Background: an optimization exercise with open tools, aiming at small area. Do not read the settings as production practice.
In this exercise RTL edits were held to simulation tests only and were not proved equivalent to the original.
Some runs may be left out. An edit can pass the tests and still lose a function that they never use.

<file path="design/flow/design.v">
`timescale 1ns/1ns
module con_5x5(
	input rst_n,			 
	input clk,				 
	input ena,				 
	input [15:0] data,		 
	output reg valid,		 
	output reg finish,		 
	output reg [15:0] result	 
	);
	parameter pics_matrix = 4'd7;
	reg [15:0] data_core[1:3][1:3];
	reg [15:0] data_pics[1:3][1:3];
	reg [15:0] data_pics_next[1:3][1:3];
	reg [15:0] core_now,pics_now;
	reg [3:0] core_num;
	reg [7:0] pics_num;
	reg [1:0] pics_num_add;
	wire [15:0] result_temp;
	con_unit cu_juan(
		.core_11(data_core[1][1]),
		.core_12(data_core[1][2]),
		.core_13(data_core[1][3]),
		.core_21(data_core[2][1]),
		.core_22(data_core[2][2]),
		.core_23(data_core[2][3]),
		.core_31(data_core[3][1]),
		.core_32(data_core[3][2]),
		.core_33(data_core[3][3]),
		.in_Data_11(data_pics[1][1]),
		.in_Data_12(data_pics[1][2]),
		.in_Data_13(data_pics[1][3]),
		.in_Data_21(data_pics[2][1]),
		.in_Data_22(data_pics[2][2]),
		.in_Data_23(data_pics[2][3]),
		.in_Data_31(data_pics[3][1]),
		.in_Data_32(data_pics[3][2]),
		.in_Data_33(data_pics[3][3]),
		.R(result_temp)		 
		);
	always @(posedge clk or negedge rst_n) begin
		if (!rst_n) begin
			core_num <= 4'h0;
			pics_num <= 8'h0;
			pics_num_add <= 2'b00;
			finish <= 1'b0;
		end
		else if(ena) begin
			if (core_num < 4'h9) begin
				core_now <= data;
				core_num <= core_num + 1'b1;
			end
			else if(core_num == 4'h9) begin
				pics_now <= data;
				pics_num <= pics_num + 1'b1;
				if(pics_num > 8'h8) begin
					if(pics_num_add == 2'd3) pics_num_add <= 2'd1;
					else pics_num_add <= pics_num_add + 1'b1;
				end
				else begin
					pics_num_add <= pics_num_add;
				end
			end
		end	
		else if(pics_num > 8'h50 && pics_num < 8'h55) begin
			pics_num <= pics_num + 1'b1;
			case(pics_num_add)
				2'd3: pics_num_add <= 2'd1;
				2'd2: pics_num_add <= 2'd3;
				2'd1: pics_num_add <= 2'd2;
				default: pics_num_add <= 2'd0;
			endcase
			if(pics_num == 8'h54) 
				finish <= 1'b1;
			else 
				finish <= 1'b0;
		end
		else begin
			pics_num <= 8'h0;
			pics_num_add <= 2'd0;
			core_num <= 4'h9;
			finish <= 1'b0;
		end
	end
	always@(posedge clk) begin
		case (core_num)
			4'h1:data_core[1][1] <= core_now;
			4'h2:data_core[1][2] <= core_now;
			4'h3:data_core[1][3] <= core_now;
			4'h4:data_core[2][1] <= core_now;
			4'h5:data_core[2][2] <= core_now;
			4'h6:data_core[2][3] <= core_now;
			4'h7:data_core[3][1] <= core_now;
			4'h8:data_core[3][2] <= core_now;
			4'h9:data_core[3][3] <= core_now;
		endcase
	end
	always@(posedge clk or negedge rst_n) begin
		if (!rst_n)  begin
			valid <= 1'b0;
			result <= 16'h0;
		end
		else 
			case(pics_num_add) 
				2'd1:begin
					data_pics[1][1] <= data_pics_next[1][1];
					data_pics[1][2] <= data_pics_next[1][2];
					data_pics[1][3] <= data_pics_next[1][3];
					data_pics[2][1] <= data_pics_next[2][1];
					data_pics[2][2] <= data_pics_next[2][2];
					data_pics[2][3] <= data_pics_next[2][3];
					data_pics[3][1] <= data_pics_next[3][1];
					data_pics[3][2] <= data_pics_next[3][2];
					data_pics[3][3] <= data_pics_next[3][3];
					valid <= 1'b0;
					result <= result;
				end
				2'd3:begin
					valid <= 1'b1;
					result <=  result_temp;
				end
				default:begin
					valid <= 1'b0;
					result <= result;
				end
			endcase
	end
	always@(posedge clk) begin
		if(pics_num < 8'd10)
			case (pics_num)
				8'h1: data_pics_next[1][1] <= pics_now;
				8'h2: data_pics_next[2][1] <= pics_now;
				8'h3: data_pics_next[3][1] <= pics_now;
				8'h4: data_pics_next[1][2] <= pics_now;
				8'h5: data_pics_next[2][2] <= pics_now;
				8'h6: data_pics_next[3][2] <= pics_now;
				8'h7: data_pics_next[1][3] <= pics_now;
				8'h8: data_pics_next[2][3] <= pics_now;
				8'h9: data_pics_next[3][3] <= pics_now;
			endcase
		else if((pics_num > 8'd9 && pics_num < (3 * pics_matrix + 1'b1)) 
			|| (pics_num > 8'd39 && pics_num < 8'd52) 
			|| (pics_num > 8'd69 && pics_num < 8'd82)) begin
			data_pics_next[1][1] <= data_pics[1][2];
			data_pics_next[2][1] <= data_pics[2][2];
			data_pics_next[3][1] <= data_pics[3][2];
			data_pics_next[1][2] <= data_pics[1][3];
			data_pics_next[2][2] <= data_pics[2][3];
			data_pics_next[3][2] <= data_pics[3][3];
			case(pics_num_add)
				2'd1: data_pics_next[1][3] <= pics_now;
				2'd2: data_pics_next[2][3] <= pics_now;
				2'd3: data_pics_next[3][3] <= pics_now;
			endcase
		end
		else if((pics_num > 8'd21 && pics_num < 8'd25) 
			|| (pics_num > 8'd51 && pics_num < 8'd55) 
			|| (pics_num > 8'd36 && pics_num < 8'd40) 
			|| (pics_num > 8'd66 && pics_num < 8'd70)) begin
			data_pics_next[1][1] <= data_pics[2][1];
			data_pics_next[1][2] <= data_pics[2][2];
			data_pics_next[1][3] <= data_pics[2][3];
			data_pics_next[2][1] <= data_pics[3][1];
			data_pics_next[2][2] <= data_pics[3][2];
			data_pics_next[2][3] <= data_pics[3][3];
			case(pics_num_add)
				2'd1: data_pics_next[3][1] <= pics_now;
				2'd2: data_pics_next[3][2] <= pics_now;
				2'd3: data_pics_next[3][3] <= pics_now;
			endcase
		end
		else if((pics_num > 8'd24 && pics_num < 8'd37) 
			|| (pics_num > 8'd54 && pics_num < 8'd67)) begin
			data_pics_next[1][3] <= data_pics[1][2];
			data_pics_next[2][3] <= data_pics[2][2];
			data_pics_next[3][3] <= data_pics[3][2];
			data_pics_next[1][2] <= data_pics[1][1];
			data_pics_next[2][2] <= data_pics[2][1];
			data_pics_next[3][2] <= data_pics[3][1];
			case(pics_num_add)
				2'd1: data_pics_next[1][1] <= pics_now;
				2'd2: data_pics_next[2][1] <= pics_now;
				2'd3: data_pics_next[3][1] <= pics_now;
			endcase
		end
		else begin
		end
	end
endmodule
module con_unit(
	input [15:0]core_11,core_12,core_13,
				core_21,core_22,core_23,
				core_31,core_32,core_33,
				in_Data_11,in_Data_12,in_Data_13,
				in_Data_21,in_Data_22,in_Data_23,
				in_Data_31,in_Data_32,in_Data_33,
	output [15:0] R
	);
	wire [15:0] P[1:3][1:3];
	wire [15:0] R_temp[1:3];
	multiplier16x16 mul_11(core_11,in_Data_11,P[1][1]);
	multiplier16x16 mul_12(core_12,in_Data_12,P[1][2]);
	multiplier16x16 mul_13(core_13,in_Data_13,P[1][3]);
	multiplier16x16 mul_21(core_21,in_Data_21,P[2][1]);
	multiplier16x16 mul_22(core_22,in_Data_22,P[2][2]);
	multiplier16x16 mul_23(core_23,in_Data_23,P[2][3]);
	multiplier16x16 mul_31(core_31,in_Data_31,P[3][1]);
	multiplier16x16 mul_32(core_32,in_Data_32,P[3][2]);
	multiplier16x16 mul_33(core_33,in_Data_33,P[3][3]);
	assign R_temp[1] = P[1][1] + P[1][2] + P[1][3];
	assign R_temp[2] = P[2][1] + P[2][2] + P[2][3];
	assign R_temp[3] = P[3][1] + P[3][2] + P[3][3];
	assign R = R_temp[1] + R_temp[2] + R_temp[3];
endmodule
module multiplier16x16(A,B,P_16);
	input signed [15:0]A,B; 	 
	output signed [15:0] P_16;
	wire signed [18:0] PP_1;
	wire signed [17:0] PP_2,PP_3,PP_4,PP_5,PP_6,PP_7,PP_8;
	wire signed [14:0] PP_9;
	wire signed [31:0] P_32; 	 
	wire signed [15:0] PP[1:9];
	wire signed [18:0] A_temp; 	 
	assign A_temp = {A[15],A[15],A,1'b0};
	booth_2_unit b2u_1(A_temp[2:0],B,PP[1]);
	booth_2_unit b2u_2(A_temp[4:2],B,PP[2]);
	booth_2_unit b2u_3(A_temp[6:4],B,PP[3]);
	booth_2_unit b2u_4(A_temp[8:6],B,PP[4]);
	booth_2_unit b2u_5(A_temp[10:8],B,PP[5]);
	booth_2_unit b2u_6(A_temp[12:10],B,PP[6]);
	booth_2_unit b2u_7(A_temp[14:12],B,PP[7]);
	booth_2_unit b2u_8(A_temp[16:14],B,PP[8]);
	booth_2_unit b2u_9(A_temp[18:16],B,PP[9]);
	assign PP_1 = {!PP[1][15],PP[1][15],PP[1][15],PP[1]};
	assign PP_2 = {1'b1,!PP[2][15],PP[2]};
	assign PP_3 = {1'b1,!PP[3][15],PP[3]};
	assign PP_4 = {1'b1,!PP[4][15],PP[4]};
	assign PP_5 = {1'b1,!PP[5][15],PP[5]};
	assign PP_6 = {1'b1,!PP[6][15],PP[6]};
	assign PP_7 = {1'b1,!PP[7][15],PP[7]};
	assign PP_8 = {1'b1,!PP[8][15],PP[8]};
	assign PP_9 = {PP[9][14:0]};
	wire signed [21:0]Carry11,Sum11;
	wire signed [21:0]Carry12,Sum12;
	wire signed [19:0]Carry13,Sum13;
	compressor_3to2_20 c3to2_20_11({3'b0,PP_1[18:2]},{2'b0,PP_2},{PP_3,2'b0},Sum11[21:2],Carry11[21:2]); 	 
	assign Sum11[1:0] = {PP_1[1:0]};
	assign Carry11[1:0] = 2'b0;
	compressor_3to2_20 c3to2_20_12({4'b0,PP_4[17:2]},{2'b0,PP_5},{PP_6,2'b0},Sum12[21:2],Carry12[21:2]);
	assign Sum12[1:0] = {PP_4[1:0]};
	assign Carry12[1:0] = 2'b0;
	compressor_3to2_20 c3to2_20_13({2'b0,PP_7},{PP_8,2'b0},{1'b0,PP_9,4'b0},Sum13,Carry13);
	wire signed [27:0]Carry21,Sum21;
	wire signed [25:0]Carry22,Sum22;
	compressor_3to2_20 c3to2_20_21({5'b0,Carry11[21:7]},{6'b0,Sum11[21:8]},Sum12[21:2],Sum21[27:8],Carry21[27:8]);
	compressor_3to2 c3to2_21(Carry11[6],Sum11[7],Sum12[1],Sum21[7],Carry21[7]);
	compressor_3to2 c3to2_22(Carry11[5],Sum11[6],Sum12[0],Sum21[6],Carry21[6]);
	compressor_3to2 c3to2_24(Carry11[4],Sum11[5],1'b0,Sum21[5],Carry21[5]);
	compressor_3to2 c3to2_25(Carry11[3],Sum11[4],1'b0,Sum21[4],Carry21[4]);
	compressor_3to2 c3to2_26(Carry11[2],Sum11[3],1'b0,Sum21[3],Carry21[3]);
	compressor_3to2 c3to2_27(Carry11[1],Sum11[2],1'b0,Sum21[2],Carry21[2]);
	compressor_3to2 c3to2_28(Carry11[0],Sum11[1],1'b0,Sum21[1],Carry21[1]);
	assign Sum21[0] = Sum11[0];
	assign Carry21[0] = 1'b0;
	compressor_3to2_20 c3to2_20_22({4'b0,Carry12[21:6]},{1'b0,Sum13[19:1]},Carry13,Sum22[25:6],Carry22[25:6]);
	compressor_3to2 c3to2_23(Carry12[5],Sum13[0],1'b0,Sum22[5],Carry22[5]);
	assign Sum22[4:0] = Carry12[4:0];
	assign Carry22[4:0] = {5'b0};
	wire [31:0] sum_temp1,sum_temp2;
	assign sum_temp1 = {3'b0,Carry21,1'b0} + {4'b0,Sum21};
	assign sum_temp2 = {Carry22[23:0],8'b0} + {Sum22[24:0],7'b0};
	assign P_32 = sum_temp1 + sum_temp2;
	bin32to16 bin32to16_my(P_32,P_16);
endmodule
module bin32to16(A,B);
	input signed [31:0]A;
	output signed [15:0]B;
	assign B = {A[31],A[26:12]};
endmodule
module booth_2_unit(A,B,PP);
	input [2:0] A;
	input signed [15:0] B;
	output reg signed [15:0] PP;
	wire signed [15:0] B_not;
	wire signed [15:0] B_shift;
	wire signed [15:0] B_shift_not;
	assign B_not = ~B;
	assign B_shift = {B[14:0],1'b0};  
	assign B_shift_not = ~B_shift;
	always@(*) begin
		case(A)
			3'b000: PP = 16'h0;					 
			3'b001: PP = B;						 
			3'b010:	PP = B; 					 
			3'b011: PP = B_shift;				 
			3'b100: PP = B_shift_not + 1'b1;	 
			3'b101: PP = B_not + 1'b1;			 
			3'b110: PP = B_not + 1'b1; 			 
			3'b111: PP = 16'h0;					 
		endcase
	end
endmodule
module compressor_3to2_4(A_1,A_2,A_3,Sum,Carry);
	input [3:0]A_1,A_2,A_3;
	output [3:0]Sum,Carry;
	compressor_3to2 c3to2_0(A_1[0],A_2[0],A_3[0],Sum[0],Carry[0]);
	compressor_3to2 c3to2_1(A_1[1],A_2[1],A_3[1],Sum[1],Carry[1]);
	compressor_3to2 c3to2_2(A_1[2],A_2[2],A_3[2],Sum[2],Carry[2]);
	compressor_3to2 c3to2_3(A_1[3],A_2[3],A_3[3],Sum[3],Carry[3]);
endmodule
module compressor_3to2_20(A_1,A_2,A_3,Sum,Carry);
	input [19:0]A_1,A_2,A_3;
	output [19:0]Sum,Carry;
	compressor_3to2_4 c3to2_4_0(A_1[3:0],A_2[3:0],A_3[3:0],Sum[3:0],Carry[3:0]);
	compressor_3to2_4 c3to2_4_1(A_1[7:4],A_2[7:4],A_3[7:4],Sum[7:4],Carry[7:4]);
	compressor_3to2_4 c3to2_4_2(A_1[11:8],A_2[11:8],A_3[11:8],Sum[11:8],Carry[11:8]);
	compressor_3to2_4 c3to2_4_3(A_1[15:12],A_2[15:12],A_3[15:12],Sum[15:12],Carry[15:12]);
	compressor_3to2_4 c3to2_4_4(A_1[19:16],A_2[19:16],A_3[19:16],Sum[19:16],Carry[19:16]);
endmodule
module compressor_3to2(a,b,cin,sum,cout);
	input a,b,cin;
	output sum,cout;
	assign sum = a + b + cin;
	assign cout = (a&b) + (a&cin) + (b&cin); 
endmodule
</file>
<file path="design/flow/constraint.sdc">
create_clock -name core_clock -period 14.0 [get_ports {clk}]
set_input_delay 2.8000 -clock core_clock [delete_from_list [all_inputs] [get_ports {clk}]]
set_output_delay 2.8000 -clock core_clock [all_outputs]
set_load 0.01 [all_outputs]
</file>
<file path="design/flow/run.sh">
#!/bin/bash
# synth_recipe.tcl (not shown) runs the flow's synth.tcl, then flattens the netlist and writes it again
# the make line also repeats each setting of config.mk as NAME=value (left out here)
make -C /OpenROAD-flow-scripts/flow DESIGN_CONFIG=/design/flow/config.mk WORK_HOME=/design/flow/orfs CLKGATE_MAP_FILE= SYNTH_SCRIPT=/design/flow/synth_recipe.tcl finish
</file>
<file path="design/flow/config.mk">
export PLATFORM = sky130hd
export DESIGN_NAME = con_5x5
export DESIGN_NICKNAME = con_5x5
export VERILOG_FILES = /design/flow/design.v
export SDC_FILE = /design/flow/constraint.sdc
export NUM_CORES = 4
export LEC_CHECK = 0
export CAP_MARGIN = 20
export CORE_MARGIN = 2
export CORE_UTILIZATION = 40
export SLEW_MARGIN = 20
</file>
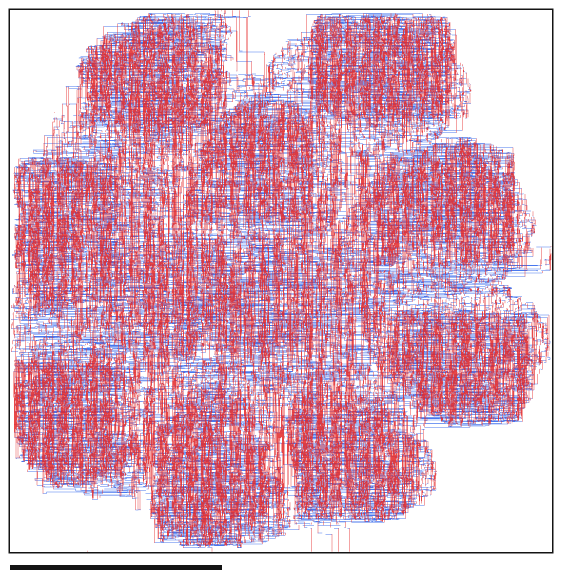
run_1/wires.png
The bar under the picture is 200 um long. Only two layers are drawn.
layer	colour	wire length
metal 1	blue	187 mm
metal 2	red	203 mm
WL final: 487,700 um
Vias: 109,505
Total Routing Usage GR: 35.77%

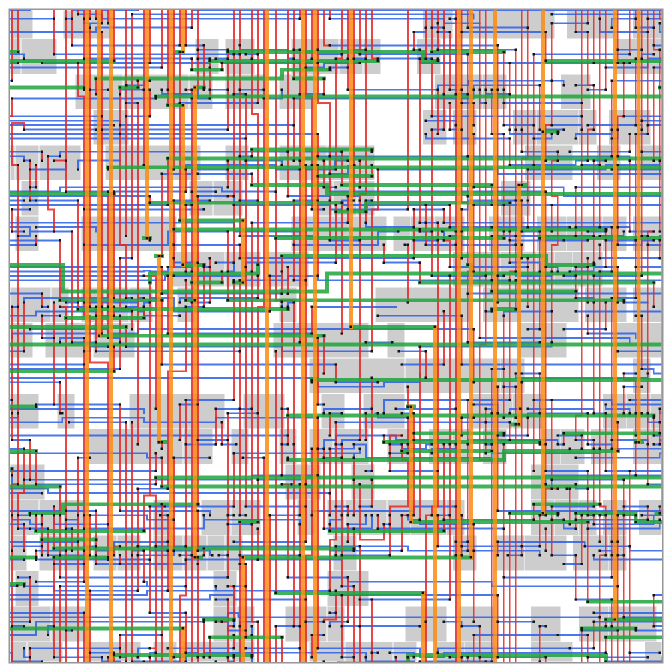
run_1/detail.png
Window x 231 to 281, y 333 to 383 um. Cells in grey, sequential cells in the stronger grey; small squares are vias.
layer	colour
metal 1	blue
metal 3	green
metal 4	orange
metal 2	red
cells with their middle in the window	178
sequential cells in the window	0
most frequent	a21oi_1 (40), o21ai_0 (22)

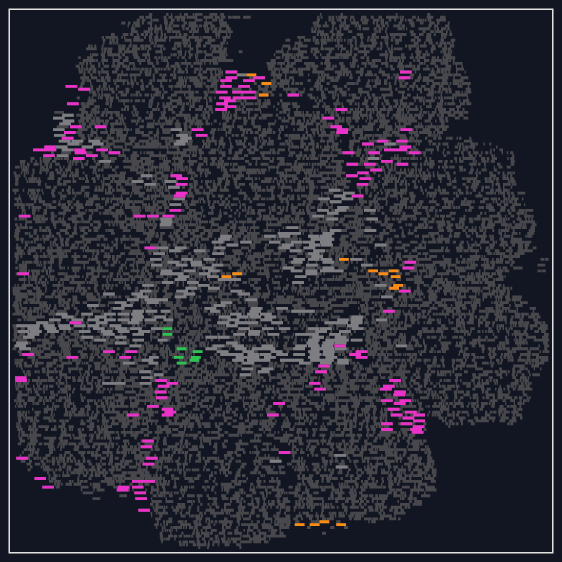
run_1/flops_by_reg.png
Other sequential cells in the stronger grey, the rest of the logic in the fainter grey.
netlist name	colour	sequential cells
`data_core`	magenta	144
`pics_num`	green	8
`result`	orange	16
not coloured	328

-- run 1: metrics by stage --
step / utilization (%) / hold WS, ps / cell area [um2] / instances
after global placement: 41.56 / 400.6 / 106600 / 16333
after global routing: 42.42 / 413.5 / 108800 / 16463
after CTS: 42.39 / 402.9 / 108700 / 16447
after detailed placement: 41.58 / 404.5 / 106600 / 16335
final: 42.46 / 404.0 / 108900 / 16508
after floorplan: - / 400.3 / 103000 / 13741
-- run 1: flip-flops by register name, summed over array words and instances (netlist names) --
signal / count
data_pics_next: 144
finish: 1
valid: 1
pics_now: 16
result: 16
pics_num_add: 2
data_pics: 144
core_num: 4
pics_num: 8
core_now: 16
data_core: 144
-- run 1: repair_timing --
item	4_1_cts	5_1_grt
resized for setup	0	1
setup buffers	0	0
setup endpoints to repair	0	1
-- run 1: area by class of cell --
cell class,count,area [um2]
fillers,26251,147600
flip-flops and latches,496,14730
well taps,3384,4234
inverters,1256,4715
diodes,60,150.1
clock inverters,46,521.8
clock buffers,66,1565
multi-input cells,10612,78460
repair buffers,588,4527
==> metrics.md, run 1 <==
| Metric | Value |
|---|---|
| Run status | timing/DRC/antenna clean |
| Slew margin rel. | 17.75% |
| Routed len/inst | 29.55 um |
| Grt met3 use | 7.632% |
| CTS tree | yes |
| Async set or reset register ratio after synthesis | 6.452% |
| Worst R2R Start | data_pics[0][3]$_DFFE_PP_ |
| Layout cells sized above 1 | 6.882% |
| CTS Buf Count | 60 |
| Highest layer used for signal routing | met5 |
| Predominant post-synthesis flop cell | edfxtp_1 |
| RSZ-0062 raised after global routing | false |
| Final WS setup | 586.2 ps |
| Setup CP Type | reg2reg |
| Post-synthesis sequential area ratio | 14.31% |
| Worst Reg-to-Reg Cells | 49 |
| Post-synth EDFFs | 464 |
| WL met1 | 186,700 um |
| Buffers and inverters on the worst path | 8 |
| Post-DP HPWL | 363,100 um |
| H-tree depth | 2 |
| R2r endpoint | result[15]$_DFFE_PN0P_ |
| Max_cap viols | 0 |
| Met1 Usage GRT | 48.00% |
| Hold EP | data_pics[5][14]$_DFFE_PP_ |
| Commonest non-fill, non-tap cells in the layout | a21oi_1, o21ai_0, inv_1 |
| R2R setup slack | 590 ps |
| CORE AREA | 256,500 um2 |
| CP required | 14,580 ps |
| Setup crit end | result[15]$_DFFE_PN0P_ |
| Hold Path Depth | 0 |
| Antenna Nets Post-Route | 0 |
| Row cnt | 186 |
| Starting Density | 40.15% |
| Clock Tree Root | clkbuf_16 |
| Compound-gate portion of the synthesized area | 30.46% |
| Post-synthesis adder-cell area fraction | 26.44% |
| Vias in the first global route | 99,209 |
| Setup violators final | 0 |
| Sink Count | 496 |
| Met2 Wirelength | 202,700 um |
| Critical path origin | data_pics[0][3]$_DFFE_PP_ |
| Initial antenna violation count | 29 |
| First-pass GRT wire length | 705,900 um |
| Largest net degree at the start of global routing | 75 |
| Aggregate global routing overflow | 0 |
| Die Ht | 511.4 um |
| Count leader, synth | a21oi_1 |
| Period utilization | 95.81% |
| CP max stage delay | 580 ps |
| Mapped Area | 103,000 um2 |
| Nets | 14,577 |
| Synth top area share | 16.49% |
| RD Place Congestion | 1.022 |
| CP arrival | 13,990 ps |
| Most common cell after layout, fill and taps aside | a21oi_1 |
| Yosys top cell by area | fa_1 |
| Setup_tns | 0 ps |
==> run 2: a larger rewrite; changed files in full <==
==> design/flow/design.v <==
`timescale 1ns/1ns
module con_5x5(
	input rst_n,
	input clk,
	input ena,
	input [15:0] data,
	output reg valid,
	output reg finish,
	output [15:0] result
	);
	reg [3:0] core_num;
	reg [7:0] pics_num;
	reg [1:0] pics_num_add;
	always @(posedge clk or negedge rst_n) begin
		if (!rst_n) begin
			core_num <= 4'h0;
			pics_num <= 8'h0;
			pics_num_add <= 2'b00;
			finish <= 1'b0;
		end
		else if (ena) begin
			if (core_num < 4'h9)
				core_num <= core_num + 1'b1;
			else if (core_num == 4'h9) begin
				pics_num <= pics_num + 1'b1;
				if (pics_num > 8'h8)
					pics_num_add <= (pics_num_add == 2'd3) ? 2'd1 : pics_num_add + 1'b1;
			end
		end
		else if (pics_num > 8'h50 && pics_num < 8'h55) begin
			pics_num <= pics_num + 1'b1;
			case (pics_num_add)
				2'd3: pics_num_add <= 2'd1;
				2'd2: pics_num_add <= 2'd3;
				2'd1: pics_num_add <= 2'd2;
				default: pics_num_add <= 2'd0;
			endcase
			finish <= (pics_num == 8'h54);
		end
		else begin
			pics_num <= 8'h0;
			pics_num_add <= 2'd0;
			core_num <= 4'h9;
			finish <= 1'b0;
		end
	end
	always @(posedge clk or negedge rst_n) begin
		if (!rst_n) valid <= 1'b0;
		else valid <= (pics_num_add == 2'd3);
	end
	reg [15:0] K [0:8];
	wire kload = ena && (core_num < 4'h9);
	integer q;
	always @(posedge clk) begin
		for (q = 0; q < 8; q = q + 1)
			if (kload && core_num == q) K[q] <= data;
		if (kload) K[8] <= data;
	end
	reg [15:0] b0, b1, b2;
	always @(posedge clk) begin
		b0 <= data;
		b1 <= b0;
		b2 <= b1;
	end
	reg mv;
	reg [1:0] mt;  
	reg [4:0] gg;
	always @(*) begin
		mv = 1'b0;
		mt = 2'd0;
		gg = 5'd0;
		if (pics_num == 8'd3 || pics_num == 8'd6 || pics_num == 8'd9)
			mv = 1'b1;
		else if (pics_num >= 8'd12 && pics_num <= 8'd81 && (pics_num % 3) == 0) begin
			mv = 1'b1;
			gg = (pics_num - 8'd12) / 3;
			case (gg % 10)
				5'd4, 5'd9: mt = 2'd2;
				5'd5, 5'd6, 5'd7, 5'd8: mt = 2'd1;
				default: mt = 2'd0;
			endcase
		end
	end
	reg [15:0] W [0:2][0:2];
	wire [15:0] nw [0:2];
	assign nw[0] = b2;
	assign nw[1] = b1;
	assign nw[2] = b0;
	integer i, j;
	always @(posedge clk) begin
		if (mv) begin
			for (i = 0; i < 3; i = i + 1)
				for (j = 0; j < 3; j = j + 1)
					case (mt)
						2'd0: W[i][j] <= (j == 2) ? nw[i] : W[i][j+1];
						2'd1: W[i][j] <= (j == 0) ? nw[i] : W[i][j-1];
						default: W[i][j] <= (i == 2) ? nw[j] : W[i+1][j];
					endcase
		end
	end
	reg [15:0] ka [0:2];
	reg [15:0] pa [0:2];
	always @(*) begin
		for (i = 0; i < 3; i = i + 1) begin
			case (pics_num_add)
				2'd2: begin ka[i] = K[3*i+1]; pa[i] = W[i][1]; end
				2'd3: begin ka[i] = K[3*i+2]; pa[i] = W[i][2]; end
				default: begin ka[i] = K[3*i]; pa[i] = W[i][0]; end
			endcase
		end
	end
	wire [15:0] t0, t1, t2;
	bmul m0(.a(ka[0]), .b(pa[0]), .t(t0));
	bmul m1(.a(ka[1]), .b(pa[1]), .t(t1));
	bmul m2(.a(ka[2]), .b(pa[2]), .t(t2));
	reg [15:0] acc;
	wire keep = pics_num_add[1];
	always @(posedge clk)
		acc <= (keep ? acc : 16'h0) + t0 + t1 + t2;
	assign result = acc;
endmodule
module bmul(input [15:0] a, input [15:0] b, output [15:0] t);
  wire b8000 = b[15] & ~(|b[14:0]);
  wire b4000 = b[14] & ~(|b[13:0]);
  wire neg0 = a[1];
  wire one0 = a[0] ^ 1'b0;
  wire two0 = (a[1] & ~a[0] & ~1'b0) | (~a[1] & a[0] & 1'b0);
  wire w_n1 = neg0 ^ (one0 & b[0]);
  wire w_n2 = neg0 ^ ((one0 & b[1]) | (two0 & b[0]));
  wire w_n3 = neg0 ^ ((one0 & b[2]) | (two0 & b[1]));
  wire w_n4 = neg0 ^ ((one0 & b[3]) | (two0 & b[2]));
  wire w_n5 = neg0 ^ ((one0 & b[4]) | (two0 & b[3]));
  wire w_n6 = neg0 ^ ((one0 & b[5]) | (two0 & b[4]));
  wire w_n7 = neg0 ^ ((one0 & b[6]) | (two0 & b[5]));
  wire w_n8 = neg0 ^ ((one0 & b[7]) | (two0 & b[6]));
  wire w_n9 = neg0 ^ ((one0 & b[8]) | (two0 & b[7]));
  wire w_n10 = neg0 ^ ((one0 & b[9]) | (two0 & b[8]));
  wire w_n11 = neg0 ^ ((one0 & b[10]) | (two0 & b[9]));
  wire w_n12 = neg0 ^ ((one0 & b[11]) | (two0 & b[10]));
  wire w_n13 = neg0 ^ ((one0 & b[12]) | (two0 & b[11]));
  wire w_n14 = neg0 ^ ((one0 & b[13]) | (two0 & b[12]));
  wire w_n15 = neg0 ^ ((one0 & b[14]) | (two0 & b[13]));
  wire w_n16 = ~(neg0 ^ ((one0 & b[15]) | (two0 & b[14])));
  wire w_n17 = ~(neg0 & ((one0 & b8000) | (two0 & b4000)));
  wire neg1 = a[3];
  wire one1 = a[2] ^ a[1];
  wire two1 = (a[3] & ~a[2] & ~a[1]) | (~a[3] & a[2] & a[1]);
  wire w_n18 = neg1 ^ (one1 & b[0]);
  wire w_n19 = neg1 ^ ((one1 & b[1]) | (two1 & b[0]));
  wire w_n20 = neg1 ^ ((one1 & b[2]) | (two1 & b[1]));
  wire w_n21 = neg1 ^ ((one1 & b[3]) | (two1 & b[2]));
  wire w_n22 = neg1 ^ ((one1 & b[4]) | (two1 & b[3]));
  wire w_n23 = neg1 ^ ((one1 & b[5]) | (two1 & b[4]));
  wire w_n24 = neg1 ^ ((one1 & b[6]) | (two1 & b[5]));
  wire w_n25 = neg1 ^ ((one1 & b[7]) | (two1 & b[6]));
  wire w_n26 = neg1 ^ ((one1 & b[8]) | (two1 & b[7]));
  wire w_n27 = neg1 ^ ((one1 & b[9]) | (two1 & b[8]));
  wire w_n28 = neg1 ^ ((one1 & b[10]) | (two1 & b[9]));
  wire w_n29 = neg1 ^ ((one1 & b[11]) | (two1 & b[10]));
  wire w_n30 = neg1 ^ ((one1 & b[12]) | (two1 & b[11]));
  wire w_n31 = neg1 ^ ((one1 & b[13]) | (two1 & b[12]));
  wire w_n32 = neg1 ^ ((one1 & b[14]) | (two1 & b[13]));
  wire w_n33 = ~(neg1 ^ ((one1 & b[15]) | (two1 & b[14])));
  wire w_n34 = ~(neg1 & ((one1 & b8000) | (two1 & b4000)));
  wire neg2 = a[5];
  wire one2 = a[4] ^ a[3];
  wire two2 = (a[5] & ~a[4] & ~a[3]) | (~a[5] & a[4] & a[3]);
  wire w_n35 = neg2 ^ (one2 & b[0]);
  wire w_n36 = neg2 ^ ((one2 & b[1]) | (two2 & b[0]));
  wire w_n37 = neg2 ^ ((one2 & b[2]) | (two2 & b[1]));
  wire w_n38 = neg2 ^ ((one2 & b[3]) | (two2 & b[2]));
  wire w_n39 = neg2 ^ ((one2 & b[4]) | (two2 & b[3]));
  wire w_n40 = neg2 ^ ((one2 & b[5]) | (two2 & b[4]));
  wire w_n41 = neg2 ^ ((one2 & b[6]) | (two2 & b[5]));
  wire w_n42 = neg2 ^ ((one2 & b[7]) | (two2 & b[6]));
  wire w_n43 = neg2 ^ ((one2 & b[8]) | (two2 & b[7]));
  wire w_n44 = neg2 ^ ((one2 & b[9]) | (two2 & b[8]));
  wire w_n45 = neg2 ^ ((one2 & b[10]) | (two2 & b[9]));
  wire w_n46 = neg2 ^ ((one2 & b[11]) | (two2 & b[10]));
  wire w_n47 = neg2 ^ ((one2 & b[12]) | (two2 & b[11]));
  wire w_n48 = neg2 ^ ((one2 & b[13]) | (two2 & b[12]));
  wire w_n49 = neg2 ^ ((one2 & b[14]) | (two2 & b[13]));
  wire w_n50 = ~(neg2 ^ ((one2 & b[15]) | (two2 & b[14])));
  wire w_n51 = ~(neg2 & ((one2 & b8000) | (two2 & b4000)));
  wire neg3 = a[7];
  wire one3 = a[6] ^ a[5];
  wire two3 = (a[7] & ~a[6] & ~a[5]) | (~a[7] & a[6] & a[5]);
  wire w_n52 = neg3 ^ (one3 & b[0]);
  wire w_n53 = neg3 ^ ((one3 & b[1]) | (two3 & b[0]));
  wire w_n54 = neg3 ^ ((one3 & b[2]) | (two3 & b[1]));
  wire w_n55 = neg3 ^ ((one3 & b[3]) | (two3 & b[2]));
  wire w_n56 = neg3 ^ ((one3 & b[4]) | (two3 & b[3]));
  wire w_n57 = neg3 ^ ((one3 & b[5]) | (two3 & b[4]));
  wire w_n58 = neg3 ^ ((one3 & b[6]) | (two3 & b[5]));
  wire w_n59 = neg3 ^ ((one3 & b[7]) | (two3 & b[6]));
  wire w_n60 = neg3 ^ ((one3 & b[8]) | (two3 & b[7]));
  wire w_n61 = neg3 ^ ((one3 & b[9]) | (two3 & b[8]));
  wire w_n62 = neg3 ^ ((one3 & b[10]) | (two3 & b[9]));
  wire w_n63 = neg3 ^ ((one3 & b[11]) | (two3 & b[10]));
  wire w_n64 = neg3 ^ ((one3 & b[12]) | (two3 & b[11]));
  wire w_n65 = neg3 ^ ((one3 & b[13]) | (two3 & b[12]));
  wire w_n66 = neg3 ^ ((one3 & b[14]) | (two3 & b[13]));
  wire w_n67 = ~(neg3 ^ ((one3 & b[15]) | (two3 & b[14])));
  wire w_n68 = ~(neg3 & ((one3 & b8000) | (two3 & b4000)));
  wire neg4 = a[9];
  wire one4 = a[8] ^ a[7];
  wire two4 = (a[9] & ~a[8] & ~a[7]) | (~a[9] & a[8] & a[7]);
  wire w_n69 = neg4 ^ (one4 & b[0]);
  wire w_n70 = neg4 ^ ((one4 & b[1]) | (two4 & b[0]));
  wire w_n71 = neg4 ^ ((one4 & b[2]) | (two4 & b[1]));
  wire w_n72 = neg4 ^ ((one4 & b[3]) | (two4 & b[2]));
  wire w_n73 = neg4 ^ ((one4 & b[4]) | (two4 & b[3]));
  wire w_n74 = neg4 ^ ((one4 & b[5]) | (two4 & b[4]));
  wire w_n75 = neg4 ^ ((one4 & b[6]) | (two4 & b[5]));
  wire w_n76 = neg4 ^ ((one4 & b[7]) | (two4 & b[6]));
  wire w_n77 = neg4 ^ ((one4 & b[8]) | (two4 & b[7]));
  wire w_n78 = neg4 ^ ((one4 & b[9]) | (two4 & b[8]));
  wire w_n79 = neg4 ^ ((one4 & b[10]) | (two4 & b[9]));
  wire w_n80 = neg4 ^ ((one4 & b[11]) | (two4 & b[10]));
  wire w_n81 = neg4 ^ ((one4 & b[12]) | (two4 & b[11]));
  wire w_n82 = neg4 ^ ((one4 & b[13]) | (two4 & b[12]));
  wire w_n83 = neg4 ^ ((one4 & b[14]) | (two4 & b[13]));
  wire w_n84 = ~(neg4 ^ ((one4 & b[15]) | (two4 & b[14])));
  wire w_n85 = ~(neg4 & ((one4 & b8000) | (two4 & b4000)));
  wire neg5 = a[11];
  wire one5 = a[10] ^ a[9];
  wire two5 = (a[11] & ~a[10] & ~a[9]) | (~a[11] & a[10] & a[9]);
  wire w_n86 = neg5 ^ (one5 & b[0]);
  wire w_n87 = neg5 ^ ((one5 & b[1]) | (two5 & b[0]));
  wire w_n88 = neg5 ^ ((one5 & b[2]) | (two5 & b[1]));
  wire w_n89 = neg5 ^ ((one5 & b[3]) | (two5 & b[2]));
  wire w_n90 = neg5 ^ ((one5 & b[4]) | (two5 & b[3]));
  wire w_n91 = neg5 ^ ((one5 & b[5]) | (two5 & b[4]));
  wire w_n92 = neg5 ^ ((one5 & b[6]) | (two5 & b[5]));
  wire w_n93 = neg5 ^ ((one5 & b[7]) | (two5 & b[6]));
  wire w_n94 = neg5 ^ ((one5 & b[8]) | (two5 & b[7]));
  wire w_n95 = neg5 ^ ((one5 & b[9]) | (two5 & b[8]));
  wire w_n96 = neg5 ^ ((one5 & b[10]) | (two5 & b[9]));
  wire w_n97 = neg5 ^ ((one5 & b[11]) | (two5 & b[10]));
  wire w_n98 = neg5 ^ ((one5 & b[12]) | (two5 & b[11]));
  wire w_n99 = neg5 ^ ((one5 & b[13]) | (two5 & b[12]));
  wire w_n100 = neg5 ^ ((one5 & b[14]) | (two5 & b[13]));
  wire w_n101 = ~(neg5 ^ ((one5 & b[15]) | (two5 & b[14])));
  wire w_n102 = ~(neg5 & ((one5 & b8000) | (two5 & b4000)));
  wire neg6 = a[13];
  wire one6 = a[12] ^ a[11];
  wire two6 = (a[13] & ~a[12] & ~a[11]) | (~a[13] & a[12] & a[11]);
  wire w_n103 = neg6 ^ (one6 & b[0]);
  wire w_n104 = neg6 ^ ((one6 & b[1]) | (two6 & b[0]));
  wire w_n105 = neg6 ^ ((one6 & b[2]) | (two6 & b[1]));
  wire w_n106 = neg6 ^ ((one6 & b[3]) | (two6 & b[2]));
  wire w_n107 = neg6 ^ ((one6 & b[4]) | (two6 & b[3]));
  wire w_n108 = neg6 ^ ((one6 & b[5]) | (two6 & b[4]));
  wire w_n109 = neg6 ^ ((one6 & b[6]) | (two6 & b[5]));
  wire w_n110 = neg6 ^ ((one6 & b[7]) | (two6 & b[6]));
  wire w_n111 = neg6 ^ ((one6 & b[8]) | (two6 & b[7]));
  wire w_n112 = neg6 ^ ((one6 & b[9]) | (two6 & b[8]));
  wire w_n113 = neg6 ^ ((one6 & b[10]) | (two6 & b[9]));
  wire w_n114 = neg6 ^ ((one6 & b[11]) | (two6 & b[10]));
  wire w_n115 = neg6 ^ ((one6 & b[12]) | (two6 & b[11]));
  wire w_n116 = neg6 ^ ((one6 & b[13]) | (two6 & b[12]));
  wire w_n117 = neg6 ^ ((one6 & b[14]) | (two6 & b[13]));
  wire w_n118 = ~(neg6 ^ ((one6 & b[15]) | (two6 & b[14])));
  wire w_n119 = ~(neg6 & ((one6 & b8000) | (two6 & b4000)));
  wire neg7 = a[15];
  wire one7 = a[14] ^ a[13];
  wire two7 = (a[15] & ~a[14] & ~a[13]) | (~a[15] & a[14] & a[13]);
  wire w_n120 = neg7 ^ (one7 & b[0]);
  wire w_n121 = neg7 ^ ((one7 & b[1]) | (two7 & b[0]));
  wire w_n122 = neg7 ^ ((one7 & b[2]) | (two7 & b[1]));
  wire w_n123 = neg7 ^ ((one7 & b[3]) | (two7 & b[2]));
  wire w_n124 = neg7 ^ ((one7 & b[4]) | (two7 & b[3]));
  wire w_n125 = neg7 ^ ((one7 & b[5]) | (two7 & b[4]));
  wire w_n126 = neg7 ^ ((one7 & b[6]) | (two7 & b[5]));
  wire w_n127 = neg7 ^ ((one7 & b[7]) | (two7 & b[6]));
  wire w_n128 = neg7 ^ ((one7 & b[8]) | (two7 & b[7]));
  wire w_n129 = neg7 ^ ((one7 & b[9]) | (two7 & b[8]));
  wire w_n130 = neg7 ^ ((one7 & b[10]) | (two7 & b[9]));
  wire w_n131 = neg7 ^ ((one7 & b[11]) | (two7 & b[10]));
  wire w_n132 = neg7 ^ ((one7 & b[12]) | (two7 & b[11]));
  wire w_n133 = neg7 ^ ((one7 & b[13]) | (two7 & b[12]));
  wire w_n134 = neg7 ^ ((one7 & b[14]) | (two7 & b[13]));
  wire w_n135 = ~(neg7 ^ ((one7 & b[15]) | (two7 & b[14])));
  wire w_n136 = ~(neg7 & ((one7 & b8000) | (two7 & b4000)));
  wire w_n137 = w_n11 ^ w_n26;
  wire w_n138 = w_n11 & w_n26;
  wire w_n139 = w_n12 ^ w_n27;
  wire w_n140 = w_n12 & w_n27;
  wire w_n141 = w_n13 ^ w_n28 ^ w_n43;
  wire w_n142 = (w_n13 & w_n28) | (w_n13 & w_n43) | (w_n28 & w_n43);
  wire w_n143 = w_n58 ^ w_n73;
  wire w_n144 = w_n58 & w_n73;
  wire w_n145 = w_n14 ^ w_n29 ^ w_n44;
  wire w_n146 = (w_n14 & w_n29) | (w_n14 & w_n44) | (w_n29 & w_n44);
  wire w_n147 = w_n59 ^ w_n74;
  wire w_n148 = w_n59 & w_n74;
  wire w_n149 = w_n15 ^ w_n30 ^ w_n45;
  wire w_n150 = (w_n15 & w_n30) | (w_n15 & w_n45) | (w_n30 & w_n45);
  wire w_n151 = w_n60 ^ w_n75 ^ w_n90;
  wire w_n152 = (w_n60 & w_n75) | (w_n60 & w_n90) | (w_n75 & w_n90);
  wire w_n153 = w_n105 ^ w_n120;
  wire w_n154 = w_n105 & w_n120;
  wire w_n155 = w_n16 ^ w_n31 ^ w_n46;
  wire w_n156 = (w_n16 & w_n31) | (w_n16 & w_n46) | (w_n31 & w_n46);
  wire w_n157 = w_n61 ^ w_n76 ^ w_n91;
  wire w_n158 = (w_n61 & w_n76) | (w_n61 & w_n91) | (w_n76 & w_n91);
  wire w_n159 = w_n106 ^ w_n121 ^ 1'b1;
  wire w_n160 = (w_n106 & w_n121) | (w_n106 & 1'b1) | (w_n121 & 1'b1);
  wire w_n161 = w_n17 ^ w_n32 ^ w_n47;
  wire w_n162 = (w_n17 & w_n32) | (w_n17 & w_n47) | (w_n32 & w_n47);
  wire w_n163 = w_n62 ^ w_n77 ^ w_n92;
  wire w_n164 = (w_n62 & w_n77) | (w_n62 & w_n92) | (w_n77 & w_n92);
  wire w_n165 = w_n107 ^ w_n122;
  wire w_n166 = w_n107 & w_n122;
  wire w_n167 = w_n33 ^ w_n48 ^ w_n63;
  wire w_n168 = (w_n33 & w_n48) | (w_n33 & w_n63) | (w_n48 & w_n63);
  wire w_n169 = w_n78 ^ w_n93 ^ w_n108;
  wire w_n170 = (w_n78 & w_n93) | (w_n78 & w_n108) | (w_n93 & w_n108);
  wire w_n171 = w_n34 ^ w_n49 ^ w_n64;
  wire w_n172 = (w_n34 & w_n49) | (w_n34 & w_n64) | (w_n49 & w_n64);
  wire w_n173 = w_n79 ^ w_n94;
  wire w_n174 = w_n79 & w_n94;
  wire w_n175 = w_n50 ^ w_n65 ^ w_n80;
  wire w_n176 = (w_n50 & w_n65) | (w_n50 & w_n80) | (w_n65 & w_n80);
  wire w_n177 = w_n51 ^ w_n66;
  wire w_n178 = w_n51 & w_n66;
  wire w_n179 = w_n7 ^ w_n22;
  wire w_n180 = w_n7 & w_n22;
  wire w_n181 = w_n8 ^ w_n23;
  wire w_n182 = w_n8 & w_n23;
  wire w_n183 = w_n9 ^ w_n24 ^ w_n39;
  wire w_n184 = (w_n9 & w_n24) | (w_n9 & w_n39) | (w_n24 & w_n39);
  wire w_n185 = w_n54 ^ w_n69;
  wire w_n186 = w_n54 & w_n69;
  wire w_n187 = w_n10 ^ w_n25 ^ w_n40;
  wire w_n188 = (w_n10 & w_n25) | (w_n10 & w_n40) | (w_n25 & w_n40);
  wire w_n189 = w_n55 ^ w_n70;
  wire w_n190 = w_n55 & w_n70;
  wire w_n191 = w_n137 ^ w_n41 ^ w_n56;
  wire w_n192 = (w_n137 & w_n41) | (w_n137 & w_n56) | (w_n41 & w_n56);
  wire w_n193 = w_n71 ^ w_n86 ^ neg5;
  wire w_n194 = (w_n71 & w_n86) | (w_n71 & neg5) | (w_n86 & neg5);
  wire w_n195 = w_n138 ^ w_n139 ^ w_n42;
  wire w_n196 = (w_n138 & w_n139) | (w_n138 & w_n42) | (w_n139 & w_n42);
  wire w_n197 = w_n57 ^ w_n72 ^ w_n87;
  wire w_n198 = (w_n57 & w_n72) | (w_n57 & w_n87) | (w_n72 & w_n87);
  wire w_n199 = w_n140 ^ w_n141 ^ w_n143;
  wire w_n200 = (w_n140 & w_n141) | (w_n140 & w_n143) | (w_n141 & w_n143);
  wire w_n201 = w_n88 ^ w_n103 ^ neg6;
  wire w_n202 = (w_n88 & w_n103) | (w_n88 & neg6) | (w_n103 & neg6);
  wire w_n203 = w_n142 ^ w_n144 ^ w_n145;
  wire w_n204 = (w_n142 & w_n144) | (w_n142 & w_n145) | (w_n144 & w_n145);
  wire w_n205 = w_n147 ^ w_n89 ^ w_n104;
  wire w_n206 = (w_n147 & w_n89) | (w_n147 & w_n104) | (w_n89 & w_n104);
  wire w_n207 = w_n146 ^ w_n148 ^ w_n149;
  wire w_n208 = (w_n146 & w_n148) | (w_n146 & w_n149) | (w_n148 & w_n149);
  wire w_n209 = w_n151 ^ w_n153 ^ neg7;
  wire w_n210 = (w_n151 & w_n153) | (w_n151 & neg7) | (w_n153 & neg7);
  wire w_n211 = w_n150 ^ w_n152 ^ w_n154;
  wire w_n212 = (w_n150 & w_n152) | (w_n150 & w_n154) | (w_n152 & w_n154);
  wire w_n213 = w_n155 ^ w_n157 ^ w_n159;
  wire w_n214 = (w_n155 & w_n157) | (w_n155 & w_n159) | (w_n157 & w_n159);
  wire w_n215 = w_n156 ^ w_n158 ^ w_n160;
  wire w_n216 = (w_n156 & w_n158) | (w_n156 & w_n160) | (w_n158 & w_n160);
  wire w_n217 = w_n161 ^ w_n163 ^ w_n165;
  wire w_n218 = (w_n161 & w_n163) | (w_n161 & w_n165) | (w_n163 & w_n165);
  wire w_n219 = w_n162 ^ w_n164 ^ w_n166;
  wire w_n220 = (w_n162 & w_n164) | (w_n162 & w_n166) | (w_n164 & w_n166);
  wire w_n221 = w_n167 ^ w_n169 ^ w_n123;
  wire w_n222 = (w_n167 & w_n169) | (w_n167 & w_n123) | (w_n169 & w_n123);
  wire w_n223 = w_n168 ^ w_n170 ^ w_n171;
  wire w_n224 = (w_n168 & w_n170) | (w_n168 & w_n171) | (w_n170 & w_n171);
  wire w_n225 = w_n173 ^ w_n109 ^ w_n124;
  wire w_n226 = (w_n173 & w_n109) | (w_n173 & w_n124) | (w_n109 & w_n124);
  wire w_n227 = w_n172 ^ w_n174 ^ w_n175;
  wire w_n228 = (w_n172 & w_n174) | (w_n172 & w_n175) | (w_n174 & w_n175);
  wire w_n229 = w_n95 ^ w_n110 ^ w_n125;
  wire w_n230 = (w_n95 & w_n110) | (w_n95 & w_n125) | (w_n110 & w_n125);
  wire w_n231 = w_n176 ^ w_n177 ^ w_n81;
  wire w_n232 = (w_n176 & w_n177) | (w_n176 & w_n81) | (w_n177 & w_n81);
  wire w_n233 = w_n96 ^ w_n111 ^ w_n126;
  wire w_n234 = (w_n96 & w_n111) | (w_n96 & w_n126) | (w_n111 & w_n126);
  wire w_n235 = w_n178 ^ w_n67 ^ w_n82;
  wire w_n236 = (w_n178 & w_n67) | (w_n178 & w_n82) | (w_n67 & w_n82);
  wire w_n237 = w_n97 ^ w_n112 ^ w_n127;
  wire w_n238 = (w_n97 & w_n112) | (w_n97 & w_n127) | (w_n112 & w_n127);
  wire w_n239 = w_n68 ^ w_n83 ^ w_n98;
  wire w_n240 = (w_n68 & w_n83) | (w_n68 & w_n98) | (w_n83 & w_n98);
  wire w_n241 = w_n113 ^ w_n128;
  wire w_n242 = w_n113 & w_n128;
  wire w_n243 = w_n84 ^ w_n99 ^ w_n114;
  wire w_n244 = (w_n84 & w_n99) | (w_n84 & w_n114) | (w_n99 & w_n114);
  wire w_n245 = w_n85 ^ w_n100;
  wire w_n246 = w_n85 & w_n100;
  wire w_n247 = w_n5 ^ w_n20;
  wire w_n248 = w_n5 & w_n20;
  wire w_n249 = w_n6 ^ w_n21;
  wire w_n250 = w_n6 & w_n21;
  wire w_n251 = w_n179 ^ w_n37 ^ w_n52;
  wire w_n252 = (w_n179 & w_n37) | (w_n179 & w_n52) | (w_n37 & w_n52);
  wire w_n253 = w_n180 ^ w_n181 ^ w_n38;
  wire w_n254 = (w_n180 & w_n181) | (w_n180 & w_n38) | (w_n181 & w_n38);
  wire w_n255 = w_n182 ^ w_n183 ^ w_n185;
  wire w_n256 = (w_n182 & w_n183) | (w_n182 & w_n185) | (w_n183 & w_n185);
  wire w_n257 = w_n184 ^ w_n186 ^ w_n187;
  wire w_n258 = (w_n184 & w_n186) | (w_n184 & w_n187) | (w_n186 & w_n187);
  wire w_n259 = w_n188 ^ w_n190 ^ w_n191;
  wire w_n260 = (w_n188 & w_n190) | (w_n188 & w_n191) | (w_n190 & w_n191);
  wire w_n261 = w_n192 ^ w_n194 ^ w_n195;
  wire w_n262 = (w_n192 & w_n194) | (w_n192 & w_n195) | (w_n194 & w_n195);
  wire w_n263 = w_n196 ^ w_n198 ^ w_n199;
  wire w_n264 = (w_n196 & w_n198) | (w_n196 & w_n199) | (w_n198 & w_n199);
  wire w_n265 = w_n200 ^ w_n202 ^ w_n203;
  wire w_n266 = (w_n200 & w_n202) | (w_n200 & w_n203) | (w_n202 & w_n203);
  wire w_n267 = w_n204 ^ w_n206 ^ w_n207;
  wire w_n268 = (w_n204 & w_n206) | (w_n204 & w_n207) | (w_n206 & w_n207);
  wire w_n269 = w_n208 ^ w_n210 ^ w_n211;
  wire w_n270 = (w_n208 & w_n210) | (w_n208 & w_n211) | (w_n210 & w_n211);
  wire w_n271 = w_n212 ^ w_n214 ^ w_n215;
  wire w_n272 = (w_n212 & w_n214) | (w_n212 & w_n215) | (w_n214 & w_n215);
  wire w_n273 = w_n216 ^ w_n218 ^ w_n219;
  wire w_n274 = (w_n216 & w_n218) | (w_n216 & w_n219) | (w_n218 & w_n219);
  wire w_n275 = w_n220 ^ w_n222 ^ w_n223;
  wire w_n276 = (w_n220 & w_n222) | (w_n220 & w_n223) | (w_n222 & w_n223);
  wire w_n277 = w_n224 ^ w_n226 ^ w_n227;
  wire w_n278 = (w_n224 & w_n226) | (w_n224 & w_n227) | (w_n226 & w_n227);
  wire w_n279 = w_n228 ^ w_n230 ^ w_n231;
  wire w_n280 = (w_n228 & w_n230) | (w_n228 & w_n231) | (w_n230 & w_n231);
  wire w_n281 = w_n232 ^ w_n234 ^ w_n235;
  wire w_n282 = (w_n232 & w_n234) | (w_n232 & w_n235) | (w_n234 & w_n235);
  wire w_n283 = w_n236 ^ w_n238 ^ w_n239;
  wire w_n284 = (w_n236 & w_n238) | (w_n236 & w_n239) | (w_n238 & w_n239);
  wire w_n285 = w_n240 ^ w_n242 ^ w_n243;
  wire w_n286 = (w_n240 & w_n242) | (w_n240 & w_n243) | (w_n242 & w_n243);
  wire w_n287 = w_n244 ^ w_n245 ^ w_n115;
  wire w_n288 = (w_n244 & w_n245) | (w_n244 & w_n115) | (w_n245 & w_n115);
  wire w_n289 = w_n246 ^ w_n101 ^ w_n116;
  wire w_n290 = (w_n246 & w_n101) | (w_n246 & w_n116) | (w_n101 & w_n116);
  wire w_n291 = w_n102 ^ w_n117;
  wire w_n292 = w_n102 & w_n117;
  wire w_n293 = w_n3 ^ w_n18;
  wire w_n294 = w_n3 & w_n18;
  wire w_n295 = w_n4 ^ w_n19;
  wire w_n296 = w_n4 & w_n19;
  wire w_n297 = w_n247 ^ w_n35 ^ neg2;
  wire w_n298 = (w_n247 & w_n35) | (w_n247 & neg2) | (w_n35 & neg2);
  wire w_n299 = w_n248 ^ w_n249 ^ w_n36;
  wire w_n300 = (w_n248 & w_n249) | (w_n248 & w_n36) | (w_n249 & w_n36);
  wire w_n301 = w_n250 ^ w_n251 ^ neg3;
  wire w_n302 = (w_n250 & w_n251) | (w_n250 & neg3) | (w_n251 & neg3);
  wire w_n303 = w_n252 ^ w_n253 ^ w_n53;
  wire w_n304 = (w_n252 & w_n253) | (w_n252 & w_n53) | (w_n253 & w_n53);
  wire w_n305 = w_n254 ^ w_n255 ^ neg4;
  wire w_n306 = (w_n254 & w_n255) | (w_n254 & neg4) | (w_n255 & neg4);
  wire w_n307 = w_n256 ^ w_n257 ^ w_n189;
  wire w_n308 = (w_n256 & w_n257) | (w_n256 & w_n189) | (w_n257 & w_n189);
  wire w_n309 = w_n258 ^ w_n259 ^ w_n193;
  wire w_n310 = (w_n258 & w_n259) | (w_n258 & w_n193) | (w_n259 & w_n193);
  wire w_n311 = w_n260 ^ w_n261 ^ w_n197;
  wire w_n312 = (w_n260 & w_n261) | (w_n260 & w_n197) | (w_n261 & w_n197);
  wire w_n313 = w_n262 ^ w_n263 ^ w_n201;
  wire w_n314 = (w_n262 & w_n263) | (w_n262 & w_n201) | (w_n263 & w_n201);
  wire w_n315 = w_n264 ^ w_n265 ^ w_n205;
  wire w_n316 = (w_n264 & w_n265) | (w_n264 & w_n205) | (w_n265 & w_n205);
  wire w_n317 = w_n266 ^ w_n267 ^ w_n209;
  wire w_n318 = (w_n266 & w_n267) | (w_n266 & w_n209) | (w_n267 & w_n209);
  wire w_n319 = w_n268 ^ w_n269 ^ w_n213;
  wire w_n320 = (w_n268 & w_n269) | (w_n268 & w_n213) | (w_n269 & w_n213);
  wire w_n321 = w_n270 ^ w_n271 ^ w_n217;
  wire w_n322 = (w_n270 & w_n271) | (w_n270 & w_n217) | (w_n271 & w_n217);
  wire w_n323 = w_n272 ^ w_n273 ^ w_n221;
  wire w_n324 = (w_n272 & w_n273) | (w_n272 & w_n221) | (w_n273 & w_n221);
  wire w_n325 = w_n274 ^ w_n275 ^ w_n225;
  wire w_n326 = (w_n274 & w_n275) | (w_n274 & w_n225) | (w_n275 & w_n225);
  wire w_n327 = w_n276 ^ w_n277 ^ w_n229;
  wire w_n328 = (w_n276 & w_n277) | (w_n276 & w_n229) | (w_n277 & w_n229);
  wire w_n329 = w_n278 ^ w_n279 ^ w_n233;
  wire w_n330 = (w_n278 & w_n279) | (w_n278 & w_n233) | (w_n279 & w_n233);
  wire w_n331 = w_n280 ^ w_n281 ^ w_n237;
  wire w_n332 = (w_n280 & w_n281) | (w_n280 & w_n237) | (w_n281 & w_n237);
  wire w_n333 = w_n282 ^ w_n283 ^ w_n241;
  wire w_n334 = (w_n282 & w_n283) | (w_n282 & w_n241) | (w_n283 & w_n241);
  wire w_n335 = w_n284 ^ w_n285 ^ w_n129;
  wire w_n336 = (w_n284 & w_n285) | (w_n284 & w_n129) | (w_n285 & w_n129);
  wire w_n337 = w_n286 ^ w_n287 ^ w_n130;
  wire w_n338 = (w_n286 & w_n287) | (w_n286 & w_n130) | (w_n287 & w_n130);
  wire w_n339 = w_n288 ^ w_n289 ^ w_n131;
  wire w_n340 = (w_n288 & w_n289) | (w_n288 & w_n131) | (w_n289 & w_n131);
  wire w_n341 = w_n290 ^ w_n291 ^ w_n132;
  wire w_n342 = (w_n290 & w_n291) | (w_n290 & w_n132) | (w_n291 & w_n132);
  wire w_n343 = w_n292 ^ w_n118 ^ w_n133;
  wire w_n344 = (w_n292 & w_n118) | (w_n292 & w_n133) | (w_n118 & w_n133);
  wire w_n345 = w_n119 ^ w_n134;
  wire w_n346 = w_n119 & w_n134;
  wire w_n347 = w_n1 & neg0;
  wire w_n348 = w_n2 & w_n347;
  wire w_n349 = (w_n293 & neg1) | (w_n293 & w_n348) | (neg1 & w_n348);
  wire w_n350 = (w_n294 & w_n295) | (w_n294 & w_n349) | (w_n295 & w_n349);
  wire w_n351 = (w_n296 & w_n297) | (w_n296 & w_n350) | (w_n297 & w_n350);
  wire w_n352 = (w_n298 & w_n299) | (w_n298 & w_n351) | (w_n299 & w_n351);
  wire w_n353 = (w_n300 & w_n301) | (w_n300 & w_n352) | (w_n301 & w_n352);
  wire w_n354 = (w_n302 & w_n303) | (w_n302 & w_n353) | (w_n303 & w_n353);
  wire w_n355 = (w_n304 & w_n305) | (w_n304 & w_n354) | (w_n305 & w_n354);
  wire w_n356 = (w_n306 & w_n307) | (w_n306 & w_n355) | (w_n307 & w_n355);
  wire w_n357 = (w_n308 & w_n309) | (w_n308 & w_n356) | (w_n309 & w_n356);
  wire w_n358 = (w_n310 & w_n311) | (w_n310 & w_n357) | (w_n311 & w_n357);
  wire w_n359 = w_n312 ^ w_n313 ^ w_n358;
  wire w_n360 = (w_n312 & w_n313) | (w_n312 & w_n358) | (w_n313 & w_n358);
  wire w_n361 = w_n314 ^ w_n315 ^ w_n360;
  wire w_n362 = (w_n314 & w_n315) | (w_n314 & w_n360) | (w_n315 & w_n360);
  wire w_n363 = w_n316 ^ w_n317 ^ w_n362;
  wire w_n364 = (w_n316 & w_n317) | (w_n316 & w_n362) | (w_n317 & w_n362);
  wire w_n365 = w_n318 ^ w_n319 ^ w_n364;
  wire w_n366 = (w_n318 & w_n319) | (w_n318 & w_n364) | (w_n319 & w_n364);
  wire w_n367 = w_n320 ^ w_n321 ^ w_n366;
  wire w_n368 = (w_n320 & w_n321) | (w_n320 & w_n366) | (w_n321 & w_n366);
  wire w_n369 = w_n322 ^ w_n323 ^ w_n368;
  wire w_n370 = (w_n322 & w_n323) | (w_n322 & w_n368) | (w_n323 & w_n368);
  wire w_n371 = w_n324 ^ w_n325 ^ w_n370;
  wire w_n372 = (w_n324 & w_n325) | (w_n324 & w_n370) | (w_n325 & w_n370);
  wire w_n373 = w_n326 ^ w_n327 ^ w_n372;
  wire w_n374 = (w_n326 & w_n327) | (w_n326 & w_n372) | (w_n327 & w_n372);
  wire w_n375 = w_n328 ^ w_n329 ^ w_n374;
  wire w_n376 = (w_n328 & w_n329) | (w_n328 & w_n374) | (w_n329 & w_n374);
  wire w_n377 = w_n330 ^ w_n331 ^ w_n376;
  wire w_n378 = (w_n330 & w_n331) | (w_n330 & w_n376) | (w_n331 & w_n376);
  wire w_n379 = w_n332 ^ w_n333 ^ w_n378;
  wire w_n380 = (w_n332 & w_n333) | (w_n332 & w_n378) | (w_n333 & w_n378);
  wire w_n381 = w_n334 ^ w_n335 ^ w_n380;
  wire w_n382 = (w_n334 & w_n335) | (w_n334 & w_n380) | (w_n335 & w_n380);
  wire w_n383 = w_n336 ^ w_n337 ^ w_n382;
  wire w_n384 = (w_n336 & w_n337) | (w_n336 & w_n382) | (w_n337 & w_n382);
  wire w_n385 = w_n338 ^ w_n339 ^ w_n384;
  wire w_n386 = (w_n338 & w_n339) | (w_n338 & w_n384) | (w_n339 & w_n384);
  wire w_n387 = w_n340 ^ w_n341 ^ w_n386;
  wire w_n388 = (w_n340 & w_n341) | (w_n340 & w_n386) | (w_n341 & w_n386);
  wire w_n389 = (w_n342 & w_n343) | (w_n342 & w_n388) | (w_n343 & w_n388);
  wire w_n390 = (w_n344 & w_n345) | (w_n344 & w_n389) | (w_n345 & w_n389);
  wire w_n391 = (w_n346 & w_n135) | (w_n346 & w_n390) | (w_n135 & w_n390);
  wire w_n392 = w_n136 ^ w_n391;
  assign t = {w_n392, w_n387, w_n385, w_n383, w_n381, w_n379, w_n377, w_n375, w_n373, w_n371, w_n369, w_n367, w_n365, w_n363, w_n361, w_n359};
endmodule
==> design/flow/config.mk <==
export PLATFORM = sky130hd
export DESIGN_NAME = con_5x5
export DESIGN_NICKNAME = con_5x5
export VERILOG_FILES = /design/flow/design.v
export SDC_FILE = /design/flow/constraint.sdc
export NUM_CORES = 4
export LEC_CHECK = 0
export ABC_AREA = 1
export CAP_MARGIN = 20
export CORE_MARGIN = 2
export CORE_UTILIZATION = 40
export SLEW_MARGIN = 20
==> run 2 against run 1 <==
First-iteration DRC count shrank 87%. Via count shrank 75%. Utilization grew 1.5 points. Register-to-register slack gained 420 ps. Synthesized area shrank 67%. Fmax is 3.2% higher. Die area is 66% lower. Clock skew grew 8.8 ps. Routed wire length decreased by 80%. Critical path depth fell by 5. Critical path type unchanged.
==> metrics.md, run 2 <==
| Metric | Value |
|---|---|
| Post-route cell area | 37,410 um2 (-66%) |
| CTS resizes | 0 (unchanged) |
| Sink Count | 368 (-26%) |
| Sequential cells | 368 (-26%) |
| Predominant post-synthesis flop cell | edfxtp_1 |
| Post-DP HPWL | 68,660 um (-81%) |
| # Post-CTS Setup Buffers | 0 (unchanged) |
| R2r endpoint | acc[15]$_DFF_P_ |
| Hold Path Depth | 0 (unchanged) |
| Starting Density | 40.36% (+0.21 points) |
| Die Ht | 297.1 um (-42%) |
| Run status | timing/DRC/antenna clean |
| Nets | 4,159 (-71%) |
| N_diodes | 4 (-93%) |
| Async set or reset register ratio after synthesis | 4.348% (-2.1 points) |
| Initial antenna violation count | 3 (-90%) |
| Worst hold margin | 367.8 ps (-36.17 ps) |
| Yosys top cell by area | edfxtp_1 |
| Period utilization | 92.80% (-3.0 points) |
| Hold EP | b1[3]$_DFF_P_ |
| Aggregate global routing overflow | 0 (unchanged) |
| RSZ-0062 raised after global routing | false |
| Largest class | multi-input gates |
| Setup crit end | acc[15]$_DFF_P_ |
| Non-Clock Inverter Count | 487 (-61%) |
| Worst R2R Start | pics_num_add[0]$_DFFE_PN0P_ |
| Multi-input gates | 2,675 (-75%) |
| Largest registers | K x144, W x144 |
| Final WS setup | 1008 ps (+421.9 ps) |
| Register area | 10,330 um2 (-30%) |
| H-tree depth | 2 (unchanged) |
| Signal buffers | 144 (-76%) |
| RD Place Congestion | 0.8929 (-13%) |
| CTS tree | yes |
| Setup violators final | 0 (unchanged) |
| Most common cell after layout, fill and taps aside | nand3_1 |
| Row cnt | 107 (-42%) |
| Setup CP Type | reg2reg |
| Multi-input logic area | 21,140 um2 (-73%) |
| Total Routing Usage GR | 21.67% (-14 points) |
| Placed cell area | 35,920 um2 (-66%) |
| Fraction of area in multi-input gates | 56.52% (-16 points) |
| Count leader, synth | nand3_1 |
| Largest net degree at the start of global routing | 257 (+240%) |
| Routed len/inst | 19.75 um (-33%) |
| WL final | 96,740 um (-80%) |
| First-pass GRT wire length | 153,400 um (-78%) |
| Slew margin rel. | 24.61% (+6.9 points) |
| Well tap count | 1,144 (-66%) |
| Setup_tns | 0 ps (unchanged) |
| CP max stage delay | 700 ps (+120 ps) |
| Antenna Nets Post-Route | 0 (unchanged) |
| Critical path origin | pics_num_add[0]$_DFFE_PN0P_ |
| CP arrival | 13,490 ps (-500 ps) |
| R2R setup slack | 1010 ps (+420 ps) |
| Post-synthesis sequential area ratio | 30.06% (+16 points) |
| Worst Reg-to-Reg Cells | 44 (-10%) |
| Mapped Area | 34,370 um2 (-67%) |
==> run 2: critical path: cells and delay by family (launching register included) <==
kind / cells / cell delay [ps]
flip-flops: 1 / 400
AND/OR/NAND/NOR: 4 / 420
XOR/XNOR: 2 / 340
adder cells (fa/ha/maj): 22 / 8530
buffers and inverters: 11 / 1620
AO/OA/AOI/OAI: 5 / 1590
==> run 2: cells by family (layout without fill, tap and decap cells) <==
group	Yosys count	after routing	synth area share [%]
adder cells (fa/ha/maj)	429	429	22.52
flip-flops	368	368	30.06
AO/OA/AOI/OAI	719	719	12.92
other	0	4	0
AND/OR/NAND/NOR	1128	1128	15.64
buffers and inverters	738	706	8.683
multiplexers	1	1	0.03276
XOR/XNOR	398	398	10.14
==> run 2: routing by layer <==
metal | track usage, % | part of all wire (%) | wire length [um]
met2 | 34.17 | 46 | 44490
met1 | 30.07 | 44 | 42380
met3 | 3.528 | 7.0 | 6753
met5 | 0 | 0 | 0
met4 | 7.852 | 3.2 | 3114
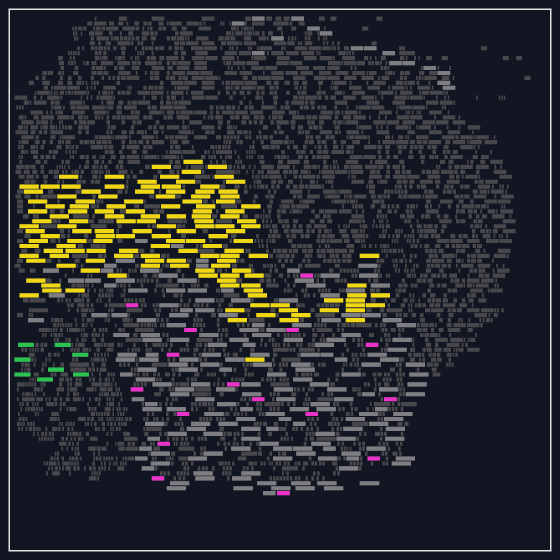
run_2/flops_by_reg.png
Other sequential cells in the stronger grey, the rest of the logic in the fainter grey.
netlist name	colour	sequential cells
`b2`	magenta	16
`K`	yellow	144
`pics_num`	green	8
final core utilization: 43.93%
sequential share of cell area: 27.61%

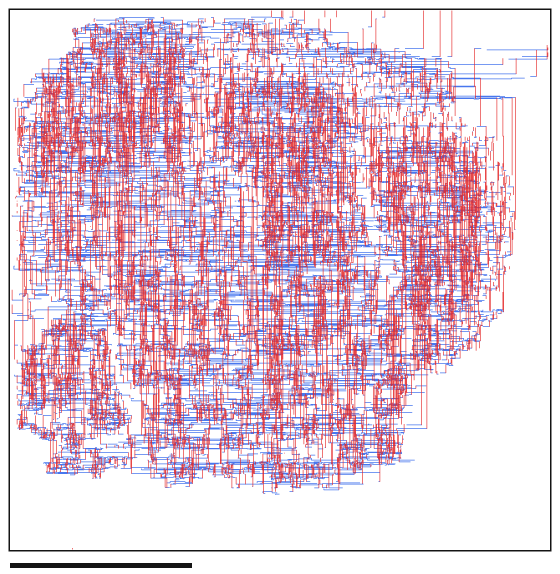
run_2/wires.png
The bar under the picture is 100 um long. Only two layers are drawn.
layer	colour	wire length
metal 2	red	44.5 mm
metal 1	blue	42.4 mm

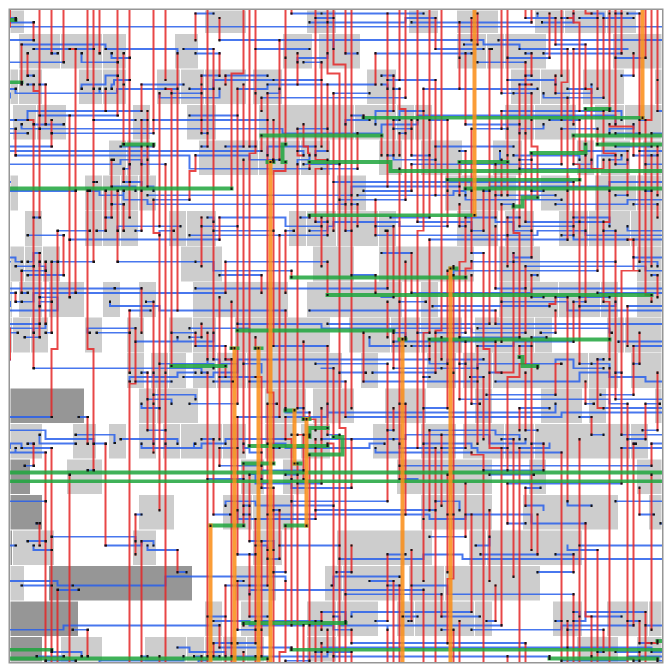
run_2/detail.png
Window x 124 to 174, y 183 to 233 um. Cells in grey, sequential cells in the stronger grey; small squares are vias.
layer	colour
metal 4	orange
metal 2	red
metal 1	blue
metal 3	green
netlist names of flops here include	`K` (2)
cells with their middle in the window	186
most frequent	o22ai_1 (39), xor2_1 (38), inv_1 (26)
sequential cells in the window	2

## Run 3: large edit since run 2, in outline
design/flow/design.v: 542 -> 550 lines; modules unchanged: 0
  con_5x5: edited, 120 -> 136 lines
  bmul: edited, 421 -> 413 lines
==> module con_5x5 as of run 3 <==
module con_5x5(
	input rst_n,
	input clk,
	input ena,
	input [15:0] data,
	output reg valid,
	output reg finish,
	output [15:0] result
	);
	reg [3:0] core_num;
	reg [7:0] pics_num;
	reg [1:0] pics_num_add;
	always @(posedge clk or negedge rst_n) begin
		if (!rst_n) begin
			core_num <= 4'h0;
			pics_num <= 8'h0;
			pics_num_add <= 2'b00;
			finish <= 1'b0;
		end
		else if (ena) begin
			if (core_num < 4'h9)
				core_num <= core_num + 1'b1;
			else if (core_num == 4'h9) begin
				pics_num <= pics_num + 1'b1;
				if (pics_num > 8'h8)
					pics_num_add <= (pics_num_add == 2'd3) ? 2'd1 : pics_num_add + 1'b1;
			end
		end
		else if (pics_num > 8'h50 && pics_num < 8'h55) begin
			pics_num <= pics_num + 1'b1;
			case (pics_num_add)
				2'd3: pics_num_add <= 2'd1;
				2'd2: pics_num_add <= 2'd3;
				2'd1: pics_num_add <= 2'd2;
				default: pics_num_add <= 2'd0;
			endcase
			finish <= (pics_num == 8'h54);
		end
		else begin
			pics_num <= 8'h0;
			pics_num_add <= 2'd0;
			core_num <= 4'h9;
			finish <= 1'b0;
		end
	end
	always @(posedge clk or negedge rst_n) begin
		if (!rst_n) valid <= 1'b0;
		else valid <= (pics_num_add == 2'd3);
	end
	reg [15:0] kr [0:2][0:2];
	reg [1:0] kph;
	wire kload = ena && (core_num < 4'h9);
	integer q;
	always @(posedge clk) begin
		for (q = 0; q < 3; q = q + 1) begin
			kr[q][0] <= kr[q][1];
			kr[q][1] <= kr[q][2];
			kr[q][2] <= (kload && core_num >= 3*q && core_num < 3*q+3) ? data : kr[q][0];
		end
		kph <= (kload && core_num == 4'd8) ? 2'd0 : (kph == 2'd0) ? 2'd1 : (kph == 2'd1) ? 2'd2 : 2'd0;
	end
	reg [15:0] b0, b1, b2;
	always @(posedge clk) begin
		b0 <= data;
		b1 <= b0;
		b2 <= b1;
	end
	wire mv = (pics_num_add == 2'd3) ? (pics_num <= 8'd81)
		: (pics_num == 8'd3 || pics_num == 8'd6 || pics_num == 8'd9);
	wire mdown = (pics_num == 8'd24 || pics_num == 8'd39 || pics_num == 8'd54 || pics_num == 8'd69);
	wire mleft = (pics_num >= 8'd27 && pics_num <= 8'd36) || (pics_num >= 8'd57 && pics_num <= 8'd66);
	reg [15:0] pr [0:2][0:2];
	wire [15:0] nw [0:2];
	assign nw[0] = b2;
	assign nw[1] = b1;
	assign nw[2] = b0;
	integer i;
	always @(posedge clk) begin
		for (i = 0; i < 3; i = i + 1) begin
			if (!mv) begin
				pr[i][0] <= pr[i][1];
				pr[i][1] <= pr[i][2];
				pr[i][2] <= pr[i][0];
			end
			else if (mdown) begin
				if (i == 2) begin
					pr[i][0] <= nw[0];
					pr[i][1] <= nw[1];
					pr[i][2] <= nw[2];
				end
				else begin
					pr[i][0] <= pr[i+1][1];
					pr[i][1] <= pr[i+1][2];
					pr[i][2] <= pr[i+1][0];
				end
			end
			else if (mleft) begin
				pr[i][0] <= nw[i];
			end
			else begin
				pr[i][0] <= pr[i][2];
				pr[i][1] <= pr[i][0];
				pr[i][2] <= nw[i];
			end
		end
	end
	reg [1:0] psel;
	always @(*) begin
		case ({kph, pics_num_add})
			{2'd0, 2'd1}, {2'd1, 2'd2}, {2'd2, 2'd3}: psel = 2'd0;
			{2'd1, 2'd1}, {2'd2, 2'd2}, {2'd0, 2'd3}: psel = 2'd1;
			default: psel = 2'd2;
		endcase
	end
	reg [15:0] ka [0:2];
	reg [15:0] pa [0:2];
	always @(*) begin
		for (i = 0; i < 3; i = i + 1) begin
			ka[i] = kr[i][0];
			case (psel)
				2'd0: pa[i] = pr[i][0];
				2'd1: pa[i] = pr[i][1];
				default: pa[i] = pr[i][2];
			endcase
		end
	end
	wire [15:0] t0, t1, t2;
	bmul m0(.a(ka[0]), .b(pa[0]), .t(t0));
	bmul m1(.a(ka[1]), .b(pa[1]), .t(t1));
	bmul m2(.a(ka[2]), .b(pa[2]), .t(t2));
	reg [15:0] acc;
	wire keep = pics_num_add[1];
	always @(posedge clk)
		acc <= (keep ? acc : 16'h0) + t0 + t1 + t2;
	assign result = acc;
endmodule
==> run 3 against run 2 <==
Die area shrank 9.5%. Worst setup slack worse by 270 ps. Via count decreased by 7.8%. Sequential share of layout area down 2.8 points. Fmax down 2.0%. Still clean on timing, DRC and antenna. Utilization is 0.14 points higher. Design area is 9.0% lower. Critical path depth grew 3. First-iteration DRC count shrank 6.8%.
==> metrics.md, run 3 <==
| Metric | Value |
|---|---|
| Row cnt | 102 (-4.7%) |
| First-pass DRT Iterations | 9 |
| Clock Tree Root | clkbuf_16 |
| Worst-Skew Late Latency | 570 ps |
| Initial antenna violation count | 4 (+1) |
| Sequential cells | 370 (+0.54%) |
| Fillcell total | 7,590 |
| Hold Buf Count CTS | 0 |
| Clock buffer count | 54 |
| Well tap count | 1,040 (-9.1%) |
| Count leader, synth | inv_1 |
| Nets | 4,064 (-2.3%) |
| CTS tree | yes |
| Sink Count | 370 (+0.54%) |
| Synth warn | 9 |
| Area contributors post-synth | fa_1, dfxtp_1, edfxtp_1 |
| CTS Buf Count | 41 |
| Ports | 37 |
| Signal buffers | 110 (-24%) |
| Die area | 79,910 um2 |
| Run status | timing/DRC/antenna clean |
| Reg clk slew, reported paths | 60 ps |
| Peak fanout along the critical path | 27 |
| Buffers and inverters on the worst path | 10 (-1) |
| Finished Layout Cells | 4,717 |
| Placed cell area | 32,220 um2 (-10%) |
| Mapped Cells | 3,709 |
| Setup violators final | 0 (unchanged) |
| Slew margin rel. | 30.73% (+6.1 points) |
| Largest class | multi-input gates |
| H-tree depth | 2 (unchanged) |
| DR vias/cell | 5.331 |
| Setup CP Type | reg2reg |
| Async set or reset register ratio after synthesis | 4.324% (-0.024 points) |
| Multi-input gates | 2,541 (-5.0%) |
| Compound-gate portion of the synthesized area | 15.13% (+2.2 points) |
| Yosys top cell by area | fa_1 |
| Most common cell after layout, fill and taps aside | inv_1 |
| Most frequent cell on the critical path | fa_1 |
| CP max stage delay | 550 ps (-150 ps) |
| WL met1 | 38,940 um (-8.1%) |
| Antenna Nets Post-Route | 0 (unchanged) |
| Met2 Wirelength | 39,540 um (-11%) |
| Synth top area share | 19.72% |
| Mapped Area | 31,060 um2 (-9.6%) |
| Worst slew pin tran | 1037 ps |
| N_diodes | 0 (-4) |
| Period utilization | 94.70% (+1.9 points) |
| Clk buf depth | 3 |
| Max_cap viols | 0 |
| Largest net degree at the start of global routing | 104 (-60%) |
| Post-synthesis adder-cell area fraction | 23.61% (+1.1 points) |
| WL final | 86,520 um (-11%) |
| Non-Clock Inverter Count | 580 (+19%) |
| Synth unique cells | 53 |
| Post-Synth XOR/XNOR Area | 10.94% (+0.80 points) |
| Multi-input logic area | 19,670 um2 (-7.0%) |
| Vias in the first global route | 24,487 |
| Crit-path leading delay family | adder cells |
| Predominant post-synthesis flop cell | dfxtp_1 |
| CP required | 14,470 ps |
| Post-DP HPWL | 62,260 um (-9.3%) |
| Final core utilization | 44.07% (+0.14 points) |
| Starting Density | 40.23% (-0.13 points) |
| CP max stage cell | fa_1 |
| Worst Setup Slack post-DPL | 221.0 ps |
| Worst hold path type | reg2reg |
| Register area | 8448 um2 (-18%) |
| Critical path endpoint category | register |
| Die Width | 282.7 um |
| Commonest cells post-synth | inv_1, nand2_1, o22ai_1 |
| Final hold violation count | 0 |
| Fraction of area in multi-input gates | 57.80% (+1.3 points) |
| Setup_tns | 0 ps (unchanged) |
| Placed Instances | 4,616 |
| Final WS setup | 742.1 ps (-266.0 ps) |
| Met2 Use GR | 35.03% (+0.86 points) |
| Worst hold margin | 310.1 ps (-57.71 ps) |
| CORE AREA | 77,210 um2 |
| Post-synthesis sequential area ratio | 27.20% (-2.9 points) |
| Commonest non-fill, non-tap cells in the layout | inv_1, nand2_1, o22ai_1 |
| GR peak layer | met2 |
| CP arrival | 13,730 ps (+240 ps) |
| Area grow syn2layout | 9.546% |
| Syn Nets | 4,129 |
| Minimum clock period | 13,260 ps |
| Clk cell area share | 4.339% |
| RD Place Congestion | 0.8866 (-0.71%) |
| Aggregate global routing overflow | 0 (unchanged) |
| Port buffer count | 36 |
| Startpoint class of the critical path | register |
| Die Ht | 282.7 um (-4.9%) |
| Post-synth EDFFs | 96 |
| Largest registers | kr x144, pr x144 |
| Synth Area in Simple Gates | 12.56% (-3.1 points) |
| DRC Markers | 0 |
| Grt met3 use | 2.561% (-0.97 points) |
| FF+latch count, synth | 370 |
| FMAX | 0.07543 GHz |
| RSZ-0062 raised after global routing | false |
| Data buffer area share | 2.802% |
| Layout cells sized above 1 | 6.473% |
| Initial DRC Count | 2,335 |
| Met1 Usage GRT | 30.21% (+0.14 points) |
| First-pass GRT wire length | 138,000 um (-10%) |
| Post-route cell area | 34,030 um2 (-9.0%) |
| Slew Viols, Final | 0 |
| Met3 WL | 4799 um (-29%) |
| Main combinational cell family by area after synthesis | adder cells |
| Post-synthesis mux area share | 0.5438% (+0.51 points) |
| Syn avg cell area | 8.375 um2 |
| Sequential share of cell area | 24.83% (-2.8 points) |
| Highest layer used for signal routing | met4 |
| Setup Skew | 20.23 ps |
==> run 3: changes by cell type in the layout (fill, tap and decap cells not counted), sizes merged, moves of 80 or more <==
cell    before  now
o21ai      139  234
dfxtp       64  258
nand2      342  535
xnor2       14  154
edfxtp     288   96
nand3      627  122
a22o        80    0
inv        477  586
nor2       103  246
xor2       384  234
==> run 3: what timing repair did <==
| action | in CTS | in global routing |
|---|---|---|
| gates resized for setup | 0 | 26 |
| buffers inserted | 0 | 23 |
| endpoints found under the setup margin | 0 | 2 |
==> run 3: worst paths after layout <==
check | from | endpoint | slack, ps | depth (start not counted)
max | pics_num_add[0]$_DFFE_PN0P_ | acc[15]$_DFF_P_ | 740 | 47
min | kr[7][12]$_DFF_P_ | kr[6][12]$_DFF_P_ | 310 | 0
max reg2reg | pics_num_add[0]$_DFFE_PN0P_ | acc[15]$_DFF_P_ | 740 | 47
min reg2reg | kr[7][12]$_DFF_P_ | kr[6][12]$_DFF_P_ | 310 | 0
max in group asynchronous | rst_n | pics_num[4]$_DFFE_PN0P_ | 10770 | 1
min in group asynchronous | rst_n | finish$_DFFE_PN0N_ | 2710 | 1
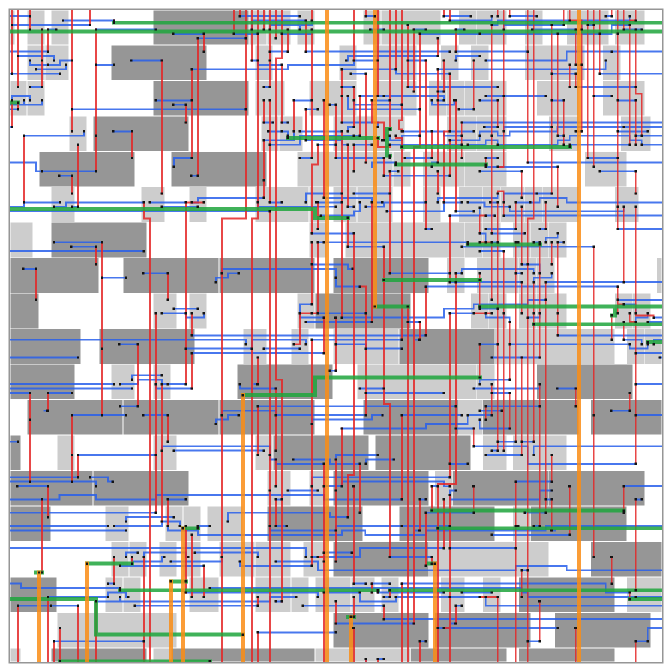
run_3/detail.png
Window x 116 to 166, y 173 to 223 um. Cells in grey, sequential cells in the stronger grey; small squares are vias.
layer	colour
metal 1	blue
metal 3	green
metal 2	red
metal 4	orange
cells with their middle in the window	165
netlist names of flops here include	`kr` (40)
sequential cells in the window	40
most frequent	dfxtp_1 (40), nand2_1 (34), o21ai_0 (19)

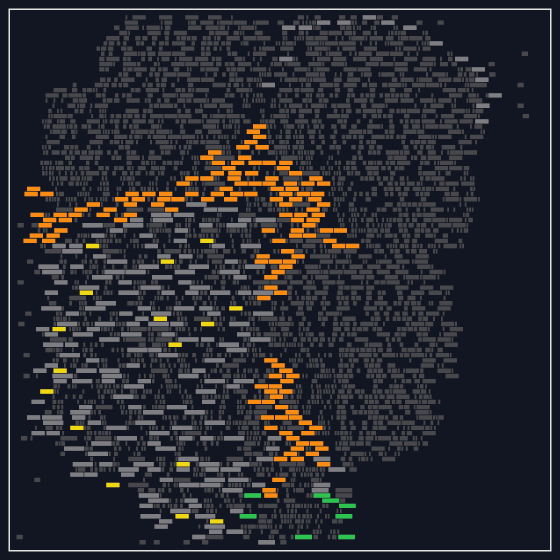
run_3/flops_by_reg.png
Other sequential cells in the stronger grey, the rest of the logic in the fainter grey.
netlist name	colour	sequential cells
`b2`	yellow	16
`kr`	orange	144
`pics_num`	green	8
not coloured	202

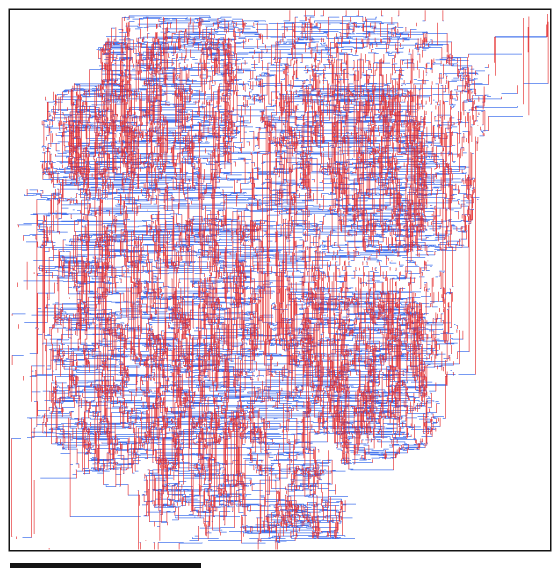
run_3/wires.png
The bar under the picture is 100 um long. Only two layers are drawn.
layer	colour	wire length
metal 1	blue	38.9 mm
metal 2	red	39.5 mm
Total Routing Usage GR: 21.83%
routed len/inst: 18.34 um
Vias: 25,148

==> run 4, diff against run 3 <==
--- a/design/flow/config.mk
+++ b/design/flow/config.mk
@@ -11,2 +11,4 @@
 export CORE_UTILIZATION = 40
+export CTS_CLUSTER_DIAMETER = 150
+export CTS_CLUSTER_SIZE = 20
 export SLEW_MARGIN = 20
==> run 4 against run 3 <==
Design area down 2.3%. Critical endpoint unchanged. Fmax barely moved. Synthesized area did not move. Sequential share of layout area is 0.59 points higher. Utilization decreased by 1.0 points.
==> metrics.md, run 4 <==
| Metric | Value |
|---|---|
| WL final | 86,090 um (-0.50%) |
| CP arrival | 13,720 ps (about the same) |
| Synth unique cells | 53 (unchanged) |
| Antenna Nets Post-Route | 0 (unchanged) |
| Hold Path Depth | 0 (unchanged) |
| Main combinational cell family by area after synthesis | adder cells |
| Finished Layout Cells | 4,680 (-0.78%) |
| Fraction of area in multi-input gates | 59.16% (+1.4 points) |
| CP max stage cell | fa_1 |
| Worst Setup Slack post-DPL | 221.0 ps (unchanged) |
| CTS Buf Count | 23 (-44%) |
| Yosys top cell by area | fa_1 |
| Setup Skew | 29.68 ps (+9.447 ps) |
| Synth top area share | 19.72% (unchanged) |
| Initial antenna violation count | 4 (unchanged) |
| Multi-input gates | 2,541 (unchanged) |
| Post-route cell area | 33,240 um2 (-2.3%) |
| FF+latch count, synth | 370 (unchanged) |
| # Post-CTS Setup Buffers | 0 (unchanged) |
| Area contributors post-synth | fa_1, dfxtp_1, edfxtp_1 |
| Most common cell after layout, fill and taps aside | inv_1 |
| Worst hold margin | 312.9 ps (+2.776 ps) |
| Async set or reset register ratio after synthesis | 4.324% (unchanged) |
| Post-DP HPWL | 62,260 um (unchanged) |
| H-tree depth | 1 (-1) |
| Initial DRC Count | 2,386 (+2.2%) |
| Clock Tree Root | clkbuf_16 |
| Max_cap viols | 0 (unchanged) |
| Register area | 8448 um2 (unchanged) |
| First-pass DRT Iterations | 6 (-3) |
| Minimum clock period | 13,250 ps (-9.449 ps) |
| Signal buffers | 110 (unchanged) |
| Largest net degree at the start of global routing | 104 (unchanged) |
| Clk buf depth | 3 (unchanged) |
| Worst Reg-to-Reg Cells | 52 (+11%) |
| First-pass GRT wire length | 137,100 um (-0.67%) |
| Mapped Area | 31,060 um2 (unchanged) |
| Run status | timing/DRC/antenna clean |
| Synth Area in Simple Gates | 12.56% (unchanged) |
| Critical path origin | pics_num_add[1]$_DFFE_PN0P_ |
| Setup CP Type | reg2reg |
| Sequential cells | 370 (unchanged) |
| Worst hold path type | reg2reg |
| Port buffer count | 36 (unchanged) |
| Post-synth EDFFs | 96 (unchanged) |
| CTS tree | yes |
| Vias | 25,114 (-0.14%) |
| Vias in the first global route | 24,174 (-1.3%) |
| Syn avg cell area | 8.375 um2 (unchanged) |
| Commonest non-fill, non-tap cells in the layout | inv_1, nand2_1, o22ai_1 |
| Die Ht | 282.7 um (unchanged) |
| CTS resizes | 0 (unchanged) |
| Peak fanout along the critical path | 24 (-11%) |
| Sink Count | 370 (unchanged) |
| Final WS setup | 751.5 ps (+9.449 ps) |
| Data buffer area share | 2.917% (+0.12 points) |
| DR vias/cell | 5.366 (+0.65%) |
| Compound-gate portion of the synthesized area | 15.13% (unchanged) |
| Critical path endpoint category | register |
| Post-synthesis sequential area ratio | 27.20% (unchanged) |
| CP max stage delay | 550 ps (about the same) |
-- run 4: changes by cell type in the layout (fill, tap and decap cells not counted), sizes merged --
cell / before / now
clkbuf: 55 / 37
inv: 586 / 579
bufinv: 5 / 0
clkinv: 8 / 4
clkinvlp: 3 / 0
-- run 4: path summary, 6_finish.rpt --
path | endpoint | slack, ps
max reg2reg | acc[15]$_DFF_P_ | 750
min in group asynchronous | pics_num[0]$_DFFE_PN0P_ | 2710
min | kr[6][15]$_DFF_P_ | 310
min reg2reg | kr[6][15]$_DFF_P_ | 310
max in group asynchronous | core_num[2]$_DFFE_PN0P_ | 10770
max | acc[15]$_DFF_P_ | 750
-- run 4: cell families (layout without fill, tap and decap cells) --
kind of cell	after synthesis	in the layout
AO/OA/AOI/OAI	805	805
XOR/XNOR	388	388
adder cells (fa/ha/maj)	403	403
buffers and inverters	799	729
flip-flops	370	370
multiplexers	15	15
AND/OR/NAND/NOR	929	930
-- run 4: metal layers --
layer,vias up,part of all wire [%],track usage [%]
li1,11946,-,-
met1,12270,45,30.25
met2,790,46,35.24
met3,108,5.5,1.883
met4,0,3.4,7.028
met5,-,0,0
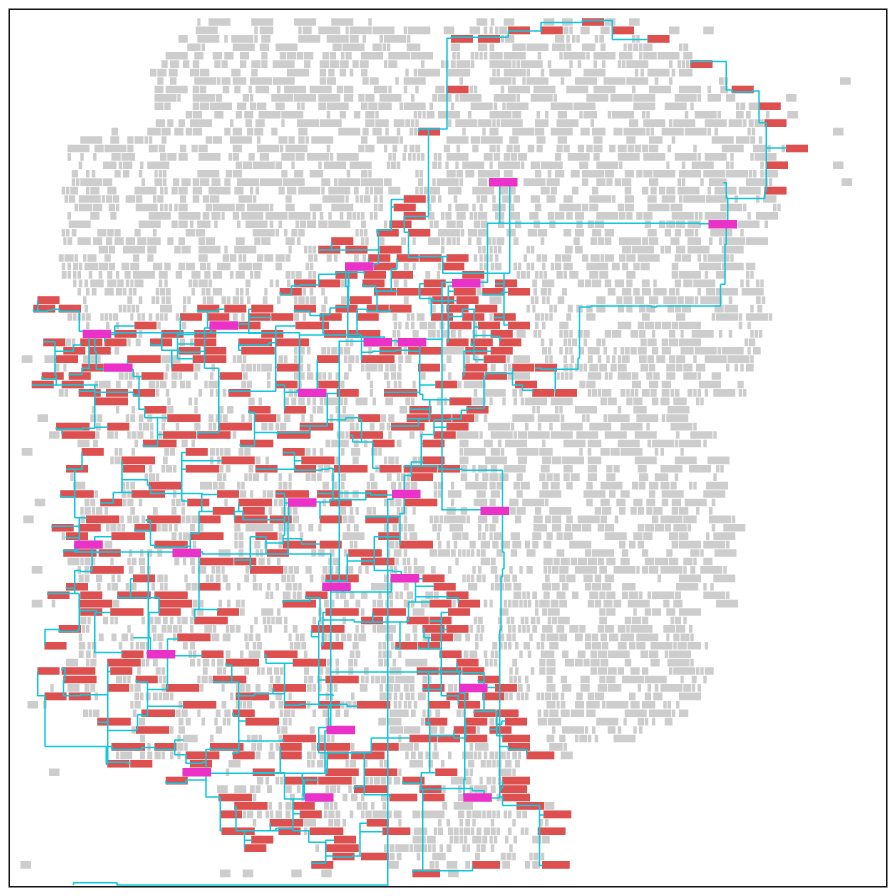
run_4/clk_routes.png
[clock drivers] magenta | count: 23
[clock wires] cyan | length: 4,700 um
[flip-flops] red | count: 370
routed clock nets	24

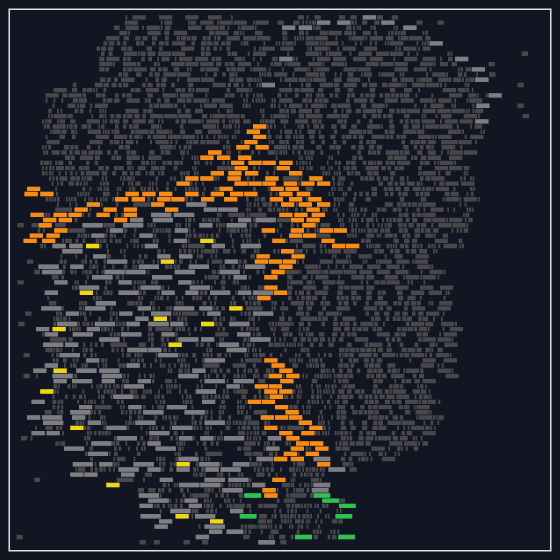
run_4/flops_by_reg.png
Other sequential cells in the stronger grey, the rest of the logic in the fainter grey.
netlist name	colour	sequential cells
`b2`	yellow	16
`kr`	orange	144
`pics_num`	green	8
sequential share of cell area: 25.41%
final core utilization: 43.06%

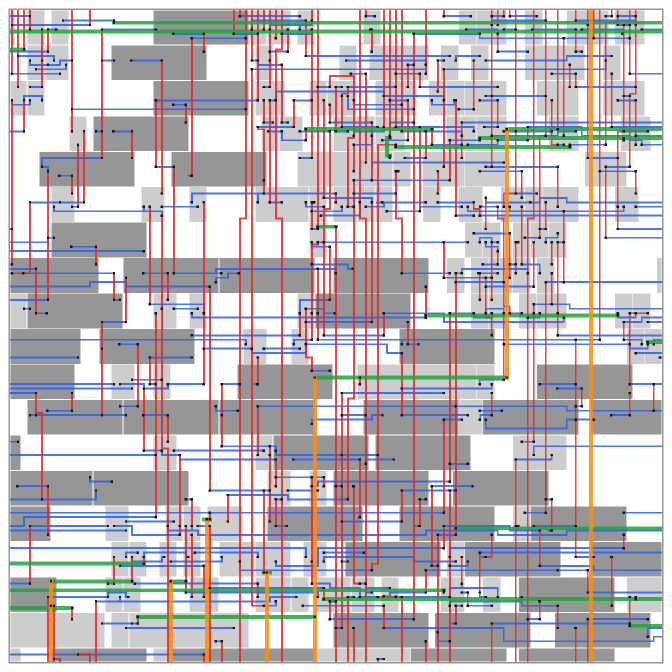
run_4/detail.png
Window x 116 to 166, y 173 to 223 um. Cells in grey, sequential cells in the stronger grey; small squares are vias.
layer	colour
metal 4	orange
metal 1	blue
metal 3	green
metal 2	red
netlist names of flops here include	`kr` (41)
cells with their middle in the window	161
most frequent	dfxtp_1 (41), nand2_1 (34), o21ai_0 (19)
sequential cells in the window	41

==> run 5, diff against run 4 <==
--- a/design/flow/design.v
+++ b/design/flow/design.v
@@ -108,7 +108,7 @@
 	reg [1:0] psel;
-	always @(*) begin
+	always @(posedge clk) begin
 		case ({kph, pics_num_add})
-			{2'd0, 2'd1}, {2'd1, 2'd2}, {2'd2, 2'd3}: psel = 2'd0;
-			{2'd1, 2'd1}, {2'd2, 2'd2}, {2'd0, 2'd3}: psel = 2'd1;
-			default: psel = 2'd2;
+			{2'd2, 2'd0}, {2'd0, 2'd1}, {2'd1, 2'd2}, {2'd2, 2'd3}: psel <= 2'd0;
+			{2'd0, 2'd0}, {2'd1, 2'd1}, {2'd2, 2'd2}, {2'd0, 2'd3}: psel <= 2'd1;
+			default: psel <= 2'd2;
 		endcase
==> run 5 against run 4 <==
Design area fell by 0.49%. First-iteration DRC count rose by 5.2%. Critical path depth fell by 3. Hold slack got worse by 26 ps. Die area rose by 0.79%. Synthesized cell count rose by 2.3%. Utilization fell by 0.35 points. Via count rose by 0.57%. Clock-buffer cell count did not move. Non-clock buffer count fell by 35. Clock skew rose by 20 ps.
==> metrics.md, run 5 <==
| Metric | Value |
|---|---|
| Run status | timing/DRC/antenna clean |
| R2r endpoint | acc[15]$_DFF_P_ |
| FF+latch count, synth | 372 (+0.54%) |
| Async set or reset register ratio after synthesis | 4.301% (-0.023 points) |
| CTS tree | yes |
| R2R setup slack | 860 ps (+110 ps) |
| RSZ-0062 raised after global routing | false |
| CP required | 14,450 ps |
| Hold Path Depth | 0 (unchanged) |
| Peak fanout along the critical path | 23 (-4.2%) |
| Crit-path leading delay family | adder cells |
| Minimum clock period | 13,140 ps (-110.1 ps) |
| Post-synth EDFFs | 96 (unchanged) |
| Predominant post-synthesis flop cell | dfxtp_1 |
| Placed cell area | 32,370 um2 |
| Worst hold path type | reg2reg |
| Slew margin rel. | 28.31% |
| WL final | 87,390 um (+1.5%) |
| H-tree depth | 1 (unchanged) |
| Syn Nets | 4,214 |
| Die Width | 283.8 um |
| Startpoint class of the critical path | register |
| Hold Buf Count CTS | 0 |
| First-pass DRT Iterations | 7 (+1) |
| Row cnt | 102 |
| RD Place Congestion | 0.8822 |
| Vias in the first global route | 24,058 (-0.48%) |
| Worst Reg-to-Reg Cells | 49 (-5.8%) |
| Aggregate global routing overflow | 0 |
| Main combinational cell family by area after synthesis | adder cells |
| CTS Buf Count | 22 (-4.3%) |
| Most common cell after layout, fill and taps aside | inv_1 |
| Critical path endpoint category | register |
| Hold Path Origin | kr[1][3]$_DFF_P_ |
| Slew Viols, Final | 0 |
| Commonest non-fill, non-tap cells in the layout | inv_1, nand2_1, o22ai_1 |
| Vias | 25,257 (+0.57%) |
| Ports | 37 |
| Setup CP Type | reg2reg |
| Setup_tns | 0 ps |
| DRC Markers | 0 |
| Die area | 80,540 um2 |
| CP arrival | 13,590 ps (-130 ps) |
| Area grow syn2layout | 5.646% |
| Synth top area share | 19.56% (-0.16 points) |
| Port buffer count | 36 (unchanged) |
| Synth unique cells | 49 (-7.5%) |
| Syn avg cell area | 8.253 um2 (-1.5%) |
| Post-synthesis sequential area ratio | 27.11% (-0.088 points) |
| Final hold violation count | 0 |
| CP max stage cell | fa_1 |
| Reg clk slew, reported paths | 100 ps |
| Count leader, synth | inv_1 |
| Layout cells sized above 1 | 3.416% |
| DR vias/cell | 5.340 (-0.49%) |
| Commonest cells post-synth | inv_1, nand2_1, o22ai_1 |
| Worst R2R Start | psel[1]$_DFF_P_ |
| Starting Density | 40.42% |
| Placed Instances | 4,689 |
| Post-DP HPWL | 64,630 um (+3.8%) |
| Post-synthesis mux area share | 0.07193% |
| Post-synthesis adder-cell area fraction | 23.36% |
| CP max stage delay | 540 ps (about the same) |
| Final WS setup | 861.6 ps (+110.1 ps) |
| Setup violators final | 0 |
| Mapped Cells | 3,794 |
| FMAX | 0.07611 GHz |
| Worst hold margin | 286.8 ps (-26.08 ps) |
| Sink Count | 372 (+0.54%) |
| Worst Setup Slack post-DPL | 486.1 ps (+265.1 ps) |
| Initial antenna violation count | 1 (-3) |
| First-pass GRT wire length | 138,300 um (+0.89%) |
| Compound-gate portion of the synthesized area | 16.14% (+1.0 points) |
| Clock Tree Root | clkbuf_16 |
| Mapped Area | 31,310 um2 (+0.80%) |
| Die Ht | 283.8 um (+0.39%) |
| Most frequent cell on the critical path | fa_1 |
| Routed len/inst | 18.48 um |
| Synth warn | 9 |
| Largest registers | kr x144, pr x144 |
| Total Routing Usage GR | 21.36% |
| Period utilization | 93.85% |
| Worst slew pin tran | 1075 ps |
| Post-route cell area | 33,080 um2 (-0.49%) |
| Critical path origin | psel[1]$_DFF_P_ |
| Nets | 4,095 |
| Initial DRC Count | 2,511 (+5.2%) |
| Levels on crit path | 49 |
| Max_cap viols | 0 (unchanged) |
| Antenna Nets Post-Route | 0 (unchanged) |
| Post-Synth XOR/XNOR Area | 10.71% |
| Area contributors post-synth | fa_1, dfxtp_1, edfxtp_1 |
| Synth Area in Simple Gates | 12.24% (-0.32 points) |
| Clk buf depth | 3 (unchanged) |
| CORE AREA | 77,470 um2 |
| Largest net degree at the start of global routing | 99 (-4.8%) |
| Hold EP | kr[0][3]$_DFF_P_ |
| Finished Layout Cells | 4,730 (+1.1%) |
| Yosys top cell by area | fa_1 |
| Final core utilization | 42.70% (-0.35 points) |
| Buffers and inverters on the worst path | 10 |
| Setup crit end | acc[15]$_DFF_P_ |
==> run 5: cell types whose count changed after synthesis, moves of 25 or more <==
cell      previous run  this run
a31oi_1             75         2
nand2_1            509       534
inv_1              574       613
o211ai_1             0        42
o22ai_1            397       354
a21oi_1             78       216
nor2_1             231       196
==> run 5: metal layers <==
| metal | vias up | global-route usage, % | routed length, um | share of wire, % |
|---|---|---|---|---|
| met5 | - | 0 | 0 | 0 |
| met4 | 0 | 6.164 | 2500 | 2.9 |
| met3 | 97 | 2.476 | 5545 | 6.3 |
| met2 | 889 | 32.91 | 39090 | 45 |
| met1 | 12201 | 31.44 | 40260 | 46 |
| li1 | 12070 | - | - | - |
==> run 5: what timing repair did <==
item                                    CTS  global route
endpoints found under the setup margin    0             1
resized for setup                         0             8
buffers inserted                          0             1
==> run 5: layout make-up <==
class,count,area [um2]
well taps,1040,1301
fillers,7744,44390
inverters,621,2338
diodes,1,2.502
clock buffers,36,613.1
clock inverters,2,25.02
multi-input cells,2583,19630
repair buffers,75,676.9
flip-flops and latches,372,8492
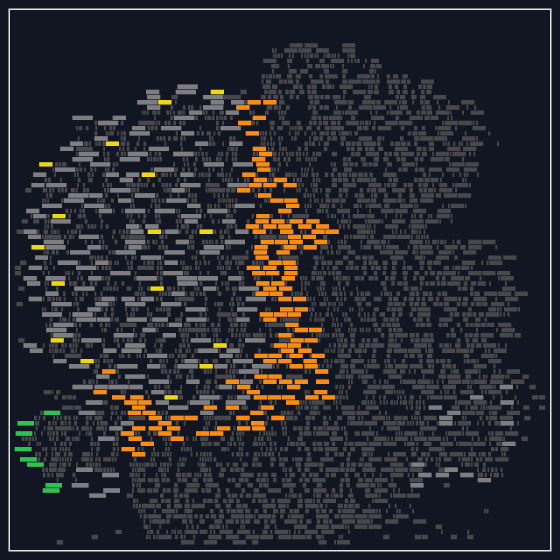
run_5/flops_by_reg.png
Other sequential cells in the stronger grey, the rest of the logic in the fainter grey.
netlist name	colour	sequential cells
`pics_num`	green	8
`b2`	yellow	16
`kr`	orange	144

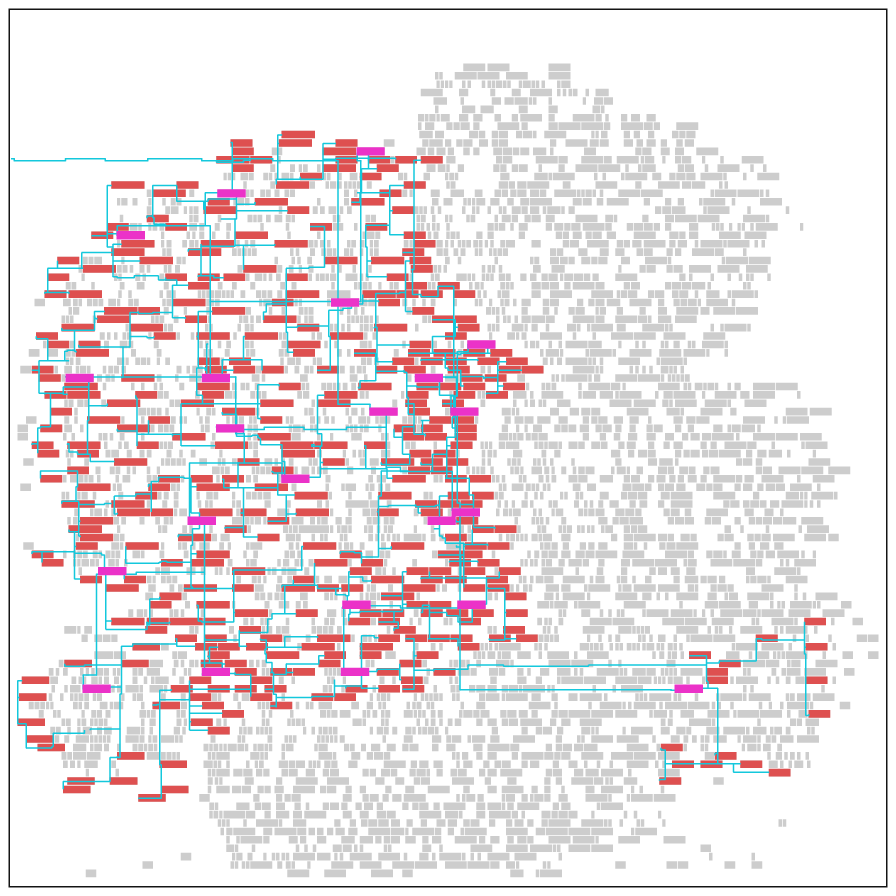
run_5/clk_routes.png
[clock wires] cyan | length: 4,540 um
[clock drivers] magenta | count: 22
[flip-flops] red | count: 372
routed clock nets	23
Worst-Skew Late Latency: 570 ps
Setup Skew: 50.17 ps

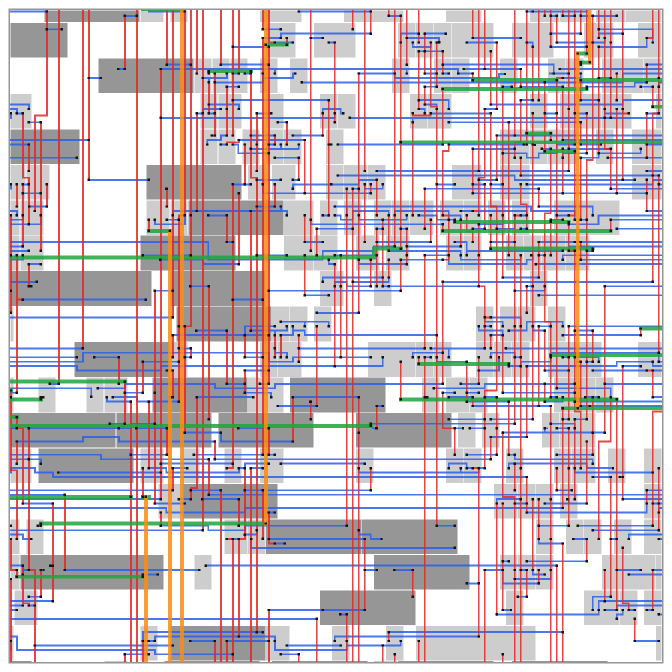
run_5/detail.png
Window x 117 to 167, y 174 to 224 um. Cells in grey, sequential cells in the stronger grey; small squares are vias.
layer	colour
metal 2	red
metal 4	orange
metal 1	blue
metal 3	green
cells with their middle in the window	183
netlist names of flops here include	`kr` (19), `pr` (4)
most frequent	nand2_1 (55), inv_1 (28), o21ai_0 (23)
sequential cells in the window	23

==> run 6, diff against run 5 <==
--- a/design/flow/design.v
+++ b/design/flow/design.v
@@ -73,2 +73,3 @@
 	reg [15:0] pr [0:2][0:2];
+	reg [1:0] wo;
 	wire [15:0] nw [0:2];
@@ -77,30 +78,45 @@
 	assign nw[2] = b0;
-	integer i;
+	wire mh = mv && !mdown;                  
+	reg [1:0] wo_n;
+	always @(*) begin
+		wo_n = wo;
+		if (pics_num == 8'd3)    
+			wo_n = 2'd0;
+		else if (mh) begin
+			if (mleft)
+				wo_n = (wo == 2'd0) ? 2'd1 : (wo == 2'd1) ? 2'd2 : 2'd0;
+			else
+				wo_n = (wo == 2'd1) ? 2'd0 : (wo == 2'd2) ? 2'd1 : 2'd2;
+		end
+	end
+	reg [1:0] ins;
+	always @(*) begin
+		if (mleft)    
+			ins = (wo_n == 2'd1) ? 2'd2 : (wo_n == 2'd2) ? 2'd1 : 2'd0;
+		else          
+			ins = (wo_n == 2'd1) ? 2'd1 : (wo_n == 2'd2) ? 2'd0 : 2'd2;
+	end
+	wire dn = mv && mdown;
+	reg [2:0] s_ins;                         
+	reg [2:0] s_b0, s_b1, s_b2;              
+	reg [2:0] s_rot2;                        
+	integer i, s;
+	always @(*) begin
+		for (s = 0; s < 3; s = s + 1) begin
+			s_ins[s] = mh && (ins == s);
+			s_b2[s] = dn && (((s + wo) % 3) == 0);
+			s_b1[s] = dn && (((s + wo) % 3) == 1);
+			s_b0[s] = (dn && (((s + wo) % 3) == 2)) || s_ins[s];
+			s_rot2[s] = !dn && !s_ins[s];
+		end
+	end
 	always @(posedge clk) begin
-		for (i = 0; i < 3; i = i + 1) begin
-			if (!mv) begin
-				pr[i][0] <= pr[i][1];
-				pr[i][1] <= pr[i][2];
-				pr[i][2] <= pr[i][0];
-			end
-			else if (mdown) begin
-				if (i == 2) begin
-					pr[i][0] <= nw[0];
-					pr[i][1] <= nw[1];
-					pr[i][2] <= nw[2];
-				end
-				else begin
-					pr[i][0] <= pr[i+1][1];
-					pr[i][1] <= pr[i+1][2];
-					pr[i][2] <= pr[i+1][0];
-				end
-			end
-			else if (mleft) begin
-				pr[i][0] <= nw[i];
-			end
-			else begin
-				pr[i][0] <= pr[i][2];
-				pr[i][1] <= pr[i][0];
-				pr[i][2] <= nw[i];
-			end
+		wo <= wo_n;
+		for (s = 0; s < 3; s = s + 1) begin
+			for (i = 0; i < 2; i = i + 1)
+				pr[i][s] <= ({16{s_ins[s]}} & nw[i])
+					| ({16{dn}} & pr[i+1][(s + 1) % 3])
+					| ({16{!dn && !s_ins[s]}} & pr[i][(s + 1) % 3]);
+			pr[2][s] <= ({16{s_b0[s]}} & b0) | ({16{s_b1[s]}} & b1)
+				| ({16{s_b2[s]}} & b2) | ({16{s_rot2[s]}} & pr[2][(s + 1) % 3]);
 		end
@@ -108,6 +124,14 @@
 	reg [1:0] psel;
-	always @(posedge clk) begin
+	reg [1:0] pk;
+	always @(*) begin
 		case ({kph, pics_num_add})
-			{2'd2, 2'd0}, {2'd0, 2'd1}, {2'd1, 2'd2}, {2'd2, 2'd3}: psel <= 2'd0;
-			{2'd0, 2'd0}, {2'd1, 2'd1}, {2'd2, 2'd2}, {2'd0, 2'd3}: psel <= 2'd1;
+			{2'd2, 2'd0}, {2'd0, 2'd1}, {2'd1, 2'd2}, {2'd2, 2'd3}: pk = 2'd0;
+			{2'd0, 2'd0}, {2'd1, 2'd1}, {2'd2, 2'd2}, {2'd0, 2'd3}: pk = 2'd1;
+			default: pk = 2'd2;
+		endcase
+	end
+	always @(posedge clk) begin
+		case ({pk, wo_n})
+			{2'd0, 2'd0}, {2'd1, 2'd1}, {2'd2, 2'd2}: psel <= 2'd0;
+			{2'd1, 2'd0}, {2'd2, 2'd1}, {2'd0, 2'd2}: psel <= 2'd1;
 			default: psel <= 2'd2;
==> run 6 against run 5 <==
Sequential cell count is 2 higher. Worst setup slack worse by 23 ps. Clock-buffer cell count is 10 lower. Critical endpoint unchanged. Utilization is 0.47 points lower. Synthesized area is 2.9% lower. Global-route usage is 0.64 points higher. Hold slack better by 33 ps. Clock skew is 14 ps lower. Synthesized cell count is 0.74% lower. Fmax is 0.17% lower.
==> metrics.md, run 6 <==
| Metric | Value |
|---|---|
| Clock Tree Root | clkbuf_16 |
| Layout cells sized above 1 | 3.229% (-0.19 points) |
| H-tree depth | 1 (unchanged) |
| R2R setup slack | 840 ps (-20 ps) |
| Routed len/inst | 18.45 um (-0.13%) |
| Reg clk slew, reported paths | 90 ps (about the same) |
| Nets | 4,075 (-0.49%) |
| Worst-Skew Late Latency | 570 ps (about the same) |
| CP max stage cell | dfxtp_2 |
| Met1 Usage GRT | 30.76% (-0.68 points) |
| Antenna Nets Post-Route | 0 (unchanged) |
| Run status | timing/DRC/antenna clean |
| Startpoint class of the critical path | register |
| Post-DP HPWL | 63,750 um (-1.4%) |
| FF+latch count, synth | 374 (+0.54%) |
| CP required | 14,450 ps (about the same) |
| Hold Buf Count CTS | 0 (unchanged) |
| Levels on crit path | 51 (+4.1%) |
| Hold EP | kr[1][14]$_DFF_P_ |
| Peak fanout along the critical path | 32 (+39%) |
| Setup_tns | 0 ps (unchanged) |
| Die area | 78,200 um2 (-2.9%) |
| Mapped Area | 30,390 um2 (-2.9%) |
| Highest layer used for signal routing | met5 |
| Die Ht | 279.6 um (-1.5%) |
| CORE AREA | 75,570 um2 (-2.4%) |
| Clk buf depth | 3 (unchanged) |
| Met2 Use GR | 36.30% (+3.4 points) |
| RD Place Congestion | 0.9065 (+2.8%) |
| Setup violators final | 0 (unchanged) |
| Synth unique cells | 51 (+4.1%) |
| DR vias/cell | 5.360 (+0.39%) |
| Finished Layout Cells | 4,634 (-2.0%) |
| Met3 WL | 5267 um (-5.0%) |
| Setup CP Type | reg2reg |
| Worst hold margin | 320.3 ps (+33.48 ps) |
| Area grow syn2layout | 5.027% |
| CTS tree | yes |
| Grt met3 use | 1.843% (-0.63 points) |
| Max_cap viols | 0 (unchanged) |
| Placed Instances | 4,600 (-1.9%) |
| Worst R2R Start | psel[1]$_DFF_P_ |
| Sink Count | 374 (+0.54%) |
| FMAX | 0.07598 GHz (-0.17%) |
| Yosys top cell by area | dfxtp_1 |
| Met2 Wirelength | 39,790 um (+1.8%) |
| Fillcell total | 7,638 (-1.4%) |
| Mapped Cells | 3,766 (-0.74%) |
| Worst slew pin tran | 1031 ps (-44.76 ps) |
| Commonest non-fill, non-tap cells in the layout | nand2_1, inv_1, dfxtp_1 |
| Final hold violation count | 0 (unchanged) |
| Port buffer count | 36 (unchanged) |
| Setup crit end | acc[15]$_DFF_P_ |
| Post-route cell area | 31,920 um2 (-3.5%) |
| DRC Markers | 0 (unchanged) |
| CP arrival | 13,610 ps (+20 ps) |
| Largest registers | kr x144, pr x144 |
| Critical path endpoint category | register |
| Most frequent cell on the critical path | fa_1 |
| Total Routing Usage GR | 22.00% (+0.64 points) |
| Predominant post-synthesis flop cell | dfxtp_1 |
| Count leader, synth | nand2_1 |
| Placed cell area | 31,260 um2 (-3.4%) |
| Ports | 37 (unchanged) |
| Vias in the first global route | 24,230 (+0.71%) |
| RSZ-0062 raised after global routing | false |
| Area contributors post-synth | dfxtp_1, fa_1, nand2_1 |
| Initial antenna violation count | 5 (+4) |
| Largest net degree at the start of global routing | 96 (-3.0%) |
| Row cnt | 101 (-0.98%) |
| Period utilization | 94.01% (+0.16 points) |
| Worst hold path type | reg2reg |
| Async set or reset register ratio after synthesis | 4.278% (-0.023 points) |
| WL met1 | 37,880 um (-5.9%) |
| Initial DRC Count | 2,120 (-16%) |
| Syn Nets | 4,192 (-0.52%) |
| Starting Density | 40.21% (-0.21 points) |
| Critical path origin | psel[1]$_DFF_P_ |
| Hold Path Depth | 0 (unchanged) |
| First-pass DRT Iterations | 6 (-1) |
| CP max stage delay | 890 ps (+350 ps) |
| Slew margin rel. | 31.20% (+2.9 points) |
| Slew Viols, Final | 0 (unchanged) |
| Synth warn | 9 (unchanged) |
| Synth top area share | 23.58% (+4.0 points) |
| R2r endpoint | acc[15]$_DFF_P_ |
| Minimum clock period | 13,160 ps (+22.84 ps) |
| GR peak layer | met2 |
| Post-synth EDFFs | 0 (-100%) |
| Commonest cells post-synth | nand2_1, inv_1, dfxtp_1 |
| Die Width | 279.6 um (-1.5%) |
run 6: layout make-up:
cell class                      count  area [um2]  share of cell area (%)
Multi-Input combinational cell   2592       19690                   61.70
Timing Repair Buffer               55       530.5                   1.662
Sequential cell                   374        7569                   23.71
Clock inverter                      4       41.29                  0.1294
Clock buffer                       26       586.8                   1.838
Tap cell                          978        1224                   3.834
Antenna cell                        2       5.005                 0.01568
Timing Repair inverter              1       5.005                 0.01568
Inverter                          602        2263                   7.091
run 6: logic make-up after synthesis:
family                   count (synthesis)  synth area share (%)
XOR/XNOR                               385                 11.12
buffers and inverters                  800                 10.33
AND/OR/NAND/NOR                       1152                 16.05
adder cells (fa/ha/maj)                407                 24.32
AO/OA/AOI/OAI                          648                 13.29
flip-flops                             374                 24.90
run 6: repair_timing:
item | CTS | global route
resized for setup | 0 | 1
setup buffers | 0 | 0
setup endpoints to repair | 0 | 1
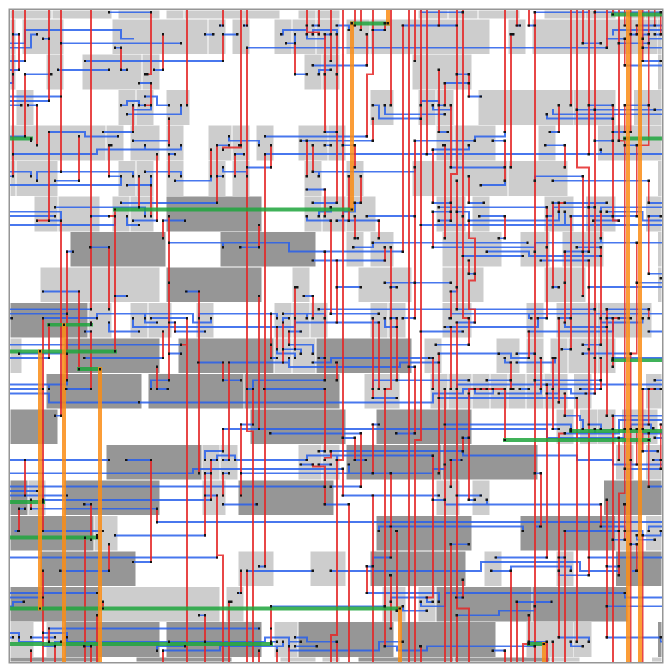
run_6/detail.png
Window x 115 to 165, y 171 to 221 um. Cells in grey, sequential cells in the stronger grey; small squares are vias.
layer	colour
metal 3	green
metal 2	red
metal 1	blue
metal 4	orange
most frequent	nand2_1 (39), dfxtp_1 (32), inv_1 (22)
netlist names of flops here include	`kr` (32)
cells with their middle in the window	167
sequential cells in the window	32

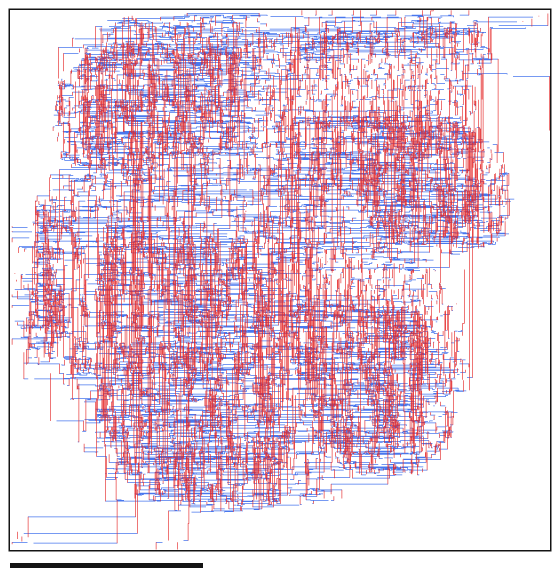
run_6/wires.png
The bar under the picture is 100 um long. Only two layers are drawn.
layer	colour	wire length
metal 1	blue	37.9 mm
metal 2	red	39.8 mm
WL final: 85,500 um
Vias: 24,840

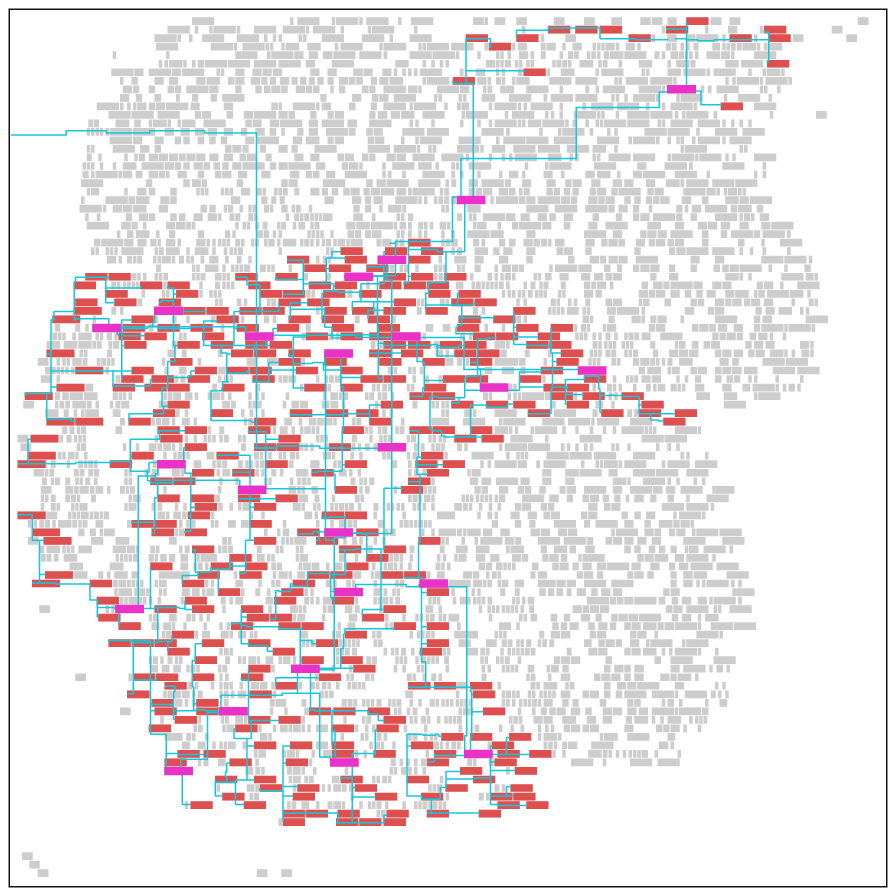
run_6/clk_routes.png
[flip-flops] red | count: 374
[clock drivers] magenta | count: 23
[clock wires] cyan | length: 4,390 um
routed clock nets	24
Setup Skew: 36.12 ps

==> run 7, diff against run 6 <==
--- a/design/flow/config.mk
+++ b/design/flow/config.mk
@@ -11,4 +11,5 @@
 export CORE_UTILIZATION = 40
-export CTS_CLUSTER_DIAMETER = 150
-export CTS_CLUSTER_SIZE = 20
+export CTS_BUF_LIST = sky130_fd_sc_hd__clkbuf_8
+export CTS_CLUSTER_DIAMETER = 100
+export CTS_CLUSTER_SIZE = 14
 export SLEW_MARGIN = 20
==> run 7 against run 6 <==
Via count is 0.55% higher. Non-clock buffer count stayed put. Sequential share of layout area is 0.055 points higher. Final cell count is 0.41% higher. Hold slack worse by 25 ps. Synthesized area stayed put. Routed wire length is 0.53% higher. Largest cell class unchanged.
==> metrics.md, run 7 <==
| Metric | Value |
|---|---|
| CP required | 14,520 ps (+70 ps) |
| CTS resizes | 0 (unchanged) |
| Critical path endpoint category | register |
| Area contributors post-synth | dfxtp_1, fa_1, nand2_1 |
| Worst hold path type | reg2reg |
| Worst slew pin tran | 1033 ps (+2.461 ps) |
| Layout cells sized above 1 | 3.651% (+0.42 points) |
| Async set or reset register ratio after synthesis | 4.278% (unchanged) |
| Post-DP HPWL | 63,750 um (unchanged) |
| Setup crit end | acc[15]$_DFF_P_ |
| CP arrival | 13,660 ps (+50 ps) |
| Post-synthesis sequential area ratio | 24.90% |
| Synth unique cells | 51 (unchanged) |
| Peak fanout along the critical path | 32 (unchanged) |
| CP max stage cell | dfxtp_2 |
| Critical path origin | psel[1]$_DFF_P_ |
| Finished Layout Cells | 4,653 (+0.41%) |
| Total Routing Usage GR | 22.22% (+0.22 points) |
| FMAX | 0.07610 GHz (+0.16%) |
| Slew Viols, Final | 0 (unchanged) |
| Aggregate global routing overflow | 0 |
| Worst-Skew Late Latency | 640 ps (+70 ps) |
| Mapped Cells | 3,766 (unchanged) |
| Starting Density | 40.21% (unchanged) |
| Nets | 4,086 (+0.27%) |
| Clk buf depth | 3 (unchanged) |
| Most frequent cell on the critical path | fa_1 |
| Synth warn | 9 (unchanged) |
| Levels on crit path | 51 (unchanged) |
| Run status | timing/DRC/antenna clean |
| Worst hold margin | 295.4 ps (-24.87 ps) |
| CTS tree | yes |
| Max_cap viols | 0 (unchanged) |
| Die Width | 279.6 um (unchanged) |
| Highest layer used for signal routing | met5 |
| Met2 Wirelength | 39,430 um (-0.91%) |
| Hold EP | kr[4][8]$_DFF_P_ |
| Syn Nets | 4,192 (unchanged) |
| Crit-path leading delay family | adder cells |
| Slew margin rel. | 31.03% (-0.16 points) |
| Most common cell after layout, fill and taps aside | nand2_1 |
| Startpoint class of the critical path | register |
| Setup violators final | 0 (unchanged) |
| R2R setup slack | 860 ps (+20 ps) |
| H-tree depth | 2 (+1) |
| Ports | 37 (unchanged) |
| Predominant post-synthesis flop cell | dfxtp_1 |
| Post-synth EDFFs | 0 (unchanged) |
| Final core utilization | 42.14% |
| Grt met3 use | 2.127% (+0.28 points) |
| Period utilization | 93.86% (-0.15 points) |
| Placed Instances | 4,600 (unchanged) |
| Synth top area share | 23.58% (unchanged) |
| Hold Path Depth | 0 (unchanged) |
| Final hold violation count | 0 (unchanged) |
| Setup CP Type | reg2reg |
| Vias in the first global route | 24,383 (+0.63%) |
| Worst R2R Start | psel[1]$_DFF_P_ |
| Worst Reg-to-Reg Cells | 51 |
| RSZ-0062 raised after global routing | false |
| CTS Buf Count | 34 |
| Met2 Use GR | 36.03% (-0.27 points) |
| CORE AREA | 75,570 um2 (unchanged) |
| Initial DRC Count | 2,282 (+7.6%) |
| GR peak layer | met2 |
| First-pass GRT wire length | 137,800 um |
| Hold Path Origin | kr[5][8]$_DFF_P_ |
| Antenna Nets Post-Route | 0 (unchanged) |
| # Post-CTS Setup Buffers | 0 (unchanged) |
| Met3 WL | 5427 um (+3.0%) |
| DR vias/cell | 5.368 (+0.14%) |
| Initial antenna violation count | 7 (+2) |
| Die area | 78,200 um2 (unchanged) |
| Port buffer count | 36 (unchanged) |
| Yosys top cell by area | dfxtp_1 |
| Area grow syn2layout | 4.784% |
| R2r endpoint | acc[15]$_DFF_P_ |
| DRC Markers | 0 (unchanged) |
| Commonest cells post-synth | nand2_1, inv_1, dfxtp_1 |
| WL met1 | 37,860 um (about the same) |
| Final WS setup | 859.2 ps |
| Placed cell area | 31,260 um2 (unchanged) |
| Setup_tns | 0 ps (unchanged) |
| Minimum clock period | 13,140 ps (-20.39 ps) |
| RD Place Congestion | 0.9065 (unchanged) |
| Mapped Area | 30,390 um2 (unchanged) |
| Reg clk slew, reported paths | 90 ps (about the same) |
| Worst Setup Slack post-DPL | 792.5 ps |
| Post-route cell area | 31,840 um2 (-0.23%) |
| Syn avg cell area | 8.070 um2 |
| Die Ht | 279.6 um (unchanged) |
| Clock Tree Root | clkbuf_8 |
| Largest registers | kr x144, pr x144 |
| Buffers and inverters on the worst path | 10 |
| Fillcell total | 7,648 (+0.13%) |
| Setup Skew | 73.22 ps (+37.10 ps) |
| Commonest non-fill, non-tap cells in the layout | nand2_1, inv_1, dfxtp_1 |
| Row cnt | 101 (unchanged) |
| Count leader, synth | nand2_1 |
| First-pass DRT Iterations | 6 (unchanged) |
| Hold Buf Count CTS | 0 (unchanged) |
| Largest net degree at the start of global routing | 96 (unchanged) |
| FF+latch count, synth | 374 (unchanged) |
| Sink Count | 374 (unchanged) |
| CP max stage delay | 880 ps (about the same) |
| Met1 Usage GRT | 30.75% (about the same) |
## run 7: cell families (layout without fill, tap and decap cells)
kind of cell	Yosys count	after routing	synth area share (%)
other	0	5	0
flip-flops	374	374	24.90
AO/OA/AOI/OAI	648	648	13.29
adder cells (fa/ha/maj)	407	407	24.32
buffers and inverters	800	704	10.33
XOR/XNOR	385	385	11.12
AND/OR/NAND/NOR	1152	1152	16.05
## run 7: final cells by class
cell class,instances,area [um2],area share (%)
tap,978,1224,3.843
clock inverter,12,78.83,0.2475
antenna,5,12.51,0.03929
multi-input combinational,2592,19690,61.84
timing repair inverter,1,5.005,0.01572
inverter,602,2263,7.108
clock buffer,34,467.9,1.469
timing repair buffer,55,530.5,1.666
sequential,374,7569,23.77
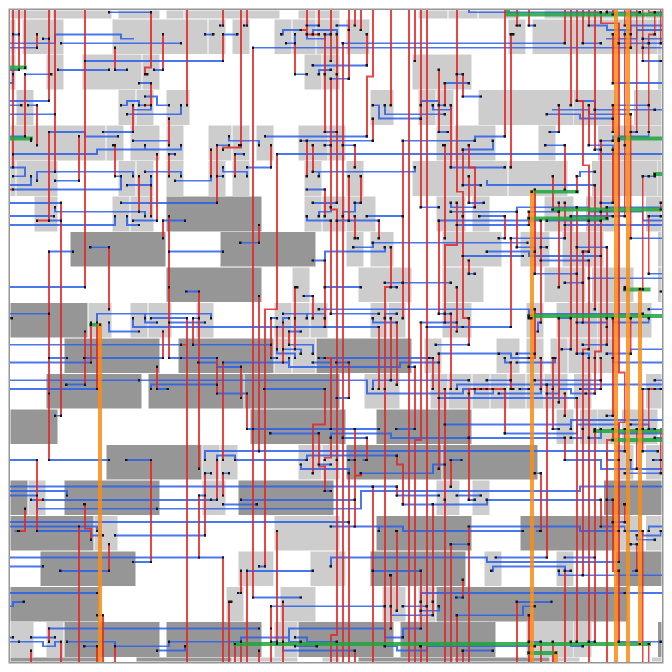
run_7/detail.png
Window x 115 to 165, y 171 to 221 um. Cells in grey, sequential cells in the stronger grey; small squares are vias.
layer	colour
metal 1	blue
metal 3	green
metal 2	red
metal 4	orange
netlist names of flops here include	`kr` (32)
cells with their middle in the window	167
sequential cells in the window	32
most frequent	nand2_1 (39), dfxtp_1 (32), inv_1 (22)

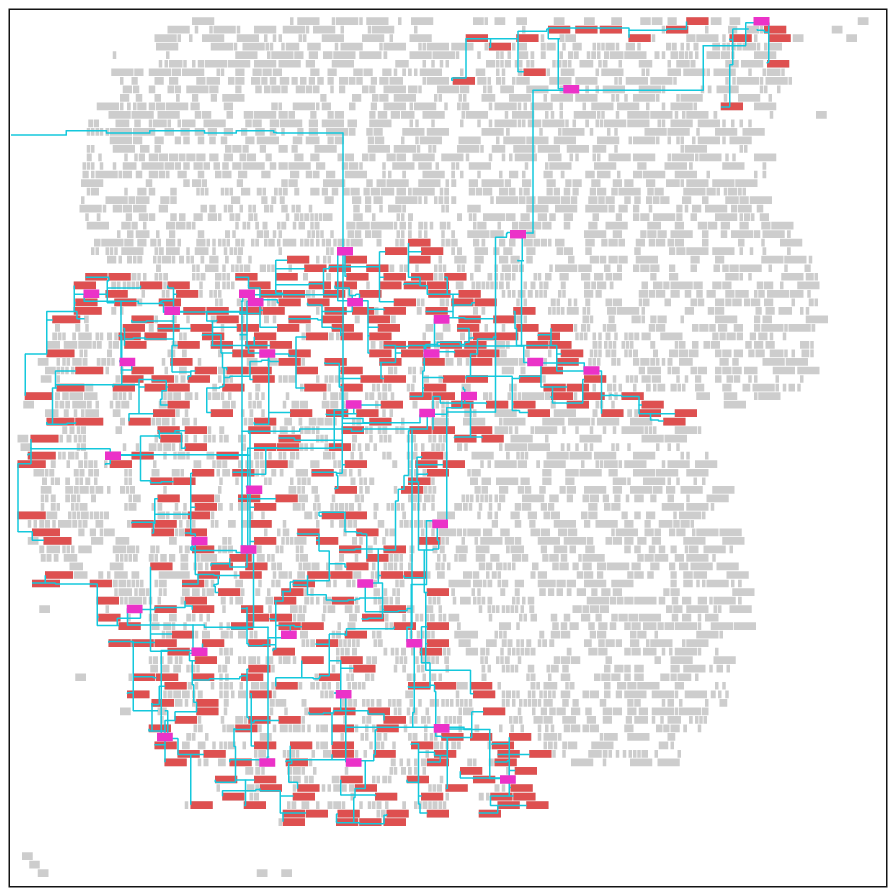
run_7/clk_routes.png
[clock wires] cyan | length: 4,760 um
[flip-flops] red | count: 374
[clock drivers] magenta | count: 34
routed clock nets	35

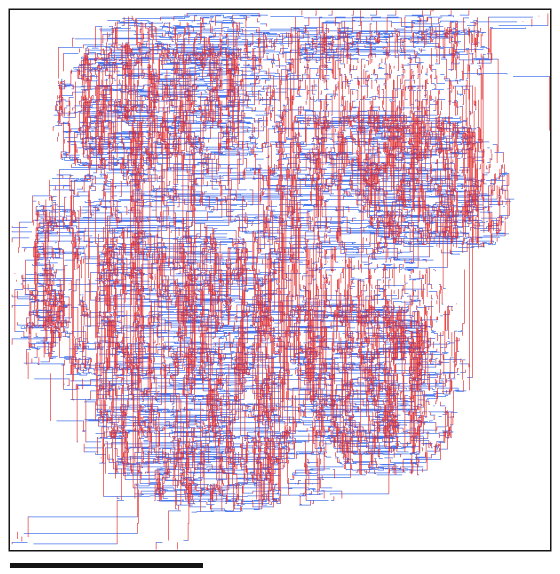
run_7/wires.png
The bar under the picture is 100 um long. Only two layers are drawn.
layer	colour	wire length
metal 1	blue	37.9 mm
metal 2	red	39.4 mm
Vias: 24,976
routed len/inst: 18.47 um
WL final: 85,960 um

afterwards: timing with drivers on the ports:
Ports are ideal in the flow. The routed layouts listed here were re-timed in OpenROAD.
Step 1 (the two cells are an assumption about what drives the block):
set clk [get_ports {clk}]
set_driving_cell -lib_cell sky130_fd_sc_hd__clkbuf_16 $clk
set_driving_cell -lib_cell sky130_fd_sc_hd__buf_2 [delete_from_list [all_inputs] $clk]
Step 2 times the ports against the registers' clock, not the clock port: input delays grow and output delays shrink by t, the midpoint of the rising clock arrivals with the driver on.
Three values: no drivers, after step 1, after step 2; two values: the first two.
run | t, ns | setup slack, ns | slew at the worst register clock pin (ns)
run 1 | 0.782 | 0.586 / 0.586 / 0.586 | 0.08 / 0.08
run 2 | 0.642 | 1.008 / 1.008 / 1.008 | 0.09 / 0.09
run 3 | 0.619 | 0.742 / 0.742 / 0.742 | 0.07 / 0.07
run 4 | 0.607 | 0.752 / 0.752 / 0.752 | 0.10 / 0.10
run 5 | 0.605 | 0.862 / 0.862 / 0.862 | 0.10 / 0.10
run 6 | 0.612 | 0.839 / 0.839 / 0.839 | 0.09 / 0.09
run 7 | 0.662 | 0.859 / 0.859 / 0.859 | 0.10 / 0.10
After both steps setup and hold are still met in every run listed.
